This is an optimization exercise on Yosys and OpenROAD, whose aim is a short achievable clock period and few clock cycles, not a production implementation. The RTL was checked by simulation tests, not by an equivalence proof against the original design. Some runs may be left out. An edit can pass the tests and still lose a function that they never use.

**design.v**
```verilog
`default_nettype none
module synchronizer #(
    parameter int FF_COUNT = 3
) (
    input  logic clk,
    input  logic reset_n,
    input  logic in,
    output logic out
);
    reg [FF_COUNT-1:0] pipe;
    always_ff @(posedge clk, negedge reset_n) begin
        if (!reset_n) begin
            pipe <= '0;
        end else begin
            pipe <= {pipe[FF_COUNT-2:0], in};
        end
    end
    assign out = pipe[FF_COUNT-1];
endmodule
`default_nettype none
module spi_receiver (
    input  logic clk_i,     
    input  logic rst_ni,    
    input  logic spi_sclk_i,
    input  logic spi_mosi_i,
    output logic spi_miso_o,
    input  logic spi_cs_i,
    input  logic [7:0] data_i,  
    output logic [7:0] data_o,  
    output logic       stb_o    
);    
    logic spi_mosi_sync;
    synchronizer  #(
        .FF_COUNT(2)
    ) synchronizer_spi_mosi (
        .clk        (clk_i),
        .reset_n    (rst_ni),
        .in         (spi_mosi_i),
        .out        (spi_mosi_sync)
    );
    logic spi_cs_sync;
    synchronizer  #(
        .FF_COUNT(2)
    ) synchronizer_spi_cs (
        .clk        (clk_i),
        .reset_n    (rst_ni),
        .in         (spi_cs_i),
        .out        (spi_cs_sync)
    );
    logic spi_sclk_sync;
    synchronizer  #(
        .FF_COUNT(2)
    ) synchronizer_spi_sclk (
        .clk        (clk_i),
        .reset_n    (rst_ni),
        .in         (spi_sclk_i),
        .out        (spi_sclk_sync)
    );
    logic spi_sclk_delayed;
    always_ff @(posedge clk_i) begin
        spi_sclk_delayed <= spi_sclk_sync;
    end
    logic spi_sclk_falling, spi_sclk_rising;
    assign spi_sclk_rising = !spi_sclk_delayed && spi_sclk_sync;
    assign spi_sclk_falling = spi_sclk_delayed && !spi_sclk_sync;
    logic [2:0] spi_cnt;
    always_ff @(posedge clk_i, negedge rst_ni) begin
        if (!rst_ni) begin
            spi_cnt  <= 3'd0;
            data_o <= '0;
            spi_miso_o <= 1'b0;
        end else begin
            stb_o <= 1'b0;
            if (!spi_cs_sync && spi_sclk_falling) begin
                data_o <= {data_o[6:0], spi_mosi_sync};
                spi_cnt <= spi_cnt + 1;
                if (spi_cnt == 7) begin
                    stb_o <= 1'b1;
                end
            end
            if (!spi_cs_sync && spi_sclk_rising) begin
                spi_miso_o <= data_i[7-spi_cnt];
            end
        end
    end
endmodule
`default_nettype none
module latch_mem #(
    parameter NUM_BITS = 8,
    parameter NUM_WORDS = 64,
    parameter ADDR_BITS = $clog2(NUM_WORDS)
) (
    input  wire                 clk_i,
    input  wire                 rst_ni,
    input  wire [ADDR_BITS-1:0] addr_i,
    input  wire [NUM_BITS-1:0]  data_i,
    output wire [NUM_BITS-1:0]  data_o,
    input  wire                 we_i
);
    reg [NUM_BITS-1:0] RAM [NUM_WORDS];
    reg [NUM_BITS-1:0] rdata;
    always @(posedge clk_i) begin
        if (we_i) begin
            RAM[addr_i] <= data_i;
        end
        rdata <= RAM[addr_i];
    end
    assign data_o = rdata;
endmodule
`default_nettype none
module cpu #(
    parameter bit [5:0] RESET_ADDR = 0,
    parameter int       ADDR_WIDTH = 6
)(
    input  logic        clk_i,
    input  logic        rst_ni,
    input  logic        execute,
    output logic        stb_o,
    input  logic        ack_i,
    output logic [5:0]  addr_o,
    input  logic [7:0]  data_i,
    output logic [7:0]  data_o,
    output logic        write_o,
    input  logic [7:0]  port_i,
    output logic [7:0]  port_o,
    output logic [7:0]  port_sel_o,
    output logic        port_stb_o
);
    localparam NUM_REGS = 4;
    logic [5:0] ip;
    logic [7:0] regs [NUM_REGS];
    logic [7:0] r0, r1, r2, r3;
    assign r0 = regs[0];
    assign r1 = regs[1];
    assign r2 = regs[2];
    assign r3 = regs[3];
    logic skip;
    logic [7:0] instr;
    logic [7:0] data;
    assign port_sel_o = data;
    logic [1:0] arg0;
    logic [1:0] arg1;
    assign arg0 = instr[1:0];
    assign arg1 = instr[3:2];
    logic is_immediate, is_write, is_read;
    assign is_immediate = instr[7:2] == 6'b00_0110   
                      || instr == 8'b00_0000_01   
                      || instr == 8'b00_0000_10  
                      || instr == 8'b00_0000_11;  
    assign is_read = is_immediate
                  || instr[7:4] == 4'b00_11;  
    assign is_write = instr[7:4] == 4'b00_10;  
    typedef enum {
        INIT,
        FETCH,
        READ,
        EXECUTE,
        WRITE
    } state_t;
    state_t cpu_state, prev_state;
    always_comb begin
        stb_o = 1'b0;
        write_o = 1'b0;
        addr_o = '0;
        data_o = '0;
        case (cpu_state)
            FETCH: begin
                stb_o = prev_state != cpu_state;
                addr_o = ip;
            end
            READ: begin
                stb_o = prev_state != cpu_state;
                addr_o = is_immediate ? ip : regs[arg1][ADDR_WIDTH-1:0];
            end
            EXECUTE: begin
            end
            WRITE: begin
                stb_o = prev_state != cpu_state;
                write_o = 1'b1;
                addr_o = regs[arg0][ADDR_WIDTH-1:0];
                data_o = regs[arg1];
            end
        endcase
    end
    always_ff @(posedge clk_i, negedge rst_ni) begin
        if (!rst_ni) begin
            for (int i=0; i<NUM_REGS; i++) begin
                regs[i] <= '0;
            end
            ip          <= RESET_ADDR;
            skip        <= 1'b0;
            instr       <= '0;
            cpu_state   <= INIT;
            port_o      <= '0;
            port_stb_o  <= 1'b0;
            data <= '0;
        end else begin
            port_stb_o <= 1'b0;
            if (execute) begin
                prev_state <= cpu_state;
                case (cpu_state)
                    INIT: begin
                        cpu_state <= FETCH;
                    end
                    FETCH: begin
                        if (ack_i) begin
                            instr <= data_i;
                            ip <= ip+1;
                            if (data_i[7:2] == 6'b00_0110  
                              || data_i == 8'b00_0000_01   
                              || data_i == 8'b00_0000_10   
                              || data_i == 8'b00_0000_11   
                              || data_i[7:4] == 4'b00_11   
                            ) begin
                                cpu_state <= READ;
                            end else begin
                                cpu_state <= EXECUTE;
                            end
                        end
                    end
                    READ: begin
                        if (ack_i) begin
                            data <= data_i;
                            if (is_immediate) begin
                                ip <= ip+1;
                            end
                            cpu_state <= EXECUTE;
                        end
                    end
                    EXECUTE: begin
                        if (is_write && !skip) begin
                            cpu_state <= WRITE;
                        end else begin
                            cpu_state <= FETCH;
                        end
                        if (skip) begin
                            skip <= 1'b0;
                        end else begin
                            casez (instr)
                                8'b00_0000_00: begin  
                                    ;
                                end
                                8'b00_0000_01: begin  
                                    ip <= data[ADDR_WIDTH-1:0];
                                end
                                8'b00_0000_10: begin  
                                    regs[0] <= port_i;
                                end
                                8'b00_0000_11: begin  
                                    port_o <= regs[0];
                                    port_stb_o <= 1'b1;
                                end
                                8'b00_0001_??: begin  
                                    regs[arg0] <= regs[arg0] + 1;
                                end
                                8'b00_0010_??: begin  
                                    regs[arg0] <= regs[arg0] - 1;
                                end
                                8'b00_0011_??: begin  
                                    ip <= regs[arg0][ADDR_WIDTH-1:0];
                                end
                                8'b00_0100_??: begin  
                                    regs[arg0] <= regs[arg0] << 1;
                                end
                                8'b00_0101_??: begin  
                                    regs[arg0] <= regs[arg0] >> 1;
                                end
                                8'b00_0110_??: begin  
                                    regs[arg0] <= data;
                                end
                                8'b00_0111_??: begin  
                                    regs[arg0] <= (~regs[arg0]) + 1;
                                end
                                8'b00_10_??_??: begin  
                                    ;
                                end
                                8'b00_11_??_??: begin  
                                    regs[arg0] <= data;
                                end
                                8'b01_00_??_??: begin  
                                    regs[arg0] <= regs[arg0] & regs[arg1];
                                end
                                8'b01_01_??_??: begin  
                                    regs[arg0] <= regs[arg0] | regs[arg1];
                                end
                                8'b01_10_??_??: begin  
                                    regs[arg0] <= ~regs[arg1];
                                end
                                8'b01_11_??_??: begin  
                                    regs[arg0] <= regs[arg0] ^ regs[arg1];
                                end         
                                8'b10_00_??_??: begin  
                                    regs[arg0] <= regs[arg1];
                                end
                                8'b10_01_??_??: begin  
                                    regs[arg0] <= regs[arg0] + regs[arg1];
                                end
                                8'b10_10_??_??: begin  
                                    regs[arg0] <= regs[arg0] << regs[arg1];
                                end
                                8'b10_11_??_??: begin  
                                    regs[arg0] <= regs[arg0] >> regs[arg1];
                                end
                                8'b11_00_??_??: begin  
                                    skip <= !(regs[arg0] == regs[arg1]);
                                end
                                8'b11_01_??_??: begin  
                                    skip <= !(regs[arg0] != regs[arg1]);
                                end
                                8'b11_10_??_??: begin  
                                    skip <= !(regs[arg0] >= regs[arg1]);
                                end
                                8'b11_11_??_??: begin  
                                    skip <= !(regs[arg0] < regs[arg1]);
                                end
                                default: begin
                                end
                            endcase
                        end
                    end
                    WRITE: begin
                        if (ack_i) begin
                            cpu_state <= FETCH;
                        end
                    end
                endcase
            end
        end
    end
endmodule
`default_nettype none
module dig_ctrl (
    input  logic        clk_i,
    input  logic        rst_ni,
    input  logic spi_sclk_i,
    input  logic spi_mosi_i,
    output logic spi_miso_o,
    input  logic spi_cs_i,
    input  logic mode_i,
    input  logic [7:0]  port_i,
    output logic [7:0]  port_o,
    input  logic        port_ms_i,
    output logic [7:0]  port_ms_o,
    input  logic       debug_i,
    output logic [1:0] debug_o
);
    logic [7:0] spi_data_i;
    logic [7:0] spi_data_o;
    logic       spi_stb_o;
    spi_receiver spi_receiver_inst (
        .clk_i          (clk_i),
        .rst_ni         (rst_ni),
        .spi_sclk_i     (spi_sclk_i),
        .spi_mosi_i     (spi_mosi_i),
        .spi_miso_o     (spi_miso_o),
        .spi_cs_i       (spi_cs_i),
        .data_i         (spi_data_i),
        .data_o         (spi_data_o),
        .stb_o          (spi_stb_o)
    );
    logic [7:0] data_out, cpu_data_out;
    logic [5:0] addr, spi_addr, cpu_addr;
    logic mode_sync;
    synchronizer #(
        .FF_COUNT (2)
    ) synchronizer_mode_i_inst (
        .clk        (clk_i),
        .reset_n    (rst_ni),
        .in         (mode_i),
        .out        (mode_sync)
    );
    always_comb begin
        if (mode_sync == 1'b1) begin
          data_out = spi_data_o;
          addr = spi_addr;
        end else begin
          data_out = cpu_data_out;
          addr = cpu_addr;
        end
    end
    logic mode_d;
    always_ff @(posedge clk_i, negedge rst_ni) begin
        if (!rst_ni) begin
            mode_d <= 1'b0;
            spi_addr <= '0;
        end else begin
            mode_d <= mode_sync;
            if (mode_sync) begin
                if (spi_stb_o) begin
                    spi_addr <= spi_addr + 1;
                end
            end
            if (!mode_d && mode_sync) begin
                spi_addr <= '0;
            end
        end
    end
    logic [7:0] data_in;
    logic wr_en;
    latch_mem #(
        .NUM_WORDS (64)
    ) latch_mem_inst (
        .clk_i      (clk_i),
        .rst_ni     (rst_ni),
        .addr_i     (addr),
        .data_i     (data_out),
        .data_o     (data_in),
        .we_i       (wr_en || (mode_sync && spi_stb_o))
    );
    logic stb_d;
    logic stb, ack;
    always_ff @(posedge clk_i, negedge rst_ni) begin
        if (!rst_ni) begin
            stb_d <= 1'b0;
        end else begin
            stb_d <= stb && !wr_en;
        end
    end
    assign ack = wr_en ? stb : stb_d;
    logic [7:0] port_in;
    logic [7:0] port_out;
    logic [7:0] port_sel;
    logic port_stb;
    cpu #(
        .RESET_ADDR (6'd0) 
    ) cpu_inst (
        .clk_i      (clk_i),
        .rst_ni     (rst_ni && !mode_sync),
        .execute    (1'b1),
        .stb_o      (stb),
        .ack_i      (ack),
        .addr_o     (cpu_addr),
        .data_i     (data_in),
        .data_o     (cpu_data_out),
        .write_o    (wr_en),
        .port_i     (port_in),
        .port_o     (port_out),
        .port_sel_o (port_sel),
        .port_stb_o (port_stb)
    );
    always_ff @(posedge clk_i, negedge rst_ni) begin
        if (!rst_ni) begin
            port_o      <= '0;
            port_ms_o   <= '0;
            spi_data_i  <= '0;
        end else begin
            if (port_stb) begin
                case (port_sel)
                    8'h00: port_o     <= port_out;  
                    8'h01: port_ms_o  <= port_out;  
                    8'h02: spi_data_i <= port_out;  
                    default: ;
                endcase
            end
        end
    end
    logic port_ms_sync_i;
    synchronizer #(
        .FF_COUNT (2)
    ) synchronizer_port_ms_i_inst (
        .clk        (clk_i),
        .reset_n    (rst_ni),
        .in         (port_ms_i),
        .out        (port_ms_sync_i)
    );
    logic [7:0] port_sync_i;
    synchronizer #(
        .FF_COUNT (2)
    ) synchronizer_port_i_inst[7:0] (
        .clk        (clk_i),
        .reset_n    (rst_ni),
        .in         (port_i),
        .out        (port_sync_i)
    );
    always_comb begin
        case (port_sel)
            8'h00: port_in = port_sync_i;                
            8'h01: port_in = {7'b0, port_ms_sync_i};     
            8'h02: port_in = spi_data_o;                 
            default: port_in = 8'h00;
        endcase
    end
    always_comb begin
        case (debug_i)
            1'b0: debug_o = {mode_sync, port_ms_sync_i};
            1'b1: debug_o = {wr_en, spi_stb_o};
        endcase
    end
endmodule
`default_nettype none
module dig_ctrl_top (
    input  logic [7:0] ui_in,     
    output logic [7:0] uo_out,    
    input  logic [7:0] uio_in,    
    output logic [7:0] uio_out,   
    output logic [7:0] uio_oe,    
    input  logic       ena,       
    input  logic       clk,       
    input  logic       rst_n,      
    input  logic       port_ms_i,
    output logic [7:0] port_ms_o
);
    logic rst_n_sync;
    always_ff @(negedge clk) begin
        rst_n_sync <= rst_n;
    end
    logic spi_sclk;
    logic spi_mosi;
    logic spi_miso;
    logic spi_cs;
    logic mode;
    logic debug_i;
    logic [1:0] debug_o;
    dig_ctrl #(
    ) dig_ctrl_inst (
        .clk_i          (clk),
        .rst_ni         (rst_n_sync),
        .spi_sclk_i     (spi_sclk),
        .spi_mosi_i     (spi_mosi),
        .spi_miso_o     (spi_miso),
        .spi_cs_i       (spi_cs),
        .mode_i         (mode),
        .port_i         (ui_in),
        .port_o         (uo_out),
        .port_ms_i      (port_ms_i),
        .port_ms_o      (port_ms_o),
        .debug_i        (debug_i),
        .debug_o        (debug_o)
    );
    assign spi_cs     = uio_in[0];  assign uio_oe[0] = 1'b0; assign uio_out[0] = 1'b0;
    assign spi_mosi   = uio_in[1];  assign uio_oe[1] = 1'b0; assign uio_out[1] = 1'b0;
    assign uio_out[2] = spi_miso;   assign uio_oe[2] = 1'b1;
    assign spi_sclk   = uio_in[3];  assign uio_oe[3] = 1'b0; assign uio_out[3] = 1'b0;
    assign mode = uio_in[4]; assign uio_out[4] = 1'b0; assign uio_oe[4] = 1'b0;  
    assign debug_i = uio_in[5]; assign uio_out[5] = 1'b0; assign uio_oe[5] = 1'b0;  
    assign uio_out[6] = debug_o[0]; assign uio_oe[6] = 1'b1;  
    assign uio_out[7] = debug_o[1]; assign uio_oe[7] = 1'b1;  
endmodule
```
**run.sh**
```bash
#!/bin/bash
# synth_recipe.tcl (not shown) runs the flow's synth.tcl, then flattens the netlist and writes it again
# the make line also repeats each setting of config.mk as NAME=value (left out here)
make -C /OpenROAD-flow-scripts/flow DESIGN_CONFIG=/design/flow/config.mk WORK_HOME=/design/flow/orfs CLKGATE_MAP_FILE= SYNTH_SCRIPT=/design/flow/synth_recipe.tcl finish
```
**config.mk**
```make
export PLATFORM = sky130hd
export DESIGN_NAME = dig_ctrl_top
export DESIGN_NICKNAME = dig_ctrl_top
export VERILOG_FILES = /design/flow/design.v
export SDC_FILE = /design/flow/constraint.sdc
export NUM_CORES = 4
export LEC_CHECK = 0
export CAP_MARGIN = 20
export CORE_MARGIN = 2
export CORE_UTILIZATION = 40
export SLEW_MARGIN = 20
```
**constraint.sdc**
```tcl
create_clock -name core_clock -period 10.0 [get_ports {clk}]
set_input_delay 2.0000 -clock core_clock [delete_from_list [all_inputs] [get_ports {clk}]]
set_output_delay 2.0000 -clock core_clock [all_outputs]
set_load 0.01 [all_outputs]
```
Figure 1. Signal wires on met2 (run 1).
The bar under the picture is 100 um long. Cells faint in the background.
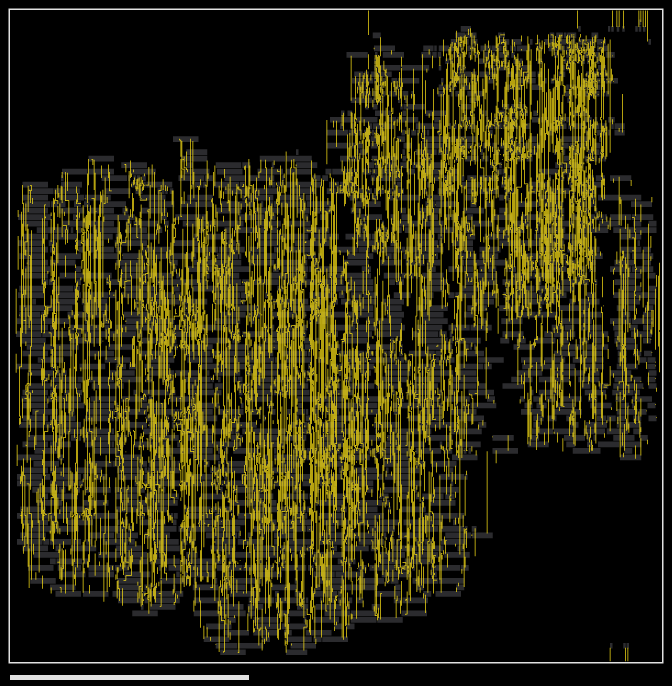
The layer holds 46% of the routed length. The longest straight run is 82.6 um. 1858 nets have wire on it. The wires run mostly vertical. The layer carries 38.4 mm of wire.

Figure 2. Ports around the boundary (run 1).
Pins as bars across the die edge, other pins in gray.
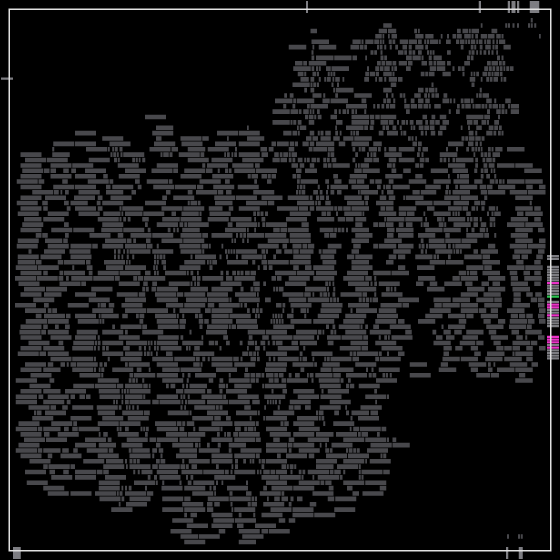
Magenta marks uo_out, pins 8, direction output, edge right. Green marks port_ms_i, pins 1, direction input, edge right.

Figure 3. Sequential cells grouped by signal name (run 1).
Other sequential cells in the stronger gray, the rest of the logic in the fainter gray.
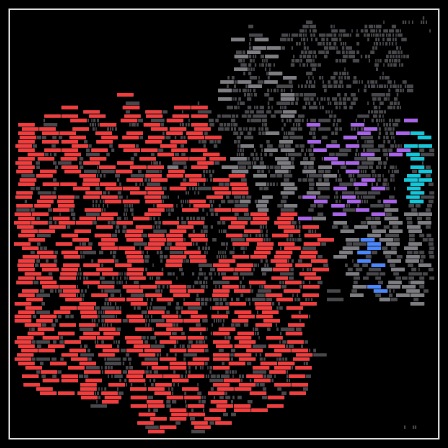
Cyan marks dig_ctrl_inst.synchronizer_port_i_inst.pipe, flops 16. Blue marks dig_ctrl_inst.spi_data_i, flops 8, where middle right. Purple marks dig_ctrl_inst.cpu_inst.regs, flops 32. Red marks dig_ctrl_inst.latch_mem_inst.RAM, flops 512.
Another 95 sequential cells are not colored.

==> summary.txt, run 1 <==
Run status
  • Outcome: finished clean

CTS
  • # H-tree levels: 3
  • Longest Clk Path Bufs: 3
  • Setup Buffers After CTS: 0
  • Worst-path clk slew: 0.05 ns
  • TritonCTS clock tree: done

Final layout
  • Multi-input gates: 1392
  • Sequential cell count: 663
  • Fraction of area in multi-input gates: 28.1%
  • Most frequent cells in the layout: edfxtp_1, nand2_1, nor2_1
  • Fill count: 6384
  • Post-route insts no fill: 3233
  • Area Growth Syn to Fin: 12.4%
  • CLK BUF: 94

Synth
  • Proportion of synthesized area in mux cells: under 10%
  • Cell Area, Synth: 0.0290 mm^2

Timing
  • RSZ-0062 raised after global routing: false
  • Final clock skew: 0.0259 ns
  • Hold Slack: between 0.3 and 0.4 ns

GRT
  • Overall Global Routing Usage: 22.2%
  • M1 GR Usage: between 30% and 40%
  • Most Used Layer, Global Route: met2

Worst setup path
  • Worst EP required: 5.56 ns
  • Crit path max-delay cell type: clkdlybuf4s50_1

Drt
  • Antenna-violating nets left: 0
  • DRT Pass-1 Iters: 8
  • Met2 wire len: 38.4 mm

Floorplan
  • I/O pin cnt: 52
  • Starting Density: 40.4%

Min path
  • Hold path startpoint: dig_ctrl_inst.synchronizer_port_i_inst[7].pipe[0]$_DFF_PN0_

Placement
  • Setup WS pre-CTS: 2.48 ns
Testbench counts for the RTL of run 1, summed over its fixed seeds: cycles 153,385.
[run 1: synth_stat cells, types with 8 or more instances]
cell | n | area share, %
nand2_1 | 268 | 3.5
clkbuf_1 | 59 | 0.76
o31ai_1 | 11 | 0.29
xnor2_1 | 15 | 0.45
nor2_1 | 154 | 2.0
a22oi_1 | 77 | 2.0
a31oi_1 | 32 | 0.69
o22ai_1 | 12 | 0.26
a221oi_1 | 28 | 0.85
nand4_1 | 18 | 0.39
ha_1 | 32 | 1.4
dfxtp_1 | 10 | 0.69
o211ai_1 | 15 | 0.39
edfxtp_1 | 516 | 54
nor3_1 | 27 | 0.47
a21oi_1 | 112 | 1.9
dfrtp_1 | 137 | 12
and3_1 | 12 | 0.26
buf_4 | 22 | 0.57
a221o_1 | 11 | 0.38
nor4_1 | 8 | 0.17
nor2b_1 | 9 | 0.19
mux4_2 | 18 | 1.4
o21ai_0 | 98 | 1.7
a22o_1 | 32 | 0.97
mux2i_1 | 69 | 2.4
nand2b_1 | 10 | 0.22
a311oi_1 | 8 | 0.24
mux2_2 | 78 | 3.0
a21o_1 | 10 | 0.26
a211oi_1 | 15 | 0.39
nand3_1 | 83 | 1.4
inv_1 | 25 | 0.32
buf_2 | 47 | 0.81
buf_1 | 13 | 0.17
[run 1: final timing paths]
| check | slack (ns) | cells after the start | end |
|---|---|---|---|
| setup reg to reg | 3.11 | 2 | dig_ctrl_inst.cpu_inst.port_o[7]$_DFFE_PN0P_ |
| setup / recovery | 3.10 | 1 | rst_n_sync$_DFF_N_ |
| min in group asynchronous | 0.71 | 2 | dig_ctrl_inst.cpu_inst.skip$_DFFE_PN0P_ |
| hold reg to reg | 0.35 | 0 | dig_ctrl_inst.synchronizer_port_i_inst[7].pipe[1]$_DFF_PN0_ |
| hold / removal | 0.35 | 0 | dig_ctrl_inst.synchronizer_port_i_inst[7].pipe[1]$_DFF_PN0_ |
| max in group asynchronous | 3.11 | 2 | dig_ctrl_inst.cpu_inst.port_o[7]$_DFFE_PN0P_ |
--- run 2 (changed files replaced; the others as in run 1) ---
==> design.v <==
`default_nettype none
module synchronizer #(
    parameter int FF_COUNT = 3
) (
    input  logic clk,
    input  logic reset_n,
    input  logic in,
    output logic out
);
    reg [FF_COUNT-1:0] pipe;
    always_ff @(posedge clk, negedge reset_n) begin
        if (!reset_n) begin
            pipe <= '0;
        end else begin
            pipe <= {pipe[FF_COUNT-2:0], in};
        end
    end
    assign out = pipe[FF_COUNT-1];
endmodule
`default_nettype none
module spi_receiver (
    input  logic clk_i,     
    input  logic rst_ni,    
    input  logic spi_sclk_i,
    input  logic spi_mosi_i,
    output logic spi_miso_o,
    input  logic spi_cs_i,
    input  logic [7:0] data_i,  
    output logic [7:0] data_o,  
    output logic       stb_o    
);    
    logic spi_mosi_sync;
    synchronizer  #(
        .FF_COUNT(2)
    ) synchronizer_spi_mosi (
        .clk        (clk_i),
        .reset_n    (rst_ni),
        .in         (spi_mosi_i),
        .out        (spi_mosi_sync)
    );
    logic spi_cs_sync;
    synchronizer  #(
        .FF_COUNT(2)
    ) synchronizer_spi_cs (
        .clk        (clk_i),
        .reset_n    (rst_ni),
        .in         (spi_cs_i),
        .out        (spi_cs_sync)
    );
    logic spi_sclk_sync;
    synchronizer  #(
        .FF_COUNT(2)
    ) synchronizer_spi_sclk (
        .clk        (clk_i),
        .reset_n    (rst_ni),
        .in         (spi_sclk_i),
        .out        (spi_sclk_sync)
    );
    logic spi_sclk_delayed;
    always_ff @(posedge clk_i) begin
        spi_sclk_delayed <= spi_sclk_sync;
    end
    logic spi_sclk_falling, spi_sclk_rising;
    assign spi_sclk_rising = !spi_sclk_delayed && spi_sclk_sync;
    assign spi_sclk_falling = spi_sclk_delayed && !spi_sclk_sync;
    logic [2:0] spi_cnt;
    always_ff @(posedge clk_i, negedge rst_ni) begin
        if (!rst_ni) begin
            spi_cnt  <= 3'd0;
            data_o <= '0;
            spi_miso_o <= 1'b0;
        end else begin
            stb_o <= 1'b0;
            if (!spi_cs_sync && spi_sclk_falling) begin
                data_o <= {data_o[6:0], spi_mosi_sync};
                spi_cnt <= spi_cnt + 1;
                if (spi_cnt == 7) begin
                    stb_o <= 1'b1;
                end
            end
            if (!spi_cs_sync && spi_sclk_rising) begin
                spi_miso_o <= data_i[7-spi_cnt];
            end
        end
    end
endmodule
`default_nettype none
module latch_mem #(
    parameter NUM_BITS = 8,
    parameter NUM_WORDS = 64,
    parameter ADDR_BITS = $clog2(NUM_WORDS)
) (
    input  wire                          clk_i,
    input  wire [ADDR_BITS-1:0]          addr_i,
    input  wire [NUM_BITS-1:0]           data_i,
    input  wire                          we_i,
    output wire [NUM_WORDS*NUM_BITS-1:0] mem_o
);
    reg [NUM_BITS-1:0] RAM [NUM_WORDS];
    always @(posedge clk_i) begin
        if (we_i) begin
            RAM[addr_i] <= data_i;
        end
    end
    genvar i;
    generate
        for (i = 0; i < NUM_WORDS; i++) begin : g_out
            assign mem_o[i*NUM_BITS +: NUM_BITS] = RAM[i];
        end
    endgenerate
endmodule
`default_nettype none
module cpu (
    input  logic         clk_i,
    input  logic         rst_ni,
    input  logic         hold_i,
    input  logic [511:0] mem_i,
    output logic         we_o,
    output logic [5:0]   waddr_o,
    output logic [7:0]   wdata_o,
    input  logic [7:0]   port0_i,
    input  logic         port1_i,
    input  logic [7:0]   port2_i,
    output logic [2:0]   out_stb_o,
    output logic [7:0]   out_data_o
);
    logic [7:0] mw [64];
    genvar gi;
    generate
        for (gi = 0; gi < 64; gi++) begin : g_mw
            assign mw[gi] = mem_i[gi*8 +: 8];
        end
    endgenerate
    logic [7:0] regs [4];
    logic [5:0] fip;         
    logic       e_valid;     
    logic [7:0] e_instr;
    logic [7:0] e_imm;
    assign out_data_o = regs[0];
    logic       ex;
    logic [1:0] a0, a1;
    logic [7:0] ra, rb;
    assign ex = e_valid && !hold_i;
    assign a0 = e_instr[1:0];
    assign a1 = e_instr[3:2];
    assign ra = regs[a0];
    assign rb = regs[a1];
    logic op_jump, op_portout, op_store, op_if;
    assign op_jump    = e_instr[7:2] == 6'b0000_11;
    assign op_portout = e_instr == 8'h03;
    assign op_store   = e_instr[7:4] == 4'b0010;
    assign op_if      = e_instr[7:6] == 2'b11;
    logic cond;
    always_comb begin
        case (e_instr[5:4])
            2'b00: cond = ra == rb;
            2'b01: cond = ra != rb;
            2'b10: cond = ra >= rb;
            2'b11: cond = ra <  rb;
        endcase
    end
    logic skip_next, redirect;
    assign skip_next = ex && op_if && !cond;
    assign redirect  = ex && op_jump;
    assign we_o    = ex && op_store;
    assign waddr_o = ra[5:0];
    assign wdata_o = rb;
    assign out_stb_o[0] = ex && op_portout && e_imm == 8'h00;
    assign out_stb_o[1] = ex && op_portout && e_imm == 8'h01;
    assign out_stb_o[2] = ex && op_portout && e_imm == 8'h02;
    logic [7:0] port_in;
    always_comb begin
        case (e_imm)
            8'h00:   port_in = port0_i;
            8'h01:   port_in = {7'b0, port1_i};
            8'h02:   port_in = port2_i;
            default: port_in = 8'h00;
        endcase
    end
    logic [7:0] ld;
    assign ld = mw[rb[5:0]];
    logic       wen;
    logic [1:0] wsel;
    logic [7:0] res;
    always_comb begin
        wen  = 1'b1;
        wsel = a0;
        res  = 8'h00;
        casez (e_instr)
            8'b0000_0000: wen = 1'b0;                         
            8'b0000_0001: wen = 1'b0;                         
            8'b0000_0010: begin res = port_in; wsel = 2'd0; end  
            8'b0000_0011: wen = 1'b0;                         
            8'b0000_01??: res = ra + 8'd1;                    
            8'b0000_10??: res = ra - 8'd1;                    
            8'b0000_11??: wen = 1'b0;                         
            8'b0001_00??: res = ra << 1;                      
            8'b0001_01??: res = ra >> 1;                      
            8'b0001_10??: res = e_imm;                        
            8'b0001_11??: res = (~ra) + 8'd1;                 
            8'b0010_????: wen = 1'b0;                         
            8'b0011_????: res = ld;                           
            8'b0100_????: res = ra & rb;                      
            8'b0101_????: res = ra | rb;                      
            8'b0110_????: res = ~rb;                          
            8'b0111_????: res = ra ^ rb;                      
            8'b1000_????: res = rb;                           
            8'b1001_????: res = ra + rb;                      
            8'b1010_????: res = ra << rb;                     
            8'b1011_????: res = ra >> rb;                     
            default:      wen = 1'b0;                         
        endcase
    end
    logic [5:0] fa, fa1, fa2, fa3;
    logic [7:0] b0, b1, b2, b3;
    assign fa  = hold_i ? 6'd0 : fip;
    assign fa1 = fa + 6'd1;
    assign fa2 = fa + 6'd2;
    assign fa3 = fa + 6'd3;
    assign b0  = mw[fa];
    assign b1  = mw[fa1];
    assign b2  = mw[fa2];
    assign b3  = mw[fa3];
    function automatic logic has_imm(input logic [7:0] i);
        has_imm = i[7:2] == 6'b0001_10 || (i[7:2] == 6'b0000_00 && i[1:0] != 2'b00);
    endfunction
    logic f_ldi;
    assign f_ldi = b0[7:2] == 6'b0001_10;
    logic imm0, imm2, jumpi0, jumpi2;
    assign imm0   = has_imm(b0);
    assign imm2   = has_imm(b2);
    assign jumpi0 = b0 == 8'h01;
    assign jumpi2 = b2 == 8'h01;
    logic [5:0] next_seq;    
    always_comb begin
        if (f_ldi) next_seq = imm2 ? fa + 6'd4 : fa3;
        else       next_seq = imm0 ? fa2 : fa1;
    end
    logic haz;
    assign haz = we_o && (waddr_o == fa || waddr_o == fa1 || waddr_o == fa2 || waddr_o == fa3);
    logic f_go;              
    assign f_go = !redirect && !haz;
    always_ff @(posedge clk_i, negedge rst_ni) begin
        if (!rst_ni) begin
            for (int i = 0; i < 4; i++) regs[i] <= '0;
            fip     <= '0;
            e_valid <= 1'b0;
            e_instr <= '0;
            e_imm   <= '0;
        end else begin
            if (hold_i) begin
                for (int i = 0; i < 4; i++) regs[i] <= '0;
            end else if (ex && wen) begin
                regs[wsel] <= res;
            end
            if (f_go && f_ldi && !skip_next) begin
                regs[b0[1:0]] <= b1;
            end
            if (redirect) begin
                fip     <= ra[5:0];
                e_valid <= 1'b0;
            end else if (haz) begin
                fip     <= fa;
                e_valid <= 1'b0;
            end else begin
                e_valid <= f_ldi || !skip_next;
                e_instr <= f_ldi ? b2 : b0;
                e_imm   <= f_ldi ? b3 : b1;
                if (f_ldi ? jumpi2 : (jumpi0 && !skip_next)) begin
                    fip <= f_ldi ? b3[5:0] : b1[5:0];
                end else begin
                    fip <= next_seq;
                end
            end
        end
    end
endmodule
`default_nettype none
module dig_ctrl (
    input  logic clk_i,
    input  logic rst_ni,
    input  logic spi_sclk_i,
    input  logic spi_mosi_i,
    output logic spi_miso_o,
    input  logic spi_cs_i,
    input  logic mode_i,
    input  logic [7:0]  port_i,
    output logic [7:0]  port_o,
    input  logic        port_ms_i,
    output logic [7:0]  port_ms_o,
    input  logic       debug_i,
    output logic [1:0] debug_o
);
    logic [7:0] spi_data_i;
    logic [7:0] spi_data_o;
    logic       spi_stb_o;
    spi_receiver spi_receiver_inst (
        .clk_i          (clk_i),
        .rst_ni         (rst_ni),
        .spi_sclk_i     (spi_sclk_i),
        .spi_mosi_i     (spi_mosi_i),
        .spi_miso_o     (spi_miso_o),
        .spi_cs_i       (spi_cs_i),
        .data_i         (spi_data_i),
        .data_o         (spi_data_o),
        .stb_o          (spi_stb_o)
    );
    logic mode_sync;
    synchronizer #(
        .FF_COUNT (2)
    ) synchronizer_mode_i_inst (
        .clk        (clk_i),
        .reset_n    (rst_ni),
        .in         (mode_i),
        .out        (mode_sync)
    );
    logic       mode_d;
    logic [5:0] spi_addr;
    always_ff @(posedge clk_i, negedge rst_ni) begin
        if (!rst_ni) begin
            mode_d <= 1'b0;
            spi_addr <= '0;
        end else begin
            mode_d <= mode_sync;
            if (mode_sync) begin
                if (spi_stb_o) begin
                    spi_addr <= spi_addr + 1;
                end
            end
            if (!mode_d && mode_sync) begin
                spi_addr <= '0;
            end
        end
    end
    logic [1:0] boot;
    always_ff @(posedge clk_i, negedge rst_ni) begin
        if (!rst_ni) begin
            boot <= '0;
        end else begin
            boot <= {boot[0], 1'b1};
        end
    end
    logic         cpu_we;
    logic [5:0]   cpu_waddr;
    logic [7:0]   cpu_wdata;
    logic [511:0] mem;
    latch_mem #(
        .NUM_WORDS (64)
    ) latch_mem_inst (
        .clk_i      (clk_i),
        .addr_i     (mode_sync ? spi_addr : cpu_waddr),
        .data_i     (mode_sync ? spi_data_o : cpu_wdata),
        .we_i       (mode_sync ? spi_stb_o : cpu_we),
        .mem_o      (mem)
    );
    logic port_ms_sync_i;
    synchronizer #(
        .FF_COUNT (2)
    ) synchronizer_port_ms_i_inst (
        .clk        (clk_i),
        .reset_n    (rst_ni),
        .in         (port_ms_i),
        .out        (port_ms_sync_i)
    );
    logic [7:0] port_sync_i;
    synchronizer #(
        .FF_COUNT (2)
    ) synchronizer_port_i_inst[7:0] (
        .clk        (clk_i),
        .reset_n    (rst_ni),
        .in         (port_i),
        .out        (port_sync_i)
    );
    logic [2:0] out_stb;
    logic [7:0] out_data;
    cpu cpu_inst (
        .clk_i      (clk_i),
        .rst_ni     (rst_ni),
        .hold_i     (mode_sync || !boot[1]),
        .mem_i      (mem),
        .we_o       (cpu_we),
        .waddr_o    (cpu_waddr),
        .wdata_o    (cpu_wdata),
        .port0_i    (port_sync_i),
        .port1_i    (port_ms_sync_i),
        .port2_i    (spi_data_o),
        .out_stb_o  (out_stb),
        .out_data_o (out_data)
    );
    always_ff @(posedge clk_i, negedge rst_ni) begin
        if (!rst_ni) begin
            port_o      <= '0;
            port_ms_o   <= '0;
            spi_data_i  <= '0;
        end else begin
            if (out_stb[0]) port_o     <= out_data;  
            if (out_stb[1]) port_ms_o  <= out_data;  
            if (out_stb[2]) spi_data_i <= out_data;  
        end
    end
    assign debug_o = {mode_sync, port_ms_sync_i};
endmodule
`default_nettype none
module dig_ctrl_top (
    input  logic [7:0] ui_in,     
    output logic [7:0] uo_out,    
    input  logic [7:0] uio_in,    
    output logic [7:0] uio_out,   
    output logic [7:0] uio_oe,    
    input  logic       ena,       
    input  logic       clk,       
    input  logic       rst_n,      
    input  logic       port_ms_i,
    output logic [7:0] port_ms_o
);
    logic rst_n_sync;
    assign rst_n_sync = rst_n;
    logic spi_sclk;
    logic spi_mosi;
    logic spi_miso;
    logic spi_cs;
    logic mode;
    logic debug_i;
    logic [1:0] debug_o;
    dig_ctrl #(
    ) dig_ctrl_inst (
        .clk_i          (clk),
        .rst_ni         (rst_n_sync),
        .spi_sclk_i     (spi_sclk),
        .spi_mosi_i     (spi_mosi),
        .spi_miso_o     (spi_miso),
        .spi_cs_i       (spi_cs),
        .mode_i         (mode),
        .port_i         (ui_in),
        .port_o         (uo_out),
        .port_ms_i      (port_ms_i),
        .port_ms_o      (port_ms_o),
        .debug_i        (debug_i),
        .debug_o        (debug_o)
    );
    assign spi_cs     = uio_in[0];  assign uio_oe[0] = 1'b0; assign uio_out[0] = 1'b0;
    assign spi_mosi   = uio_in[1];  assign uio_oe[1] = 1'b0; assign uio_out[1] = 1'b0;
    assign uio_out[2] = spi_miso;   assign uio_oe[2] = 1'b1;
    assign spi_sclk   = uio_in[3];  assign uio_oe[3] = 1'b0; assign uio_out[3] = 1'b0;
    assign mode = uio_in[4]; assign uio_out[4] = 1'b0; assign uio_oe[4] = 1'b0;  
    assign debug_i = uio_in[5]; assign uio_out[5] = 1'b0; assign uio_oe[5] = 1'b0;  
    assign uio_out[6] = debug_o[0]; assign uio_oe[6] = 1'b1;  
    assign uio_out[7] = debug_o[1]; assign uio_oe[7] = 1'b1;  
endmodule
==> summary.txt, run 2 <==
Run status
  • Outcome: did not finish
  • Fail Step: 5_1_grt
  • Tool error message: [ERROR GRT-0116] Global routing finished with congestion. Check the congestion regions in the DRC Viewer.

GRT
  • Gr ovfl total: 1985
  • Overall Global Routing Usage: 88.2%
  • Vias in the first global route: 63600
  • Largest net degree at the start of global routing: between 60 and 70
  • First-pass GRT wire length: 688 mm

Floorplan
  • I/O pin cnt: 52
  • Starting Density: between 40% and 50%
  • Die width: around 340 um
  • Number of core rows: 122
  • Die H: 338 um

Synth
  • Cell Area, Synth: about 0.045 mm^2
  • Xor-xnor portion of the synthesized cell area: 1.04%
  • Post-synth top cells: edfxtp_1, a22oi_1, nand2_1, nor2_1, nand3_1
  • Top_reg_cell synth: edfxtp_1
  • Async set-reset flop share out of synthesis: roughly 20%
  • Most common cell in the netlist: edfxtp_1
  • Yosys top cell by area: edfxtp_1
  • Post-synthesis cell type count: 118
  • Seq cells post-synth: 640
  • Post-synth EDFFs: 513
  • Synth warn: 7
  • Post-Synth Simple-Gate Area: between 15 and 20%
  • Post-synthesis sequential area ratio: 41.7%
  • Compound-Gate Fraction of Synth Area: 30.5%
  • Mapped Cells: 4649
  • Synth area leaders: edfxtp_1, a22oi_1, dfrtp_1
  • Proportion of synthesized area in mux cells: 4.49%
  • Mean Syn Cell Area: roughly 9.6 um^2
  • Adder-cell share of the synthesized area: 1.22%
  • Yosys top cell area share: 34.6%
  • Main combinational cell family by area after synthesis: compound AO/OA/AOI/OAI gates

CTS
  • # H-tree levels: 3
  • Setup Buffers After CTS: 0
  • Clock Sinks: 640
  • Hold Buf Count CTS: 0
  • Post-CTS sizing: 0
  • Clock Root Buffer: clkbuf_16
  • TritonCTS buffer count: 73
  • Longest Clk Path Bufs: 3

Placement
  • Placer Congestion: approximately 1.5
  • Detailed placement HPWL: 324 mm
  • Post-place instance area: 0.0492 mm^2
  • IO Port Bufs: 33
Testbench counts for the RTL of run 2, summed over its fixed seeds: cycles 29,269.
run 2: cell count changes after synthesis, sizes merged, moves of 84 or more:
cell	change
a21oi	+112
a221oi	+97
a222oi	+95
a22o	+84
a22oi	+434
a32oi	+86
clkbuf	+155
nand2	+108
nand3	+171
nand4	+104
nor2	+199
run 2: kinds of logic after synthesis:
group           Yosys count
other cells               2
buf+inv                 434
flops                   640
mux                     165
compound gates         1804
xor+xnor                 49
simple gates           1512
fa+ha+maj                43
run 2: how the worst min path moves through the flow:
stage | endpoint | depth (start not counted)
2_1_floorplan | dig_ctrl_inst.boot[1]$_DFF_PN0_ | 0
3_3_place_gp | dig_ctrl_inst.synchronizer_port_i_inst[6].pipe[1]$_DFF_PN0_ | 0
3_5_place_dp | dig_ctrl_inst.synchronizer_mode_i_inst.pipe[1]$_DFF_PN0_ | 0
4_1_cts | dig_ctrl_inst.synchronizer_mode_i_inst.pipe[1]$_DFF_PN0_ | 0
run 2: layer usage:
metal	GRT overflow	global-route usage [%]
met1	146	89.7
met2	1166	97.1
met3	124	82.0
met4	518	81.1
met5	31	62.9
run 2: per-stage QoR:
| stage | hold WS [ns] | utilization, % | worst slack, ns | cells |
|---|---|---|---|---|
| 2_1_floorplan | 0.331 | - | 4.75 | 4661 |
| 3_3_place_gp | 0.335 | 44.4 | 2.52 | 6208 |
| 3_5_place_dp | 0.335 | 44.5 | 2.69 | 6214 |
| 4_1_cts | 0.353 | 46.7 | 2.59 | 6348 |
==> run 3: changes to the inputs <==
--- a/config.mk
+++ b/config.mk
@@ -5,7 +5,9 @@
 export SDC_FILE = /design/flow/constraint.sdc
 export NUM_CORES = 4
 export LEC_CHECK = 0
+export ABC_CLOCK_PERIOD_IN_PS = 2500
 export CAP_MARGIN = 20
 export CORE_MARGIN = 2
 export CORE_UTILIZATION = 40
+export SETUP_SLACK_MARGIN = 5
 export SLEW_MARGIN = 20
==> summary.txt, run 3 <==
Floorplan
  • Die H: between 300 and 400 um
  • Die width: 338 um
  • Number of core rows: ~120
  • I/O pin cnt: 52

Synth
  • Yosys top cell area share: 34.6%
  • Yosys top cell by area: edfxtp_1
  • Post-synthesis cell type count: 118
  • Seq cells post-synth: 640
  • Post-synth top cells: edfxtp_1, a22oi_1, nand2_1, nor2_1, nand3_1
  • Mapped Cells: between 4000 and 5000
  • Async set-reset flop share out of synthesis: about a fifth
  • Synth warn: 7
  • Top_reg_cell synth: edfxtp_1
  • Most common cell in the netlist: edfxtp_1
  • Post-synth EDFFs: slightly above 500
  • Cell Area, Synth: ~0.045 mm^2
  • Post-synthesis sequential area ratio: 41.7%
  • Synth area leaders: edfxtp_1, a22oi_1, dfrtp_1
  • Mean Syn Cell Area: 9.58 um^2

Placement
  • Detailed placement HPWL: 322 mm
  • Dpl cells: 6223
  • IO Port Bufs: 33

Run status
  • Outcome: did not finish
  • Tool error message: [ERROR GRT-0116] Global routing finished with congestion. Check the congestion regions in the DRC Viewer.
  • Fail Step: 5_1_grt

CTS
  • Clock Root Buffer: clkbuf_16
  • Clock Sinks: 640
  • Hold Buf Count CTS: 0
  • # H-tree levels: 3
  • Longest Clk Path Bufs: 3

GRT
  • First-pass GRT wire length: between 600 and 700 mm
  • Overall Global Routing Usage: about nine tenths
  • Gr ovfl total: 3181
  • Vias in the first global route: a little under 70000
-- run 3: cell counts after synthesis --
Identical to the previous run, type by type.
-- run 3: logic make-up after synthesis --
kind of cell / synth area share, %
buffers and inverters: 4.26
adder cells (fa/ha/maj): 1.22
AND/OR/NAND/NOR: 16.8
AO/OA/AOI/OAI: 30.5
flip-flops: 41.7
multiplexers: 4.49
XOR/XNOR: 1.04
other: 0.0169
-- run 3: timing repair --
item,CTS
resized for setup,574
cloned,19
pin swaps,121
endpoints found under the setup margin,55
hold endpoints to repair,0
setup buffers,239
-- run 3: metrics by stage --
stage	hold slack [ns]	setup WS, ns	utilization [%]	cell area (um^2)
after floorplan	0.331	5.01	-	44600
after global placement	0.335	2.14	44.5	49200
after detailed placement	0.336	2.08	44.6	49300
after CTS	0.350	4.79	51.8	57300
-- run 3: worst max-delay path by stage --
stage	start	slack [ns]	end
floorplan	dig_ctrl_inst.synchronizer_mode_i_inst.pipe[1]$_DFF_PN0_	5.01	dig_ctrl_inst.cpu_inst.fip[2]$_DFF_PN0_
global placement	dig_ctrl_inst.boot[1]$_DFF_PN0_	2.14	dig_ctrl_inst.cpu_inst.fip[2]$_DFF_PN0_
detailed placement	dig_ctrl_inst.boot[1]$_DFF_PN0_	2.08	dig_ctrl_inst.cpu_inst.fip[2]$_DFF_PN0_
CTS	dig_ctrl_inst.boot[1]$_DFF_PN0_	4.79	dig_ctrl_inst.cpu_inst.fip[5]$_DFF_PN0_
-- run 3: routing by layer --
metal	global-route usage, %	overflow
met5	62.9	37
met4	85.0	796
met3	82.0	232
met2	100	1850
met1	89.3	266
--- run 4 (changed files replaced; the others as in run 3) ---
==> design.v <==
`default_nettype none
module synchronizer #(
    parameter int FF_COUNT = 3
) (
    input  logic clk,
    input  logic reset_n,
    input  logic in,
    output logic out
);
    reg [FF_COUNT-1:0] pipe;
    always_ff @(posedge clk, negedge reset_n) begin
        if (!reset_n) begin
            pipe <= '0;
        end else begin
            pipe <= {pipe[FF_COUNT-2:0], in};
        end
    end
    assign out = pipe[FF_COUNT-1];
endmodule
`default_nettype none
module spi_receiver (
    input  logic clk_i,     
    input  logic rst_ni,    
    input  logic spi_sclk_i,
    input  logic spi_mosi_i,
    output logic spi_miso_o,
    input  logic spi_cs_i,
    input  logic [7:0] data_i,  
    output logic [7:0] data_o,  
    output logic       stb_o    
);    
    logic spi_mosi_sync;
    synchronizer  #(
        .FF_COUNT(2)
    ) synchronizer_spi_mosi (
        .clk        (clk_i),
        .reset_n    (rst_ni),
        .in         (spi_mosi_i),
        .out        (spi_mosi_sync)
    );
    logic spi_cs_sync;
    synchronizer  #(
        .FF_COUNT(2)
    ) synchronizer_spi_cs (
        .clk        (clk_i),
        .reset_n    (rst_ni),
        .in         (spi_cs_i),
        .out        (spi_cs_sync)
    );
    logic spi_sclk_sync;
    synchronizer  #(
        .FF_COUNT(2)
    ) synchronizer_spi_sclk (
        .clk        (clk_i),
        .reset_n    (rst_ni),
        .in         (spi_sclk_i),
        .out        (spi_sclk_sync)
    );
    logic spi_sclk_delayed;
    always_ff @(posedge clk_i) begin
        spi_sclk_delayed <= spi_sclk_sync;
    end
    logic spi_sclk_falling, spi_sclk_rising;
    assign spi_sclk_rising = !spi_sclk_delayed && spi_sclk_sync;
    assign spi_sclk_falling = spi_sclk_delayed && !spi_sclk_sync;
    logic [2:0] spi_cnt;
    always_ff @(posedge clk_i, negedge rst_ni) begin
        if (!rst_ni) begin
            spi_cnt  <= 3'd0;
            data_o <= '0;
            spi_miso_o <= 1'b0;
        end else begin
            stb_o <= 1'b0;
            if (!spi_cs_sync && spi_sclk_falling) begin
                data_o <= {data_o[6:0], spi_mosi_sync};
                spi_cnt <= spi_cnt + 1;
                if (spi_cnt == 7) begin
                    stb_o <= 1'b1;
                end
            end
            if (!spi_cs_sync && spi_sclk_rising) begin
                spi_miso_o <= data_i[7-spi_cnt];
            end
        end
    end
endmodule
`default_nettype none
module latch_mem #(
    parameter NUM_BITS = 8,
    parameter NUM_WORDS = 64,
    parameter ADDR_BITS = $clog2(NUM_WORDS)
) (
    input  wire                          clk_i,
    input  wire [ADDR_BITS-1:0]          addr_i,
    input  wire [NUM_BITS-1:0]           data_i,
    input  wire                          we_i,
    output wire [NUM_WORDS*NUM_BITS-1:0] mem_o
);
    reg [NUM_BITS-1:0] RAM [NUM_WORDS];
    always @(posedge clk_i) begin
        if (we_i) begin
            RAM[addr_i] <= data_i;
        end
    end
    genvar i;
    generate
        for (i = 0; i < NUM_WORDS; i++) begin : g_out
            assign mem_o[i*NUM_BITS +: NUM_BITS] = RAM[i];
        end
    endgenerate
endmodule
`default_nettype none
module cpu (
    input  logic         clk_i,
    input  logic         hold_i,
    input  logic [703:0] mem_i,
    output logic         we_o,
    output logic [5:0]   waddr_o,
    output logic [7:0]   wdata_o,
    input  logic [7:0]   port0_i,
    input  logic         port1_i,
    input  logic [7:0]   port2_i,
    output logic [2:0]   out_stb_o,
    output logic [7:0]   out_data_o
);
    localparam int W = 11;
    logic [7:0]  mw [64];
    logic [10:0] mword [64];
    genvar gi;
    generate
        for (gi = 0; gi < 64; gi++) begin : g_mw
            assign mword[gi] = mem_i[gi*W +: W];
            assign mw[gi]    = mem_i[gi*W +: 8];
        end
    endgenerate
    function automatic logic [15:0] rot16(input logic [15:0] v);
        rot16 = {v[14:0], v[15]};
    endfunction
    function automatic logic [63:0] lane_sel(input logic [15:0] l, input logic [3:0] o);
        logic later;
        for (int j = 0; j < 4; j++) begin
            later = 1'b0;
            for (int m = j + 1; m < 4; m++) later = later | o[m];
            lane_sel[j*16 +: 16] = later ? rot16(l) : l;
        end
    endfunction
    localparam int C_PORTIN = 0,  C_INC = 1,  C_DEC = 2,  C_DBL = 3,
                   C_HALF   = 4,  C_LDI = 5,  C_TWOS = 6, C_LOAD = 7,
                   C_AND    = 8,  C_OR  = 9,  C_NOT = 10, C_XOR = 11,
                   C_MOV    = 12, C_ADD = 13, C_SHL = 14, C_SHR = 15;
    function automatic logic [15:0] classes(input logic [7:0] i);
        classes = '0;
        classes[C_PORTIN] = i == 8'h02;
        classes[C_INC]    = i[7:2] == 6'b0000_01;
        classes[C_DEC]    = i[7:2] == 6'b0000_10;
        classes[C_DBL]    = i[7:2] == 6'b0001_00;
        classes[C_HALF]   = i[7:2] == 6'b0001_01;
        classes[C_LDI]    = i[7:2] == 6'b0001_10;
        classes[C_TWOS]   = i[7:2] == 6'b0001_11;
        classes[C_LOAD]   = i[7:4] == 4'b0011;
        classes[C_AND]    = i[7:4] == 4'b0100;
        classes[C_OR]     = i[7:4] == 4'b0101;
        classes[C_NOT]    = i[7:4] == 4'b0110;
        classes[C_XOR]    = i[7:4] == 4'b0111;
        classes[C_MOV]    = i[7:4] == 4'b1000;
        classes[C_ADD]    = i[7:4] == 4'b1001;
        classes[C_SHL]    = i[7:4] == 4'b1010;
        classes[C_SHR]    = i[7:4] == 4'b1011;
    endfunction
    logic [7:0]  regs [4];
    logic        e_valid;    
    logic [7:0]  e_instr;
    logic [7:0]  e_imm;
    logic [15:0] e_cls;      
    logic [3:0]  e_we;       
    logic [7:0]  e_ra;       
    logic [7:0]  e_rb;       
    logic [15:0] e_ldl;      
    logic [3:0]  e_ldb;      
    logic [63:0] lsel;       
    logic [3:0]  off;        
    assign out_data_o = regs[0];
    logic       ex;
    logic [7:0] ra, rb;
    assign ex = e_valid && !hold_i;
    assign ra = e_ra;
    assign rb = e_rb;
    logic op_jump, op_portout, op_store, op_if;
    assign op_jump    = e_instr[7:2] == 6'b0000_11;
    assign op_portout = e_instr == 8'h03;
    assign op_store   = e_instr[7:4] == 4'b0010;
    assign op_if      = e_instr[7:6] == 2'b11;
    logic cond;
    always_comb begin
        case (e_instr[5:4])
            2'b00: cond = ra == rb;
            2'b01: cond = ra != rb;
            2'b10: cond = ra >= rb;
            2'b11: cond = ra <  rb;
        endcase
    end
    logic skip_next, redirect;
    assign skip_next = e_valid && op_if && !cond;
    assign redirect  = e_valid && op_jump;
    assign we_o    = ex && op_store;
    assign waddr_o = ra[5:0];
    assign wdata_o = rb;
    assign out_stb_o[0] = ex && op_portout && e_imm == 8'h00;
    assign out_stb_o[1] = ex && op_portout && e_imm == 8'h01;
    assign out_stb_o[2] = ex && op_portout && e_imm == 8'h02;
    logic [7:0] port_in;
    always_comb begin
        case (e_imm)
            8'h00:   port_in = port0_i;
            8'h01:   port_in = {7'b0, port1_i};
            8'h02:   port_in = port2_i;
            default: port_in = 8'h00;
        endcase
    end
    logic [7:0] ld;
    always_comb begin
        ld = '0;
        for (int j = 0; j < 4; j++) begin
            logic [7:0] lb;
            lb = '0;
            for (int l = 0; l < 16; l++) lb = lb | (mw[4*l + j] & {8{e_ldl[l]}});
            ld = ld | (lb & {8{e_ldb[j]}});
        end
    end
    logic [7:0] val [16];
    assign val[C_PORTIN] = port_in;
    assign val[C_INC]    = ra + 8'd1;
    assign val[C_DEC]    = ra - 8'd1;
    assign val[C_DBL]    = ra << 1;
    assign val[C_HALF]   = ra >> 1;
    assign val[C_LDI]    = e_imm;
    assign val[C_TWOS]   = (~ra) + 8'd1;
    assign val[C_LOAD]   = ld;
    assign val[C_AND]    = ra & rb;
    assign val[C_OR]     = ra | rb;
    assign val[C_NOT]    = ~rb;
    assign val[C_XOR]    = ra ^ rb;
    assign val[C_MOV]    = rb;
    assign val[C_ADD]    = ra + rb;
    assign val[C_SHL]    = ra << rb;
    assign val[C_SHR]    = ra >> rb;
    logic [7:0] res;
    always_comb begin
        res = '0;
        for (int c = 0; c < 16; c++) res = res | (val[c] & {8{e_cls[c]}});
    end
    logic [10:0] lane [4];
    always_comb begin
        for (int j = 0; j < 4; j++) begin
            lane[j] = '0;
            for (int l = 0; l < 16; l++) begin
                lane[j] = lane[j] | (mword[4*l + j] & {W{lsel[j*16 + l]}});
            end
        end
    end
    logic [10:0] b [4];
    always_comb begin
        for (int k = 0; k < 4; k++) begin
            b[k] = '0;
            for (int j = 0; j < 4; j++) begin
                b[k] = b[k] | (lane[(j + k) % 4] & {W{off[j]}});
            end
        end
    end
    logic       fs_valid, fs_ldi, fh_valid, fh_ldi;
    logic [7:0] fs_instr, fs_imm, fs_ldi_val, fh_instr, fh_imm, fh_ldi_val;
    logic [1:0] fs_ldi_reg, fh_ldi_reg;
    logic [4:0] fs_sel, fh_sel;
    logic [5:0] fs_target, fh_target;
    fstep fstep_inst (
        .b0_i (b[0]), .b1_i (b[1]), .b2_i (b[2]), .b3_i (b[3]), .skip_i (skip_next),
        .valid_o (fs_valid), .instr_o (fs_instr), .imm_o (fs_imm),
        .ldi_o (fs_ldi), .ldi_reg_o (fs_ldi_reg), .ldi_val_o (fs_ldi_val),
        .sel_o (fs_sel), .target_o (fs_target)
    );
    fstep fstep_hold_inst (
        .b0_i (mword[0]), .b1_i (mword[1]), .b2_i (mword[2]), .b3_i (mword[3]), .skip_i (1'b0),
        .valid_o (fh_valid), .instr_o (fh_instr), .imm_o (fh_imm),
        .ldi_o (fh_ldi), .ldi_reg_o (fh_ldi_reg), .ldi_val_o (fh_ldi_val),
        .sel_o (fh_sel), .target_o (fh_target)
    );
    logic haz;
    assign haz = we_o && lsel[waddr_o[1:0]*16 + waddr_o[5:2]];
    logic        ovr;
    logic [63:0] ovr_lsel;
    logic [3:0]  ovr_off;
    always_comb begin
        ovr      = hold_i || redirect || haz;
        ovr_lsel = lsel;
        ovr_off  = off;
        if (hold_i) begin
            if (fh_sel[4]) begin
                ovr_lsel = lane_sel(16'd1 << fh_target[5:2], 4'd1 << fh_target[1:0]);
                ovr_off  = 4'd1 << fh_target[1:0];
            end else begin
                for (int k = 1; k <= 4; k++) begin
                    if (fh_sel[k-1]) begin
                        ovr_lsel = lane_sel(k == 4 ? 16'd2 : 16'd1, 4'd1 << (k % 4));
                        ovr_off  = 4'd1 << (k % 4);
                    end
                end
            end
        end else if (redirect) begin
            ovr_lsel = lane_sel(16'd1 << ra[5:2], 4'd1 << ra[1:0]);
            ovr_off  = 4'd1 << ra[1:0];
        end
    end
    logic [15:0] cur_line;
    assign cur_line = lsel[48 +: 16];    
    logic [63:0] n_lsel;
    logic [3:0]  n_off;
    always_comb begin
        n_lsel = '0;
        n_off  = '0;
        for (int k = 1; k <= 4; k++) begin
            logic [3:0]  o;
            logic        carry;
            logic [15:0] l;
            o     = 4'((({off, off} << k) >> 4));
            carry = 1'b0;
            for (int m = 4 - k; m < 4; m++) carry = carry | off[m];
            l     = carry ? rot16(cur_line) : cur_line;
            n_lsel = n_lsel | ((ovr ? ovr_lsel : lane_sel(l, o)) & {64{fs_sel[k-1]}});
            n_off  = n_off  | ((ovr ? ovr_off : o) & {4{fs_sel[k-1]}});
        end
        n_lsel = n_lsel | ((ovr ? ovr_lsel : lane_sel(16'd1 << fs_target[5:2], 4'd1 << fs_target[1:0]))
                           & {64{fs_sel[4]}});
        n_off  = n_off  | ((ovr ? ovr_off : 4'd1 << fs_target[1:0]) & {4{fs_sel[4]}});
    end
    logic       take;            
    logic       n_valid;
    logic [7:0] n_instr, n_imm;
    logic [3:0] l_we;            
    logic [7:0] l_val;
    assign take    = hold_i || (!redirect && !haz);
    assign n_valid = take && (hold_i ? fh_valid : fs_valid);
    assign n_instr = hold_i ? fh_instr : fs_instr;
    assign n_imm   = hold_i ? fh_imm : fs_imm;
    assign l_we    = (hold_i ? fh_ldi : fs_ldi && take) ? 4'd1 << (hold_i ? fh_ldi_reg : fs_ldi_reg) : 4'd0;
    assign l_val   = hold_i ? fh_ldi_val : fs_ldi_val;
    logic [7:0] nv_f [4];
    logic [3:0] nv_e;            
    always_comb begin
        for (int r = 0; r < 4; r++) begin
            if (l_we[r])     nv_f[r] = l_val;
            else if (hold_i) nv_f[r] = 8'h00;
            else             nv_f[r] = regs[r];
            nv_e[r] = e_we[r] && !l_we[r] && !hold_i;
        end
    end
    logic [15:0] n_cls;
    logic [3:0]  n_we, sa, sb;
    logic [7:0]  oth_a, oth_b;
    logic        fwd_a, fwd_b;
    always_comb begin
        n_cls = classes(n_instr);
        n_we  = (n_valid && |n_cls) ? 4'd1 << (n_cls[C_PORTIN] ? 2'd0 : n_instr[1:0]) : 4'd0;
        sa    = 4'd1 << n_instr[1:0];
        sb    = 4'd1 << n_instr[3:2];
        oth_a = '0;
        oth_b = '0;
        for (int r = 0; r < 4; r++) begin
            oth_a = oth_a | (nv_f[r] & {8{sa[r]}});
            oth_b = oth_b | (nv_f[r] & {8{sb[r]}});
        end
        fwd_a = |(sa & nv_e);
        fwd_b = |(sb & nv_e);
    end
    logic [7:0] n_rb;
    assign n_rb = fwd_b ? res : oth_b;
    always_ff @(posedge clk_i) begin
        for (int r = 0; r < 4; r++) regs[r] <= nv_e[r] ? res : nv_f[r];
        e_ra    <= fwd_a ? res : oth_a;
        e_rb    <= n_rb;
        e_ldl   <= 16'd1 << n_rb[5:2];
        e_ldb   <= 4'd1 << n_rb[1:0];
        e_valid <= n_valid;
        e_instr <= n_instr;
        e_imm   <= n_imm;
        e_cls   <= n_cls;
        e_we    <= n_we;
        lsel    <= n_lsel;
        off     <= n_off;
    end
endmodule
module fstep (
    input  logic [10:0] b0_i,
    input  logic [10:0] b1_i,
    input  logic [10:0] b2_i,
    input  logic [10:0] b3_i,
    input  logic        skip_i,      
    output logic        valid_o,     
    output logic [7:0]  instr_o,
    output logic [7:0]  imm_o,
    output logic        ldi_o,       
    output logic [1:0]  ldi_reg_o,
    output logic [7:0]  ldi_val_o,
    output logic [4:0]  sel_o,
    output logic [5:0]  target_o
);
    logic f_ldi;
    assign f_ldi     = b0_i[8];
    assign ldi_o     = f_ldi && !skip_i;
    assign ldi_reg_o = b0_i[1:0];
    assign ldi_val_o = b1_i[7:0];
    always_comb begin
        if (f_ldi) begin
            valid_o  = 1'b1;
            instr_o  = b2_i[7:0];
            imm_o    = b3_i[7:0];
            target_o = b3_i[5:0];
        end else begin
            valid_o  = !skip_i;
            instr_o  = b0_i[7:0];
            imm_o    = b1_i[7:0];
            target_o = b1_i[5:0];
        end
    end
    assign sel_o[4] = f_ldi ? b2_i[10] : b0_i[10] && !skip_i;
    assign sel_o[3] = f_ldi && b2_i[9];
    assign sel_o[2] = f_ldi && !b2_i[10] && !b2_i[9];
    assign sel_o[1] = !f_ldi && (b0_i[9] || (b0_i[10] && skip_i));
    assign sel_o[0] = !f_ldi && !b0_i[10] && !b0_i[9];
endmodule
`default_nettype none
module dig_ctrl (
    input  logic clk_i,
    input  logic rst_ni,
    input  logic spi_sclk_i,
    input  logic spi_mosi_i,
    output logic spi_miso_o,
    input  logic spi_cs_i,
    input  logic mode_i,
    input  logic [7:0]  port_i,
    output logic [7:0]  port_o,
    input  logic        port_ms_i,
    output logic [7:0]  port_ms_o,
    input  logic       debug_i,
    output logic [1:0] debug_o
);
    logic [7:0] spi_data_i;
    logic [7:0] spi_data_o;
    logic       spi_stb_o;
    spi_receiver spi_receiver_inst (
        .clk_i          (clk_i),
        .rst_ni         (rst_ni),
        .spi_sclk_i     (spi_sclk_i),
        .spi_mosi_i     (spi_mosi_i),
        .spi_miso_o     (spi_miso_o),
        .spi_cs_i       (spi_cs_i),
        .data_i         (spi_data_i),
        .data_o         (spi_data_o),
        .stb_o          (spi_stb_o)
    );
    logic mode_sync;
    synchronizer #(
        .FF_COUNT (2)
    ) synchronizer_mode_i_inst (
        .clk        (clk_i),
        .reset_n    (rst_ni),
        .in         (mode_i),
        .out        (mode_sync)
    );
    logic       mode_d;
    logic [5:0] spi_addr;
    always_ff @(posedge clk_i, negedge rst_ni) begin
        if (!rst_ni) begin
            mode_d <= 1'b0;
            spi_addr <= '0;
        end else begin
            mode_d <= mode_sync;
            if (mode_sync) begin
                if (spi_stb_o) begin
                    spi_addr <= spi_addr + 1;
                end
            end
            if (!mode_d && mode_sync) begin
                spi_addr <= '0;
            end
        end
    end
    logic [1:0] boot;
    always_ff @(posedge clk_i, negedge rst_ni) begin
        if (!rst_ni) begin
            boot <= '0;
        end else begin
            boot <= {boot[0], 1'b1};
        end
    end
    function automatic logic [10:0] mem_word(input logic [7:0] d);
        mem_word = {d == 8'h01,
                    d == 8'h02 || d == 8'h03 || d[7:2] == 6'b0001_10,
                    d[7:2] == 6'b0001_10,
                    d};
    endfunction
    logic         cpu_we;
    logic [5:0]   cpu_waddr;
    logic [7:0]   cpu_wdata;
    logic [703:0] mem;
    latch_mem #(
        .NUM_BITS  (11),
        .NUM_WORDS (64)
    ) latch_mem_inst (
        .clk_i      (clk_i),
        .addr_i     (mode_sync ? spi_addr : cpu_waddr),
        .data_i     (mem_word(mode_sync ? spi_data_o : cpu_wdata)),
        .we_i       (mode_sync ? spi_stb_o : cpu_we),
        .mem_o      (mem)
    );
    logic port_ms_sync_i;
    synchronizer #(
        .FF_COUNT (2)
    ) synchronizer_port_ms_i_inst (
        .clk        (clk_i),
        .reset_n    (rst_ni),
        .in         (port_ms_i),
        .out        (port_ms_sync_i)
    );
    logic [7:0] port_sync_i;
    synchronizer #(
        .FF_COUNT (2)
    ) synchronizer_port_i_inst[7:0] (
        .clk        (clk_i),
        .reset_n    (rst_ni),
        .in         (port_i),
        .out        (port_sync_i)
    );
    logic [2:0] out_stb;
    logic [7:0] out_data;
    cpu cpu_inst (
        .clk_i      (clk_i),
        .hold_i     (mode_sync || !boot[1]),
        .mem_i      (mem),
        .we_o       (cpu_we),
        .waddr_o    (cpu_waddr),
        .wdata_o    (cpu_wdata),
        .port0_i    (port_sync_i),
        .port1_i    (port_ms_sync_i),
        .port2_i    (spi_data_o),
        .out_stb_o  (out_stb),
        .out_data_o (out_data)
    );
    always_ff @(posedge clk_i, negedge rst_ni) begin
        if (!rst_ni) begin
            port_o      <= '0;
            port_ms_o   <= '0;
            spi_data_i  <= '0;
        end else begin
            if (out_stb[0]) port_o     <= out_data;  
            if (out_stb[1]) port_ms_o  <= out_data;  
            if (out_stb[2]) spi_data_i <= out_data;  
        end
    end
    assign debug_o = {mode_sync, port_ms_sync_i};
endmodule
`default_nettype none
module dig_ctrl_top (
    input  logic [7:0] ui_in,     
    output logic [7:0] uo_out,    
    input  logic [7:0] uio_in,    
    output logic [7:0] uio_out,   
    output logic [7:0] uio_oe,    
    input  logic       ena,       
    input  logic       clk,       
    input  logic       rst_n,      
    input  logic       port_ms_i,
    output logic [7:0] port_ms_o
);
    logic rst_n_sync;
    assign rst_n_sync = rst_n;
    logic spi_sclk;
    logic spi_mosi;
    logic spi_miso;
    logic spi_cs;
    logic mode;
    logic debug_i;
    logic [1:0] debug_o;
    dig_ctrl #(
    ) dig_ctrl_inst (
        .clk_i          (clk),
        .rst_ni         (rst_n_sync),
        .spi_sclk_i     (spi_sclk),
        .spi_mosi_i     (spi_mosi),
        .spi_miso_o     (spi_miso),
        .spi_cs_i       (spi_cs),
        .mode_i         (mode),
        .port_i         (ui_in),
        .port_o         (uo_out),
        .port_ms_i      (port_ms_i),
        .port_ms_o      (port_ms_o),
        .debug_i        (debug_i),
        .debug_o        (debug_o)
    );
    assign spi_cs     = uio_in[0];  assign uio_oe[0] = 1'b0; assign uio_out[0] = 1'b0;
    assign spi_mosi   = uio_in[1];  assign uio_oe[1] = 1'b0; assign uio_out[1] = 1'b0;
    assign uio_out[2] = spi_miso;   assign uio_oe[2] = 1'b1;
    assign spi_sclk   = uio_in[3];  assign uio_oe[3] = 1'b0; assign uio_out[3] = 1'b0;
    assign mode = uio_in[4]; assign uio_out[4] = 1'b0; assign uio_oe[4] = 1'b0;  
    assign debug_i = uio_in[5]; assign uio_out[5] = 1'b0; assign uio_oe[5] = 1'b0;  
    assign uio_out[6] = debug_o[0]; assign uio_oe[6] = 1'b1;  
    assign uio_out[7] = debug_o[1]; assign uio_oe[7] = 1'b1;  
endmodule
==> config.mk <==
export PLATFORM = sky130hd
export DESIGN_NAME = dig_ctrl_top
export DESIGN_NICKNAME = dig_ctrl_top
export VERILOG_FILES = /design/flow/design.v
export SDC_FILE = /design/flow/constraint.sdc
export NUM_CORES = 4
export LEC_CHECK = 0
export ABC_CLOCK_PERIOD_IN_PS = 2000
export CAP_MARGIN = 20
export CORE_MARGIN = 2
export CORE_UTILIZATION = 40
export SETUP_SLACK_MARGIN = 5
export SLEW_MARGIN = 20
Figure 4. Signal wires on met2 (run 4).
The bar under the picture is 100 um long. Cells faint in the background.
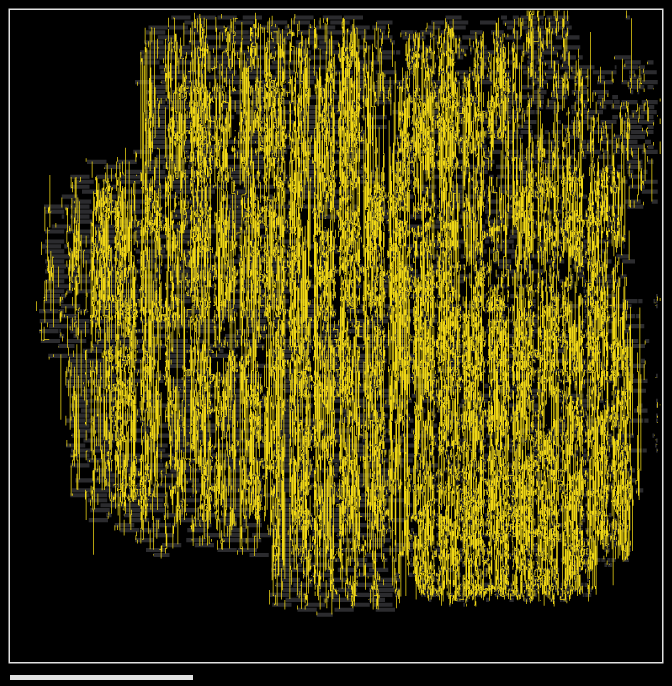
The longest straight run is 154 um. 3822 nets have wire on it. The wires run mostly vertical. The layer holds 41% of the routed length. The layer carries 92.8 mm of wire.

Figure 5. Ports around the boundary (run 4).
Pins as bars across the die edge, other pins in gray.
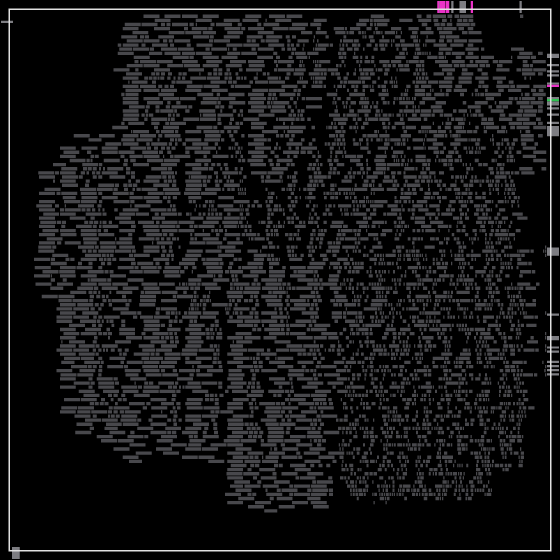
Magenta marks uo_out, pins 8, direction output, edge 7 top, 1 right. Green marks port_ms_i, pins 1, direction input, edge right.
All pins by edge: 32 right, 14 top, 5 bottom, 1 left.
IO Port Bufs: 33
die width: 356 um

Figure 6. Cell placement (run 4).
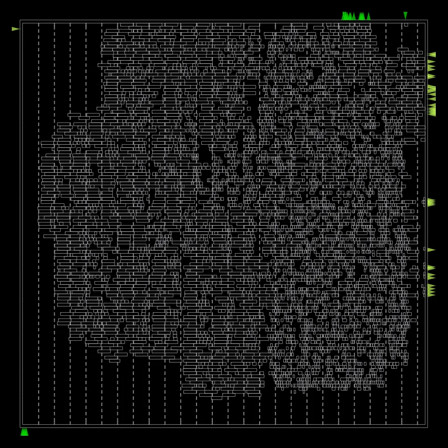
number of core rows: 129
Core Region: 0.123 mm^2
sequential cell area share: 47.4%

==> summary.txt, run 4 <==
Run status
  • Outcome: finished clean

Synth
  • Post-synthesis cell type count: 105
  • Cell Area, Synth: 0.0497 mm^2
  • Mean Syn Cell Area: 10.6 um^2
  • Top_reg_cell synth: edfxtp_1
  • Post-synth top cells: edfxtp_1, nand2_1, nor2_1, a21oi_1, o21ai_0
  • Synth warn: 20
  • Post-synth EDFFs: just over 700
  • Synth area leaders: edfxtp_1, dfxtp_1, a221oi_1
  • Yosys top cell area share: 42.6%
  • Mapped Cells: 4670
  • Most common cell in the netlist: edfxtp_1

Worst setup path
  • Crit path max-delay cell type: a2111oi_1
  • Reg2Reg Setup Slack: 4.88 ns
  • Worst R2R Path Depth: 12
  • Worst EP required: 10.52 ns
  • R2R Path End: dig_ctrl_inst.cpu_inst.lsel[18]$_DFF_P_

Final layout
  • Most frequent cells in the layout: edfxtp_1, nand2_1, a21oi_1
  • Area Growth Syn to Fin: 12.4%

GRT
  • Met3 Use GR: 11.3%
  • First-pass GRT wire length: approximately 320 mm
  • Most Used Layer, Global Route: met2
  • Gr ovfl total: 0
  • M1 GR Usage: 45.5%
  • Largest net degree at the start of global routing: 157

Timing
  • Hold Slack: between 0.3 and 0.4 ns
  • RSZ-0062 raised after global routing: false
  • Final clock skew: 0.0660 ns

Min path
  • Worst hold path depth: 0
  • Worst Hold End: dig_ctrl_inst.synchronizer_mode_i_inst.pipe[1]$_DFF_PN0_
  • Hold path startpoint: dig_ctrl_inst.synchronizer_mode_i_inst.pipe[0]$_DFF_PN0_

CTS
  • # H-tree levels: 3
  • TritonCTS clock tree: done
  • Clock Root Buffer: clkbuf_16
  • Hold Buf Count CTS: 0
  • TritonCTS buffer count: 101
  • Longest Clk Path Bufs: 3
  • Worst-path clk slew: 0.07 ns

Placement
  • Detailed placement HPWL: between 100 and 150 mm

Drt
  • DRT Pass-1 Iters: 12
Testbench counts for the RTL of run 4, summed over its fixed seeds: cycles 29,269.
## run 4: cell count changes after synthesis, sizes merged, moves of 45 or more
cell,delta
a32oi,-83
a21oi,+94
edfxtp,+192
dfxtp,+173
nand4,-45
o21ai,+166
nor3,-62
a221oi,+151
nand3,-160
a22o,+108
dfrtp,-55
a22oi,-264
a222oi,-88
clkbuf,+76
## run 4: layout make-up
cell class              instances  area share [%]
clock buffers                 128            4.74
repair buffers                250            3.57
diodes                          4          0.0179
flip-flops and latches        950            47.4
multi-input cells            3257            39.0
inverters                      52           0.356
clock inverters                57            1.24
well taps                    1637            3.67
## run 4: logic make-up (layout without fill, tap and decap cells)
kind of cell / after synthesis / in the layout / share of synthesized area (%)
AO/OA/AOI/OAI: 1849 / 1849 / 26.7
flip-flops: 950 / 950 / 53.2
other: 2 / 18 / 0.0151
XOR/XNOR: 26 / 26 / 0.459
AND/OR/NAND/NOR: 1160 / 1161 / 10.8
buffers and inverters: 476 / 487 / 3.93
adder cells (fa/ha/maj): 32 / 32 / 0.821
multiplexers: 175 / 175 / 4.07
## run 4: timing repair
item                       in CTS  in global routing
buffers inserted                4                  4
setup endpoints to repair      85                 65
cloned                          1                  0
gates resized for setup        10                 26
pin swaps                       3                  2
## run 4: worst reg2reg max path, delay by kind of cell (launching register included)
| family | cells | cell delay [ns] |
|---|---|---|
| AOI/OAI and AO/OA | 6 | 2.76 |
| buffers and inverters | 4 | 1.42 |
| DFF | 1 | 0.32 |
| and+or+nand+nor | 2 | 0.41 |
## run 4: metrics by stage
stage	cells	setup WS, ns
finish	6335	4.88
CTS	6325	4.99
floorplan	4682	5.02
global placement	6135	4.30
detailed placement	6135	4.30
global route	6331	5.01
## run 4: layer usage
metal	vias up	share of wire (%)
met2	4202	41
met1	22200	36
met5	-	0.051
met4	16	7.3
met3	984	15
li1	18500	-
Figure 7. I/O nets highlighted (run 4).
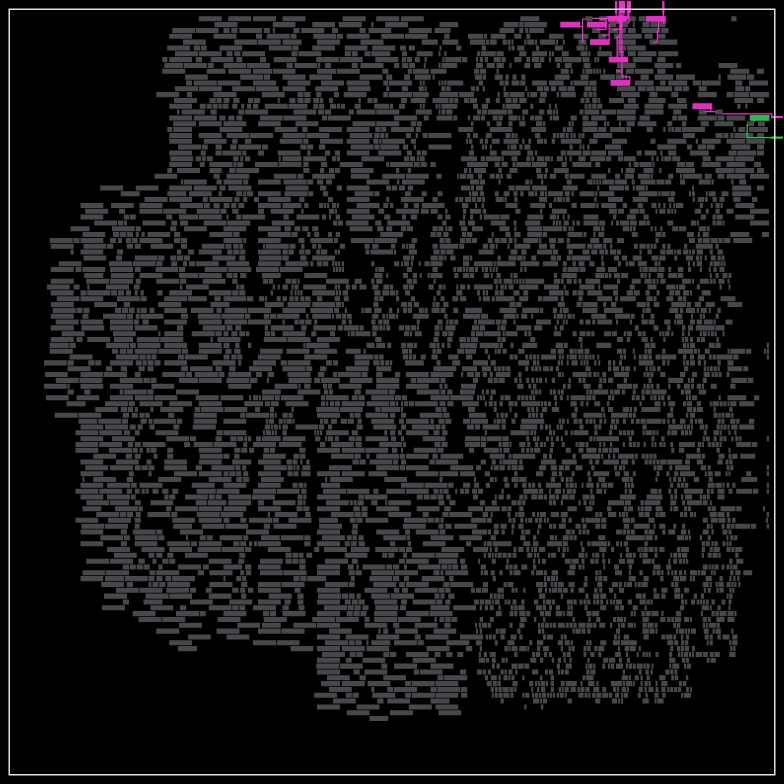

==> run 5: a larger rewrite; changed files in full <==
removed: run.sh
==> design.v <==
`default_nettype none
module synchronizer #(
    parameter int FF_COUNT = 3
) (
    input  logic clk,
    input  logic reset_n,
    input  logic in,
    output logic out,
    output logic out_copy    
);
    reg [FF_COUNT-1:0] pipe;
    reg                last_copy;
    always_ff @(posedge clk, negedge reset_n) begin
        if (!reset_n) begin
            pipe <= '0;
            last_copy <= 1'b0;
        end else begin
            pipe <= {pipe[FF_COUNT-2:0], in};
            last_copy <= pipe[FF_COUNT-2];
        end
    end
    assign out = pipe[FF_COUNT-1];
    assign out_copy = last_copy;
endmodule
`default_nettype none
module spi_receiver (
    input  logic clk_i,     
    input  logic rst_ni,    
    input  logic spi_sclk_i,
    input  logic spi_mosi_i,
    output logic spi_miso_o,
    input  logic spi_cs_i,
    input  logic [7:0] data_i,  
    output logic [7:0] data_o,  
    output logic       stb_o    
);    
    logic spi_mosi_sync;
    synchronizer  #(
        .FF_COUNT(2)
    ) synchronizer_spi_mosi (
        .clk        (clk_i),
        .reset_n    (rst_ni),
        .in         (spi_mosi_i),
        .out        (spi_mosi_sync)
    );
    logic spi_cs_sync;
    synchronizer  #(
        .FF_COUNT(2)
    ) synchronizer_spi_cs (
        .clk        (clk_i),
        .reset_n    (rst_ni),
        .in         (spi_cs_i),
        .out        (spi_cs_sync)
    );
    logic spi_sclk_sync;
    synchronizer  #(
        .FF_COUNT(2)
    ) synchronizer_spi_sclk (
        .clk        (clk_i),
        .reset_n    (rst_ni),
        .in         (spi_sclk_i),
        .out        (spi_sclk_sync)
    );
    logic spi_sclk_delayed;
    always_ff @(posedge clk_i) begin
        spi_sclk_delayed <= spi_sclk_sync;
    end
    logic spi_sclk_falling, spi_sclk_rising;
    assign spi_sclk_rising = !spi_sclk_delayed && spi_sclk_sync;
    assign spi_sclk_falling = spi_sclk_delayed && !spi_sclk_sync;
    logic [2:0] spi_cnt;
    always_ff @(posedge clk_i, negedge rst_ni) begin
        if (!rst_ni) begin
            spi_cnt  <= 3'd0;
            data_o <= '0;
            spi_miso_o <= 1'b0;
        end else begin
            stb_o <= 1'b0;
            if (!spi_cs_sync && spi_sclk_falling) begin
                data_o <= {data_o[6:0], spi_mosi_sync};
                spi_cnt <= spi_cnt + 1;
                if (spi_cnt == 7) begin
                    stb_o <= 1'b1;
                end
            end
            if (!spi_cs_sync && spi_sclk_rising) begin
                spi_miso_o <= data_i[7-spi_cnt];
            end
        end
    end
endmodule
`default_nettype none
module latch_mem #(
    parameter NUM_BITS = 8,
    parameter NUM_WORDS = 64,
    parameter ADDR_BITS = $clog2(NUM_WORDS)
) (
    input  wire                          clk_i,
    input  wire [ADDR_BITS-1:0]          addr_i,
    input  wire [NUM_BITS-1:0]           data_i,
    input  wire                          we_i,
    output wire [NUM_WORDS*NUM_BITS-1:0] mem_o
);
    reg [NUM_BITS-1:0] RAM [NUM_WORDS];
    always @(posedge clk_i) begin
        if (we_i) begin
            RAM[addr_i] <= data_i;
        end
    end
    genvar i;
    generate
        for (i = 0; i < NUM_WORDS; i++) begin : g_out
            assign mem_o[i*NUM_BITS +: NUM_BITS] = RAM[i];
        end
    endgenerate
endmodule
`default_nettype none
module cpu (
    input  logic         clk_i,
    input  logic         hold_i,
    input  logic [639:0] mem_i,
    output logic         we_o,
    output logic [5:0]   waddr_o,
    output logic [7:0]   wdata_o,
    input  logic [7:0]   port0_i,
    input  logic         port1_i,
    input  logic [7:0]   port2_i,
    output logic [2:0]   out_stb_o,      
    output logic [23:0]  out_data_o      
);
    localparam int W = 10;
    logic [7:0]  mw [64];
    logic [9:0]  mword [64];
    genvar gi;
    generate
        for (gi = 0; gi < 64; gi++) begin : g_mw
            assign mword[gi] = mem_i[gi*W +: W];
            assign mw[gi]    = mem_i[gi*W +: 8];
        end
    endgenerate
    function automatic logic [15:0] rot16(input logic [15:0] v);
        rot16 = {v[14:0], v[15]};
    endfunction
    function automatic logic [63:0] lane_sel(input logic [15:0] l, input logic [3:0] o);
        logic later;
        for (int j = 0; j < 4; j++) begin
            later = 1'b0;
            for (int m = j + 1; m < 4; m++) later = later | o[m];
            lane_sel[j*16 +: 16] = later ? rot16(l) : l;
        end
    endfunction
    function automatic logic [73:0] fa_of(input logic [5:0] a);
        fa_of = {a, 4'd1 << a[1:0], lane_sel(16'd1 << a[5:2], 4'd1 << a[1:0])};
    endfunction
    localparam int C_PORTIN = 0,  C_INC = 1,  C_DEC = 2,  C_DBL = 3,
                   C_HALF   = 4,  C_LDI = 5,  C_TWOS = 6, C_LOAD = 7,
                   C_AND    = 8,  C_OR  = 9,  C_NOT = 10, C_XOR = 11,
                   C_MOV    = 12, C_ADD = 13, C_SHL = 14, C_SHR = 15;
    function automatic logic [15:0] classes(input logic [7:0] i);
        classes = '0;
        classes[C_PORTIN] = i == 8'h02;
        classes[C_INC]    = i[7:2] == 6'b0000_01;
        classes[C_DEC]    = i[7:2] == 6'b0000_10;
        classes[C_DBL]    = i[7:2] == 6'b0001_00;
        classes[C_HALF]   = i[7:2] == 6'b0001_01;
        classes[C_LDI]    = i[7:2] == 6'b0001_10;
        classes[C_TWOS]   = i[7:2] == 6'b0001_11;
        classes[C_LOAD]   = i[7:4] == 4'b0011;
        classes[C_AND]    = i[7:4] == 4'b0100;
        classes[C_OR]     = i[7:4] == 4'b0101;
        classes[C_NOT]    = i[7:4] == 4'b0110;
        classes[C_XOR]    = i[7:4] == 4'b0111;
        classes[C_MOV]    = i[7:4] == 4'b1000;
        classes[C_ADD]    = i[7:4] == 4'b1001;
        classes[C_SHL]    = i[7:4] == 4'b1010;
        classes[C_SHR]    = i[7:4] == 4'b1011;
    endfunction
    logic [7:0]  regs [4];
    logic        e_valid;    
    logic [7:0]  e_instr;
    logic [7:0]  e_imm;
    logic [15:0] e_cls;      
    logic [3:0]  e_we;       
    logic [7:0]  e_ra;       
    logic [7:0]  e_rb;       
    logic [3:0]  e_ldh;      
    logic [3:0]  e_ldm;      
    logic [3:0]  e_ldb;      
    logic        e_ifj;      
    logic [73:0] e_fall;     
    logic [73:0] fa;         
    logic        pend;       
    logic [73:0] pend_fa;
    logic       ex;
    logic [7:0] ra, rb;
    assign ex = e_valid && !hold_i;
    assign ra = e_ra;
    assign rb = e_rb;
    logic op_jump, op_portout, op_store, op_if;
    assign op_jump    = e_instr[7:2] == 6'b0000_11;
    assign op_portout = e_instr == 8'h03;
    assign op_store   = e_instr[7:4] == 4'b0010;
    assign op_if      = e_instr[7:6] == 2'b11;
    logic cond;
    always_comb begin
        case (e_instr[5:4])
            2'b00: cond = ra == rb;
            2'b01: cond = ra != rb;
            2'b10: cond = ra >= rb;
            2'b11: cond = ra <  rb;
        endcase
    end
    logic skip_next, redirect;
    assign skip_next = e_valid && op_if && !cond;
    assign redirect  = e_valid && op_jump;
    assign we_o    = ex && op_store;
    assign waddr_o = ra[5:0];
    assign wdata_o = rb;
    logic [2:0] e_pstb;      
    assign e_pstb[0] = ex && op_portout && e_imm == 8'h00;
    assign e_pstb[1] = ex && op_portout && e_imm == 8'h01;
    assign e_pstb[2] = ex && op_portout && e_imm == 8'h02;
    function automatic logic [7:0] port_read(input logic [7:0] p);
        case (p)
            8'h00:   port_read = port0_i;
            8'h01:   port_read = {7'b0, port1_i};
            8'h02:   port_read = port2_i;
            default: port_read = 8'h00;
        endcase
    endfunction
    logic [7:0] port_in;
    assign port_in = port_read(e_imm);
    logic [7:0] ld;
    always_comb begin
        ld = '0;
        for (int j = 0; j < 4; j++) begin
            logic [7:0] lb;
            lb = '0;
            for (int l = 0; l < 16; l++) lb = lb | (mw[4*l + j] & {8{e_ldh[l/4] && e_ldm[l%4]}});
            ld = ld | (lb & {8{e_ldb[j]}});
        end
    end
    logic [7:0] val [16];
    assign val[C_PORTIN] = port_in;
    assign val[C_INC]    = ra + 8'd1;
    assign val[C_DEC]    = ra - 8'd1;
    assign val[C_DBL]    = ra << 1;
    assign val[C_HALF]   = ra >> 1;
    assign val[C_LDI]    = e_imm;
    assign val[C_TWOS]   = (~ra) + 8'd1;
    assign val[C_LOAD]   = ld;
    assign val[C_AND]    = ra & rb;
    assign val[C_OR]     = ra | rb;
    assign val[C_NOT]    = ~rb;
    assign val[C_XOR]    = ra ^ rb;
    assign val[C_MOV]    = rb;
    assign val[C_ADD]    = ra + rb;
    assign val[C_SHL]    = ra << rb;
    assign val[C_SHR]    = ra >> rb;
    logic [7:0] res;
    always_comb begin
        res = '0;
        for (int c = 0; c < 16; c++) res = res | (val[c] & {8{e_cls[c]}});
    end
    logic [5:0]  f_bin;
    logic [3:0]  f_off;
    logic [63:0] f_lsel;
    assign {f_bin, f_off, f_lsel} = fa;
    logic [9:0]  lane [4];
    always_comb begin
        for (int j = 0; j < 4; j++) begin
            lane[j] = '0;
            for (int l = 0; l < 16; l++) begin
                lane[j] = lane[j] | (mword[4*l + j] & {W{f_lsel[j*16 + l]}});
            end
        end
    end
    logic [9:0]  b [4];
    always_comb begin
        for (int k = 0; k < 4; k++) begin
            b[k] = '0;
            for (int j = 0; j < 4; j++) begin
                b[k] = b[k] | (lane[(j + k) % 4] & {W{f_off[j]}});
            end
        end
    end
    logic       fs_fx, fs_ifj, fs_jmp0, fh_fx, fh_ifj, fh_jmp0;
    logic [7:0] fs_instr, fs_imm, fh_instr, fh_imm;
    logic [6:0] fs_sel, fh_sel;
    fstep fstep_inst (
        .b0_i (b[0]), .b1_i (b[1]), .b2_i (b[2]), .b3_i (b[3]), .ldi_only_i (1'b0),
        .instr_o (fs_instr), .imm_o (fs_imm), .fx_o (fs_fx),
        .ifj_o (fs_ifj), .jmp0_o (fs_jmp0), .sel_o (fs_sel)
    );
    fstep fstep_hold_inst (
        .b0_i (mword[0]), .b1_i (mword[1]), .b2_i (mword[2]), .b3_i (mword[3]), .ldi_only_i (1'b1),
        .instr_o (fh_instr), .imm_o (fh_imm), .fx_o (fh_fx),
        .ifj_o (fh_ifj), .jmp0_o (fh_jmp0), .sel_o (fh_sel)
    );
    logic f_ldi, f_pin, f_pout;
    assign f_ldi  = fs_fx && b[0][4];
    assign f_pin  = fs_fx && !b[0][4] && !b[0][0];
    assign f_pout = fs_fx && !b[0][4] && b[0][0];
    logic [2:0] f_port;      
    assign f_port[0] = f_pout && b[1][7:0] == 8'h00;
    assign f_port[1] = f_pout && b[1][7:0] == 8'h01;
    assign f_port[2] = f_pout && b[1][7:0] == 8'h02;
    logic pconf;
    assign pconf = |(f_port & e_pstb) || (f_port[0] && e_pstb[1]);
    logic [15:0] cur_line;
    assign cur_line = f_lsel[48 +: 16];    
    logic [73:0] seq [4];     
    always_comb begin
        for (int k = 1; k <= 4; k++) begin
            logic [3:0]  o;
            logic        carry;
            logic [15:0] l;
            o     = 4'((({f_off, f_off} << k) >> 4));
            carry = 1'b0;
            for (int m = 4 - k; m < 4; m++) carry = carry | f_off[m];
            l     = carry ? rot16(cur_line) : cur_line;
            seq[k-1] = {6'(f_bin + 6'(k)), o, lane_sel(l, o)};
        end
    end
    logic [73:0] n_fa_f;
    always_comb begin
        n_fa_f = '0;
        for (int k = 1; k <= 4; k++) n_fa_f = n_fa_f | (seq[k-1] & {74{fs_sel[k-1]}});
        for (int k = 1; k <= 3; k++) n_fa_f = n_fa_f | (fa_of(b[k][5:0]) & {74{fs_sel[3+k]}});
    end
    logic [73:0] h_fa;
    always_comb begin
        h_fa = '0;
        for (int k = 1; k <= 4; k++) h_fa = h_fa | (fa_of(6'(k)) & {74{fh_sel[k-1]}});
        for (int k = 1; k <= 3; k++) h_fa = h_fa | (fa_of(mw[k][5:0]) & {74{fh_sel[3+k]}});
    end
    logic haz;
    assign haz = we_o && (6'(ra[5:0] - f_bin) < 6'd4);
    logic ovr;
    logic [73:0] ovr_fa, n_fa;
    always_comb begin
        ovr = hold_i || redirect || pend || haz || pconf;
        if (hold_i)        ovr_fa = h_fa;
        else if (redirect) ovr_fa = fa_of(ra[5:0]);
        else if (pend)     ovr_fa = pend_fa;
        else               ovr_fa = fa_of(f_bin);
        n_fa = ovr ? ovr_fa : n_fa_f;
    end
    logic       take;            
    logic       n_valid;
    logic [7:0] n_instr, n_imm;
    logic [3:0] l_hit;           
    logic       l_on;            
    logic [7:0] l_val;
    assign take    = hold_i || !(redirect || pend || haz || pconf || (skip_next && e_ifj));
    assign n_instr = hold_i ? fh_instr : fs_instr;
    assign n_imm   = hold_i ? fh_imm : fs_imm;
    assign n_valid = take && (hold_i || fs_fx || !skip_next);
    assign l_on    = hold_i || !skip_next;
    always_comb begin
        if (hold_i) begin
            l_hit = fh_fx ? 4'd1 << mw[0][1:0] : 4'd0;
            l_val = mw[1];
        end else begin
            l_hit = (take && f_ldi) ? 4'd1 << b[0][1:0] : (take && f_pin) ? 4'd1 : 4'd0;
            l_val = f_pin ? port_read(b[1][7:0]) : b[1][7:0];
        end
    end
    logic [15:0] n_cls;
    logic [3:0]  n_we, sa, sb;
    always_comb begin
        n_cls = classes(n_instr);
        n_we  = (n_valid && |n_cls) ? 4'd1 << (n_cls[C_PORTIN] ? 2'd0 : n_instr[1:0]) : 4'd0;
        sa    = 4'd1 << n_instr[1:0];
        sb    = 4'd1 << n_instr[3:2];
    end
    logic [3:0] e_hit;
    logic [7:0] nv_old [4];
    always_comb begin
        for (int r = 0; r < 4; r++) begin
            e_hit[r]  = e_we[r] && !hold_i;
            nv_old[r] = hold_i ? 8'h00 : regs[r];
        end
    end
    logic [3:0] sel_q [6];
    logic [7:0] nv [6];
    assign sel_q[0] = sa;
    assign sel_q[1] = sb;
    assign sel_q[2] = 4'b0001;
    assign sel_q[3] = 4'b0010;
    assign sel_q[4] = 4'b0100;
    assign sel_q[5] = 4'b1000;
    always_comb begin
        for (int q = 0; q < 6; q++) begin
            logic [7:0] old_v;
            logic       ldi_h, e_h;
            old_v = '0;
            ldi_h = 1'b0;
            e_h   = 1'b0;
            for (int r = 0; r < 4; r++) begin
                old_v = old_v | (nv_old[r] & {8{sel_q[q][r]}});
                ldi_h = ldi_h | (l_hit[r] && sel_q[q][r]);
                e_h   = e_h   | (e_hit[r] && sel_q[q][r]);
            end
            if (ldi_h && l_on) nv[q] = l_val;
            else if (e_h)      nv[q] = res;
            else               nv[q] = old_v;
        end
    end
    logic [7:0] n_ra, n_rb;
    assign n_ra = nv[0];
    assign n_rb = nv[1];
    logic [7:0] r0_e;
    assign r0_e = e_hit[0] ? res : regs[0];
    always_comb begin
        for (int p = 0; p < 3; p++) begin
            out_stb_o[p] = e_pstb[p] || (f_port[p] && take && l_on && !hold_i);
            out_data_o[8*p +: 8] = e_pstb[p] ? regs[0] : r0_e;
        end
    end
    always_ff @(posedge clk_i) begin
        for (int r = 0; r < 4; r++) regs[r] <= nv[2+r];
        e_ra    <= n_ra;
        e_rb    <= n_rb;
        e_ldh   <= 4'd1 << n_rb[5:4];
        e_ldm   <= 4'd1 << n_rb[3:2];
        e_ldb   <= 4'd1 << n_rb[1:0];
        e_valid <= n_valid;
        e_instr <= n_instr;
        e_imm   <= n_imm;
        e_cls   <= n_cls;
        e_we    <= n_we;
        e_ifj   <= take && (hold_i ? fh_ifj : (fs_ifj && !skip_next));
        e_fall  <= hold_i ? fa_of(6'd3) : seq[2];
        fa      <= n_fa;
        pend    <= !hold_i && skip_next && (e_ifj || (fs_jmp0 && !redirect && !pend && !haz));
        pend_fa <= e_ifj ? e_fall : seq[1];
    end
endmodule
module fstep (
    input  logic [9:0]  b0_i,
    input  logic [9:0]  b1_i,
    input  logic [9:0]  b2_i,
    input  logic [9:0]  b3_i,
    input  logic        ldi_only_i,
    output logic [7:0]  instr_o,
    output logic [7:0]  imm_o,
    output logic        fx_o,        
    output logic        ifj_o,       
    output logic        jmp0_o,      
    output logic [6:0]  sel_o
);
    logic f_x, two0, one0, one2;
    assign two0 = b0_i[8];
    assign f_x  = two0 && (!ldi_only_i || b0_i[4]);
    assign one0 = !b0_i[9] && !b0_i[8];
    assign one2 = !b2_i[9] && !b2_i[8];
    assign fx_o    = f_x;
    assign instr_o = f_x ? b2_i[7:0] : b0_i[7:0];
    assign imm_o   = f_x ? b3_i[7:0] : b1_i[7:0];
    logic fold1;
    assign fold1   = b1_i[9] && b0_i[7:4] != 4'b0010;
    assign ifj_o   = one0 && fold1 && b0_i[7:6] == 2'b11;
    assign jmp0_o  = !two0 && b0_i[9];
    assign sel_o[0] = one0 && !fold1;                           
    assign sel_o[1] = two0 && !f_x;                             
    assign sel_o[2] = f_x && one2;                              
    assign sel_o[3] = f_x && b2_i[8];                           
    assign sel_o[4] = !two0 && b0_i[9];                         
    assign sel_o[5] = one0 && fold1;                            
    assign sel_o[6] = f_x && b2_i[9];                           
endmodule
`default_nettype none
module dig_ctrl (
    input  logic clk_i,
    input  logic rst_ni,
    input  logic spi_sclk_i,
    input  logic spi_mosi_i,
    output logic spi_miso_o,
    input  logic spi_cs_i,
    input  logic mode_i,
    input  logic [7:0]  port_i,
    output logic [7:0]  port_o,
    input  logic        port_ms_i,
    output logic [7:0]  port_ms_o,
    input  logic       debug_i,
    output logic [1:0] debug_o
);
    logic [7:0] spi_data_i;
    logic [7:0] spi_data_o;
    logic       spi_stb_o;
    spi_receiver spi_receiver_inst (
        .clk_i          (clk_i),
        .rst_ni         (rst_ni),
        .spi_sclk_i     (spi_sclk_i),
        .spi_mosi_i     (spi_mosi_i),
        .spi_miso_o     (spi_miso_o),
        .spi_cs_i       (spi_cs_i),
        .data_i         (spi_data_i),
        .data_o         (spi_data_o),
        .stb_o          (spi_stb_o)
    );
    logic mode_sync, mode_sync_dbg;
    synchronizer #(
        .FF_COUNT (2)
    ) synchronizer_mode_i_inst (
        .clk        (clk_i),
        .reset_n    (rst_ni),
        .in         (mode_i),
        .out        (mode_sync),
        .out_copy   (mode_sync_dbg)
    );
    logic       mode_d;
    logic [5:0] spi_addr;
    always_ff @(posedge clk_i, negedge rst_ni) begin
        if (!rst_ni) begin
            mode_d <= 1'b0;
            spi_addr <= '0;
        end else begin
            mode_d <= mode_sync;
            if (mode_sync) begin
                if (spi_stb_o) begin
                    spi_addr <= spi_addr + 1;
                end
            end
            if (!mode_d && mode_sync) begin
                spi_addr <= '0;
            end
        end
    end
    logic [1:0] boot;
    always_ff @(posedge clk_i, negedge rst_ni) begin
        if (!rst_ni) begin
            boot <= '0;
        end else begin
            boot <= {boot[0], 1'b1};
        end
    end
    function automatic logic [9:0] mem_word(input logic [7:0] d);
        mem_word = {d == 8'h01,
                    d == 8'h02 || d == 8'h03 || d[7:2] == 6'b0001_10,
                    d};
    endfunction
    logic         cpu_we;
    logic [5:0]   cpu_waddr;
    logic [7:0]   cpu_wdata;
    logic [639:0] mem;
    latch_mem #(
        .NUM_BITS  (10),
        .NUM_WORDS (64)
    ) latch_mem_inst (
        .clk_i      (clk_i),
        .addr_i     (mode_sync ? spi_addr : cpu_waddr),
        .data_i     (mem_word(mode_sync ? spi_data_o : cpu_wdata)),
        .we_i       (mode_sync ? spi_stb_o : cpu_we),
        .mem_o      (mem)
    );
    logic port_ms_sync_i, port_ms_sync_dbg;
    synchronizer #(
        .FF_COUNT (2)
    ) synchronizer_port_ms_i_inst (
        .clk        (clk_i),
        .reset_n    (rst_ni),
        .in         (port_ms_i),
        .out        (port_ms_sync_i),
        .out_copy   (port_ms_sync_dbg)
    );
    logic [7:0] port_sync_i;
    synchronizer #(
        .FF_COUNT (2)
    ) synchronizer_port_i_inst[7:0] (
        .clk        (clk_i),
        .reset_n    (rst_ni),
        .in         (port_i),
        .out        (port_sync_i)
    );
    logic [2:0]  out_stb;
    logic [23:0] out_data;
    cpu cpu_inst (
        .clk_i      (clk_i),
        .hold_i     (mode_sync || !boot[1]),
        .mem_i      (mem),
        .we_o       (cpu_we),
        .waddr_o    (cpu_waddr),
        .wdata_o    (cpu_wdata),
        .port0_i    (port_sync_i),
        .port1_i    (port_ms_sync_i),
        .port2_i    (spi_data_o),
        .out_stb_o  (out_stb),
        .out_data_o (out_data)
    );
    always_ff @(posedge clk_i, negedge rst_ni) begin
        if (!rst_ni) begin
            port_o      <= '0;
            port_ms_o   <= '0;
            spi_data_i  <= '0;
        end else begin
            if (out_stb[0]) port_o     <= out_data[7:0];    
            if (out_stb[1]) port_ms_o  <= out_data[15:8];   
            if (out_stb[2]) spi_data_i <= out_data[23:16];  
        end
    end
    assign debug_o = {mode_sync_dbg, port_ms_sync_dbg};
endmodule
`default_nettype none
module dig_ctrl_top (
    input  logic [7:0] ui_in,     
    output logic [7:0] uo_out,    
    input  logic [7:0] uio_in,    
    output logic [7:0] uio_out,   
    output logic [7:0] uio_oe,    
    input  logic       ena,       
    input  logic       clk,       
    input  logic       rst_n,      
    input  logic       port_ms_i,
    output logic [7:0] port_ms_o
);
    logic rst_n_sync;
    assign rst_n_sync = rst_n;
    logic spi_sclk;
    logic spi_mosi;
    logic spi_miso;
    logic spi_cs;
    logic mode;
    logic debug_i;
    logic [1:0] debug_o;
    dig_ctrl #(
    ) dig_ctrl_inst (
        .clk_i          (clk),
        .rst_ni         (rst_n_sync),
        .spi_sclk_i     (spi_sclk),
        .spi_mosi_i     (spi_mosi),
        .spi_miso_o     (spi_miso),
        .spi_cs_i       (spi_cs),
        .mode_i         (mode),
        .port_i         (ui_in),
        .port_o         (uo_out),
        .port_ms_i      (port_ms_i),
        .port_ms_o      (port_ms_o),
        .debug_i        (debug_i),
        .debug_o        (debug_o)
    );
    assign spi_cs     = uio_in[0];  assign uio_oe[0] = 1'b0; assign uio_out[0] = 1'b0;
    assign spi_mosi   = uio_in[1];  assign uio_oe[1] = 1'b0; assign uio_out[1] = 1'b0;
    assign uio_out[2] = spi_miso;   assign uio_oe[2] = 1'b1;
    assign spi_sclk   = uio_in[3];  assign uio_oe[3] = 1'b0; assign uio_out[3] = 1'b0;
    assign mode = uio_in[4]; assign uio_out[4] = 1'b0; assign uio_oe[4] = 1'b0;  
    assign debug_i = uio_in[5]; assign uio_out[5] = 1'b0; assign uio_oe[5] = 1'b0;  
    assign uio_out[6] = debug_o[0]; assign uio_oe[6] = 1'b1;  
    assign uio_out[7] = debug_o[1]; assign uio_oe[7] = 1'b1;  
endmodule
==> flow/run.sh <==
#!/bin/bash
set -euo pipefail
export SETUP_SLACK_MARGIN=7
bash standard.sh > standard.log 2>&1
==> standard.sh <==
#!/bin/bash
# synth_recipe.tcl (not shown) runs the flow's synth.tcl, then flattens the netlist and writes it again
# the make line also repeats each setting of config.mk as NAME=value (left out here)
make -C /OpenROAD-flow-scripts/flow DESIGN_CONFIG=/design/flow/config.mk WORK_HOME=/design/flow/orfs CLKGATE_MAP_FILE= SYNTH_SCRIPT=/design/flow/synth_recipe.tcl "${@:-finish}"
==> config.mk <==
export PLATFORM = sky130hd
export DESIGN_NAME = dig_ctrl_top
export DESIGN_NICKNAME = dig_ctrl_top
export VERILOG_FILES = /design/flow/design.v
export SDC_FILE = /design/flow/constraint.sdc
export NUM_CORES = 4
export LEC_CHECK = 0
export ABC_CLOCK_PERIOD_IN_PS = 2000
export CAP_MARGIN = 20
export CORE_MARGIN = 2
export CORE_UTILIZATION = 40
export SLEW_MARGIN = 20
Figure 8. I/O nets highlighted (run 5).
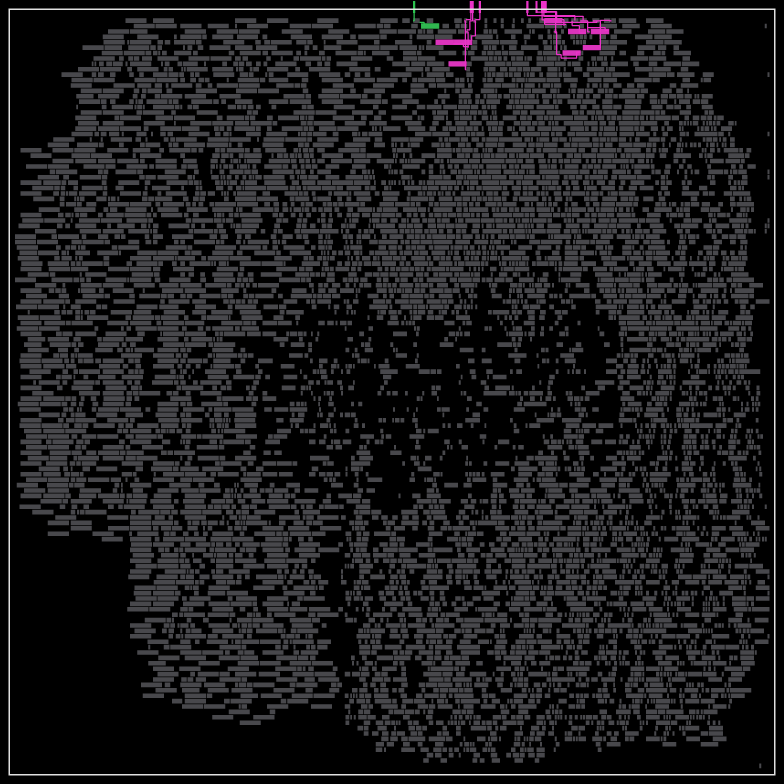
Magenta marks uo_out, bits 8, direction output, end cells 8, buffers 8, wire 301 um. Green marks port_ms_i, bits 1, direction input, end cells 1, buffers 1, wire 9.40 um.
I/O pin cnt: 52

Figure 9. Sequential cells grouped by signal name (run 5).
Other sequential cells in the stronger gray, the rest of the logic in the fainter gray.
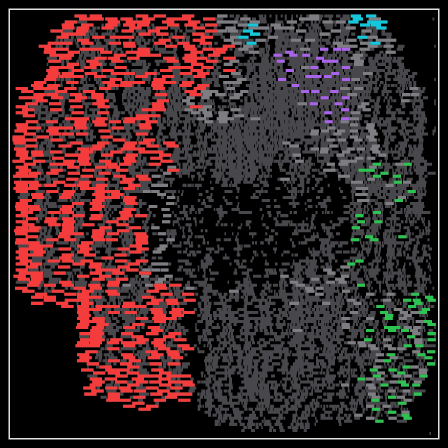
Purple marks dig_ctrl_inst.cpu_inst.regs, flops 32, where upper right. Red marks dig_ctrl_inst.latch_mem_inst.RAM, flops 640. Cyan marks dig_ctrl_inst.synchronizer_port_i_inst.pipe, flops 16, where upper right. Green marks dig_ctrl_inst.cpu_inst.pend_fa, flops 74.

Figure 10. Signal wires on met2 (run 5).
The bar under the picture is 100 um long. Cells faint in the background.
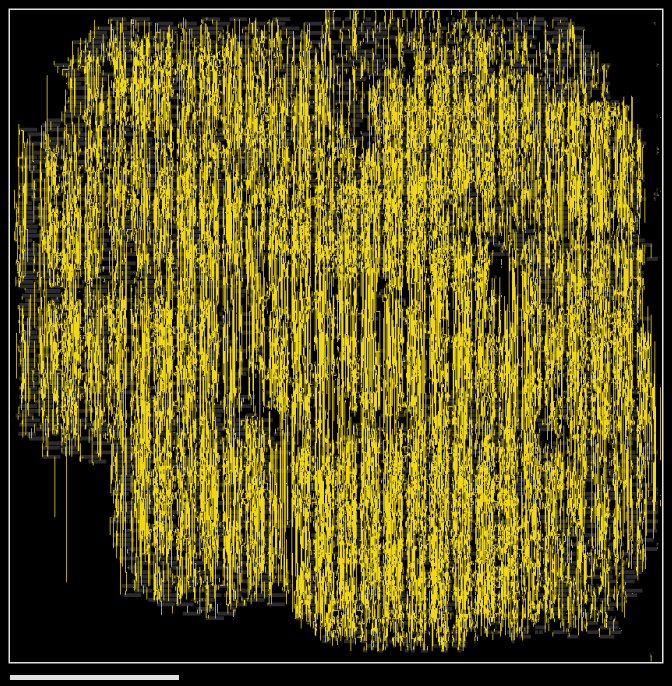
5643 nets have wire on it. The longest straight run is 95.7 um. The layer holds 39% of the routed length.

==> summary.txt, run 5 <==
CTS
  • Clock Sinks: 1034
  • Worst-path clk slew: 0.07 ns
  • TritonCTS buffer count: 109

Synth
  • Post-synth top cells: nand2_1, edfxtp_1, nor2_1, clkbuf_1, o21ai_0
  • Synth warn: 25
  • Seq cells post-synth: 1034
  • Async set-reset flop share out of synthesis: 6.87%
  • Most common cell in the netlist: nand2_1
  • Post-synth EDFFs: approximately 650
  • Top_reg_cell synth: edfxtp_1

Worst setup path
  • CP Depth: 11
  • Worst EP required: 10.58 ns

GRT
  • M1 GR Usage: 56.2%
  • GR Layer Usage met2: 60.4%
  • Gr ovfl total: 0
  • Most Used Layer, Global Route: met2
  • Met3 Use GR: approximately 18%

Final layout
  • Post-route insts no fill: approximately 8600
  • Most frequent cells in the layout: nand2_1, edfxtp_1, buf_4

Drt
  • Met2 wire len: 132 mm
  • Highest metal used: met5
  • Wire length on met1: 121 mm

Placement
  • IO Port Bufs: 33
  • Dpl cells: about 7600

Timing
  • RSZ-0062 raised after global routing: true

Run status
  • Outcome: finished clean
Testbench counts for the RTL of run 5, summed over its fixed seeds: cycles 25,535.
[run 5: cell count changes in the layout (fill, tap and decap cells not counted), sizes merged, moves of 125 or more]
cell,previous run,this run
a21oi,318,193
dfxtp,174,316
buf,216,959
mux2i,104,235
nor2,342,517
nand2,409,732
[run 5: per-stage QoR]
stage | instance area, um^2
floorplan | 58600
global placement | 60900
detailed placement | 60900
CTS | 76700
global route | 79700
finish | 79700
[run 5: kinds of logic (layout without fill, tap and decap cells)]
family                   Yosys count  in the layout  share of synthesized area (%)
AO/OA/AOI/OAI                   2008           2008                           25.1
XOR/XNOR                          51             51                          0.770
adder cells (fa/ha/maj)           48             48                           1.05
buffers and inverters            634           1254                           4.57
flip-flops                      1034           1034                           47.5
multiplexers                     313            313                           5.70
other                              2             26                         0.0129
AND/OR/NAND/NOR                 1911           1921                           15.3
[run 5: repair_timing]
action	in CTS	in global routing
pin swaps	360	220
cloned	70	3
gates resized for setup	1451	313
setup endpoints to repair	960	517
setup buffers	481	152
[run 5: worst min-delay path by stage]
| stage | from | endpoint | slack, ns |
|---|---|---|---|
| after floorplan | dig_ctrl_inst.synchronizer_mode_i_inst.pipe[0]$_DFF_PN0_ | dig_ctrl_inst.synchronizer_mode_i_inst.pipe[1]$_DFF_PN0_ | 0.33 |
| after global routing | dig_ctrl_inst.synchronizer_port_i_inst[0].pipe[0]$_DFF_PN0_ | dig_ctrl_inst.synchronizer_port_i_inst[0].pipe[1]$_DFF_PN0_ | 0.35 |
| after detailed placement | register | register | 0.34 |
| after global placement | dig_ctrl_inst.synchronizer_port_ms_i_inst.pipe[0]$_DFF_PN0_ | dig_ctrl_inst.synchronizer_port_ms_i_inst.pipe[1]$_DFF_PN0_ | 0.33 |
| final | register | register | 0.35 |
| after CTS | dig_ctrl_inst.synchronizer_port_ms_i_inst.pipe[0]$_DFF_PN0_ | dig_ctrl_inst.synchronizer_port_ms_i_inst.pipe[1]$_DFF_PN0_ | 0.35 |
[run 5: area by class of cell]
class | instances | share of cell area [%]
Multi-Input combinational cell | 4355 | 43.1
Timing Repair Buffer | 999 | 14.0
Inverter | 52 | 0.402
Antenna cell | 12 | 0.0377
Tap cell | 1903 | 2.99
Clock buffer | 135 | 3.69
Clock inverter | 68 | 1.05
Sequential cell | 1034 | 34.7
Figure 11. Cell placement (run 5).
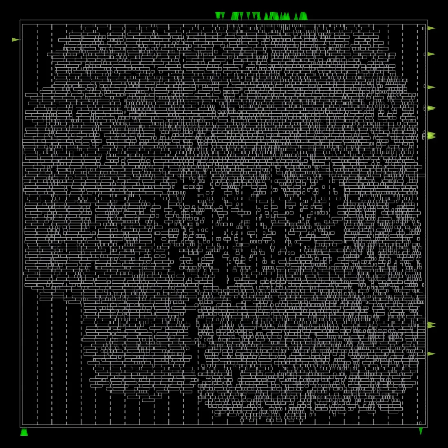

--- run 6: outline of the changes from run 5 ---
design.v: 651 -> 742 lines; modules unchanged: 5
  cpu: edited, 322 -> 345 lines
  fstep: edited, 33 -> 101 lines
==> module fstep as of run 6 <==
module fstep (
    input  logic [9:0]  b0_i,
    input  logic [9:0]  b1_i,
    input  logic [9:0]  b2_i,
    input  logic [9:0]  b3_i,
    input  logic        ldi_only_i,
    output logic        fx_o,        
    output logic        if_p_o,      
    output logic        if_b0_o,     
    output logic [7:0]  if_w_o,      
    output logic        x_p_o,       
    output logic        x_b0_o,      
    output logic [7:0]  x_w_o,       
    output logic [7:0]  x_imm_o,     
    output logic        xc_o,        
    output logic        ifj_o,       
    output logic        jmp0_o,      
    output logic [6:0]  sel_o
);
    function automatic logic one(input logic [9:0] w);      
        one = !w[9] && !w[8];
    endfunction
    function automatic logic isif(input logic [9:0] w);
        isif = w[7:6] == 2'b11;
    endfunction
    function automatic logic store(input logic [9:0] w);
        store = w[7:4] == 4'b0010;
    endfunction
    function automatic logic fuse(input logic [9:0] w);
        fuse = one(w) && !isif(w);
    endfunction
    logic f_x;
    assign f_x  = b0_i[8] && (!ldi_only_i || b0_i[4]);
    assign fx_o = f_x;
    always_comb begin
        if_p_o  = 1'b0;
        if_b0_o = 1'b0;
        if_w_o  = b0_i[7:0];
        x_p_o   = 1'b0;
        x_b0_o  = 1'b0;
        x_w_o   = b0_i[7:0];
        x_imm_o = b1_i[7:0];
        xc_o    = 1'b0;
        ifj_o   = 1'b0;
        jmp0_o  = 1'b0;
        sel_o   = '0;
        if (f_x) begin
            if_w_o  = b2_i[7:0];
            x_w_o   = b2_i[7:0];
            x_imm_o = b3_i[7:0];
            if (b2_i[9]) begin
                sel_o[6] = 1'b1;                         
            end else if (b2_i[8]) begin
                x_p_o    = 1'b1;                         
                sel_o[3] = 1'b1;
            end else if (isif(b2_i) && fuse(b3_i)) begin
                if_p_o   = 1'b1;                         
                x_p_o    = 1'b1;
                x_w_o    = b3_i[7:0];
                xc_o     = 1'b1;
                sel_o[3] = 1'b1;
            end else if (isif(b2_i)) begin
                if_p_o   = 1'b1;                         
                sel_o[2] = 1'b1;
            end else begin
                x_p_o    = 1'b1;                         
                sel_o[2] = 1'b1;
            end
        end else if (b0_i[9]) begin
            jmp0_o   = 1'b1;                             
            sel_o[4] = 1'b1;
        end else if (b0_i[8]) begin
            x_p_o    = 1'b1;                             
            x_b0_o   = 1'b1;                             
            sel_o[1] = 1'b1;
        end else if (isif(b0_i)) begin
            if_b0_o = 1'b1;
            if (fuse(b1_i)) begin
                if_p_o  = 1'b1;                          
                x_p_o   = 1'b1;
                x_w_o   = b1_i[7:0];
                x_imm_o = b2_i[7:0];
                xc_o    = 1'b1;
                if (b2_i[9] && !store(b1_i)) sel_o[6] = 1'b1;    
                else                         sel_o[1] = 1'b1;
            end else if (b1_i[9]) begin
                if_p_o   = 1'b1;                         
                ifj_o    = 1'b1;
                sel_o[5] = 1'b1;
            end else begin
                if_p_o   = 1'b1;                         
                sel_o[0] = 1'b1;
            end
        end else begin
            x_p_o  = 1'b1;                               
            x_b0_o = 1'b1;
            if (b1_i[9] && !store(b0_i)) sel_o[5] = 1'b1;    
            else                         sel_o[0] = 1'b1;
        end
    end
endmodule
Figure 12. Cell placement (run 6).
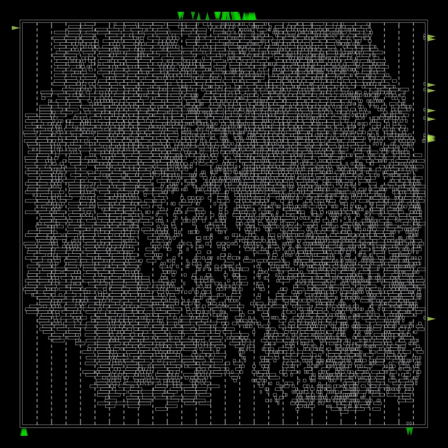
sequential cell count: 1054
fill count: 12100
post-route insts no fill: 8841
number of core rows: 141

Figure 13. I/O nets highlighted (run 6).
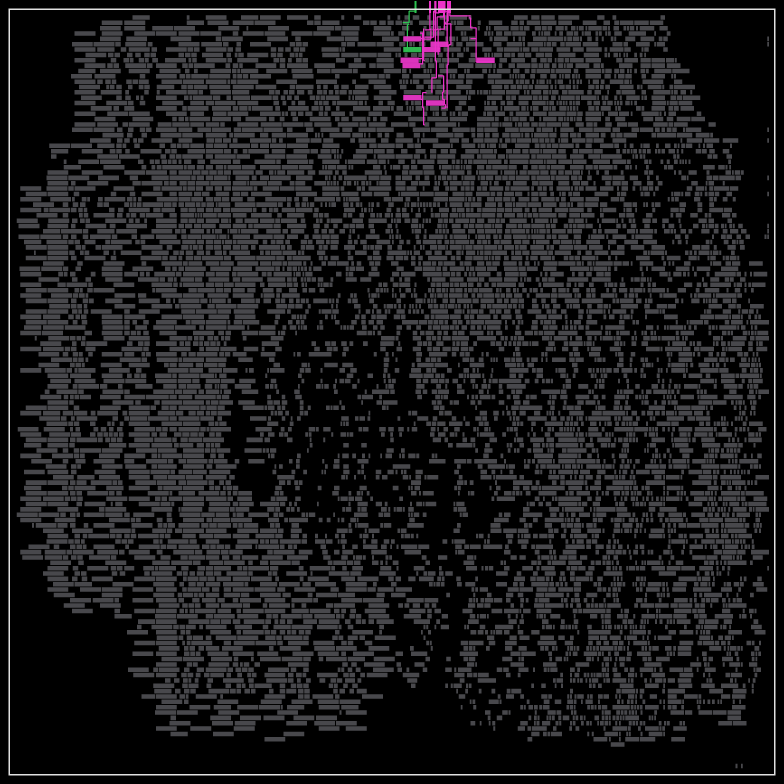
Green marks port_ms_i, bits 1, direction input, end cells 1, buffers 1, wire 27.2 um. Magenta marks uo_out, bits 8, direction output, end cells 8, buffers 8, wire 339 um.

==> summary.txt, run 6 <==
Run status
  • Outcome: finished clean

Final layout
  • Most frequent cells in the layout: edfxtp_1, nand2_1, buf_4
  • Area Growth Syn to Fin: 39.6%

CTS
  • TritonCTS buffer count: 112
  • TritonCTS clock tree: done
  • Clock Root Buffer: clkbuf_16
  • Longest Clk Path Bufs: 3
  • Clock Sinks: 1054

Timing
  • RSZ-0062 raised after global routing: true

Worst setup path
  • R2R Path End: dig_ctrl_inst.cpu_inst.fa[9]$_DFF_P_
  • Reg2Reg Setup Slack: 5.48 ns
  • Crit path max-delay cell type: or4_4
  • Worst EP required: about 11 ns
  • Worst R2R Path Depth: 15
  • CP Depth: 15

Floorplan
  • Core Region: 0.147 mm^2
  • Starting Density: roughly 40%
  • I/O pin cnt: 52
  • Die H: 389 um
  • Die width: 389 um

GRT
  • Gr ovfl total: 0
  • Largest net degree at the start of global routing: ~120
  • First-pass GRT wire length: 463 mm
  • Overall Global Routing Usage: 43.0%

Synth
  • Async set-reset flop share out of synthesis: under 10%
  • Synth area leaders: edfxtp_1, dfxtp_1, nand2_1
  • Most common cell in the netlist: nand2_1
  • Yosys top cell area share: 32.8%
  • Cell Area, Synth: just under 0.06 mm^2
  • Post-synth EDFFs: 647
  • Mapped Cells: between 6000 and 7000
  • Post-synth top cells: nand2_1, edfxtp_1, nor2_1, clkbuf_1, o21ai_0
  • Seq cells post-synth: 1054
  • Post-synthesis sequential area ratio: 47.2%

Placement
  • IO Port Bufs: 33

Min path
  • Worst hold path depth: 0
  • Hold path startpoint: dig_ctrl_inst.synchronizer_port_i_inst[5].pipe[0]$_DFF_PN0_

Drt
  • Highest metal used: met5
  • DRT Pass-1 Iters: 15
  • Met3 wire length: 55.8 mm
  • Met2 wire len: 136 mm
Testbench counts for the RTL of run 6, summed over its fixed seeds: cycles 24,014.
Figure 14. Sequential cells grouped by signal name (run 6).
Other sequential cells in the stronger gray, the rest of the logic in the fainter gray.
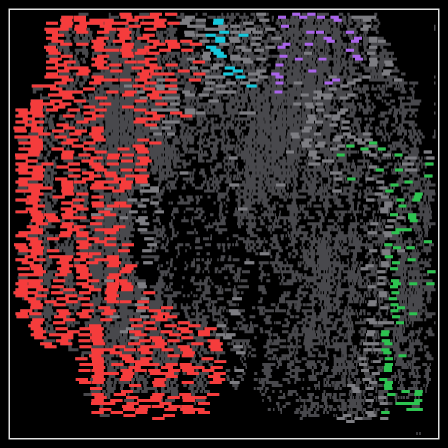
Cyan marks dig_ctrl_inst.synchronizer_port_i_inst.pipe, flops 16, where top center. Green marks dig_ctrl_inst.cpu_inst.pend_fa, flops 74. Purple marks dig_ctrl_inst.cpu_inst.regs, flops 32. Red marks dig_ctrl_inst.latch_mem_inst.RAM, flops 640.
flip-flop and latch area: 0.0281 mm^2
Finished Core Util: 56.1%
sequential cell area share: 34.1%

## run 6: cell types whose count changed after synthesis, moves of 28 or more
cell      before  now
buf_2        102   30
a21oi_1      193  344
o21ai_0      344  413
a22oi_1      316  249
clkbuf_1     386  459
mux2i_1      235  207
nor2_1       511  565
inv_1         45   82
a221oi_1     189  268
## run 6: layout make-up
class	instances	area (um^2)	area share [%]
timing repair buffer	1034	12400	15.0
tap	1930	2410	2.92
inverter	88	365	0.442
antenna	6	15.0	0.0182
clock inverter	79	1120	1.35
multi-input combinational	4519	35200	42.6
sequential	1054	28100	34.1
clock buffer	131	2990	3.61
## run 6: per-stage QoR
| step | hold WS, ns | instances | cell area, um^2 | worst slack [ns] |
|---|---|---|---|---|
| detailed placement | 0.336 | 7827 | 62900 | 3.28 |
| floorplan | 0.331 | 6236 | 61300 | 6.27 |
| global placement | 0.332 | 7827 | 62900 | 3.33 |
| finish | 0.347 | 8841 | 82600 | 5.48 |
| global route | 0.352 | 8837 | 82600 | 5.56 |
| CTS | 0.349 | 8646 | 78700 | 5.79 |
## run 6: logic make-up (layout without fill, tap and decap cells)
| logic type | count (synthesis) | in the layout | share of synthesized area, % |
|---|---|---|---|
| XOR/XNOR | 46 | 46 | 0.681 |
| AND/OR/NAND/NOR | 1885 | 1885 | 14.1 |
| buffers and inverters | 667 | 1332 | 4.47 |
| adder cells (fa/ha/maj) | 48 | 48 | 1.03 |
| flip-flops | 1054 | 1054 | 47.2 |
| AO/OA/AOI/OAI | 2218 | 2222 | 26.6 |
| other | 2 | 20 | 0.0127 |
| multiplexers | 304 | 304 | 5.90 |
## run 6: layer usage
| layer | global-route usage [%] | vias to the layer above |
|---|---|---|
| li1 | - | 25300 |
| met1 | 53.9 | 31000 |
| met2 | 60.8 | 6239 |
| met3 | 17.8 | 1826 |
| met4 | 27.5 | 23 |
| met5 | 0.0319 | - |
## run 6: repair_timing
action	4_1_cts	5_1_grt
setup endpoints to repair	1026	1018
gates resized for setup	1173	447
buffers inserted	555	173
hold buffers	0	0
cloned	54	15
hold endpoints to repair	0	0
pin swaps	328	212

-- static timing again, ports no longer ideal --
How much do the figures lean on ideal ports? The routed layouts below were timed once more, with nothing changed but the port constraints.
Step 1 sets driving cells, clkbuf_16 on the clock port and buf_2 on the other inputs (assumed; they add their load-dependent delay and slew).
Step 2 moves the port delays by t, midway between the first and last clock arrival at a register: inputs arrive t later, outputs are due t later. That takes back most of the time a late clock gives input paths.
Slacks: ideal ports / drivers / drivers and shift; pairs: ideal ports / drivers.
| run | t, ns | slack for setup (ns) | worst register clock-pin slew, ns |
|---|---|---|---|
| run 4 | 0.805 | 4.881 / 4.881 / 4.881 | 0.07 / 0.07 |
| run 5 | 0.849 | 5.850 / 5.850 / 5.850 | 0.08 / 0.08 |
| run 6 | 0.862 | 5.477 / 5.477 / 5.477 | 0.08 / 0.08 |
After both steps every run listed still meets setup and hold.
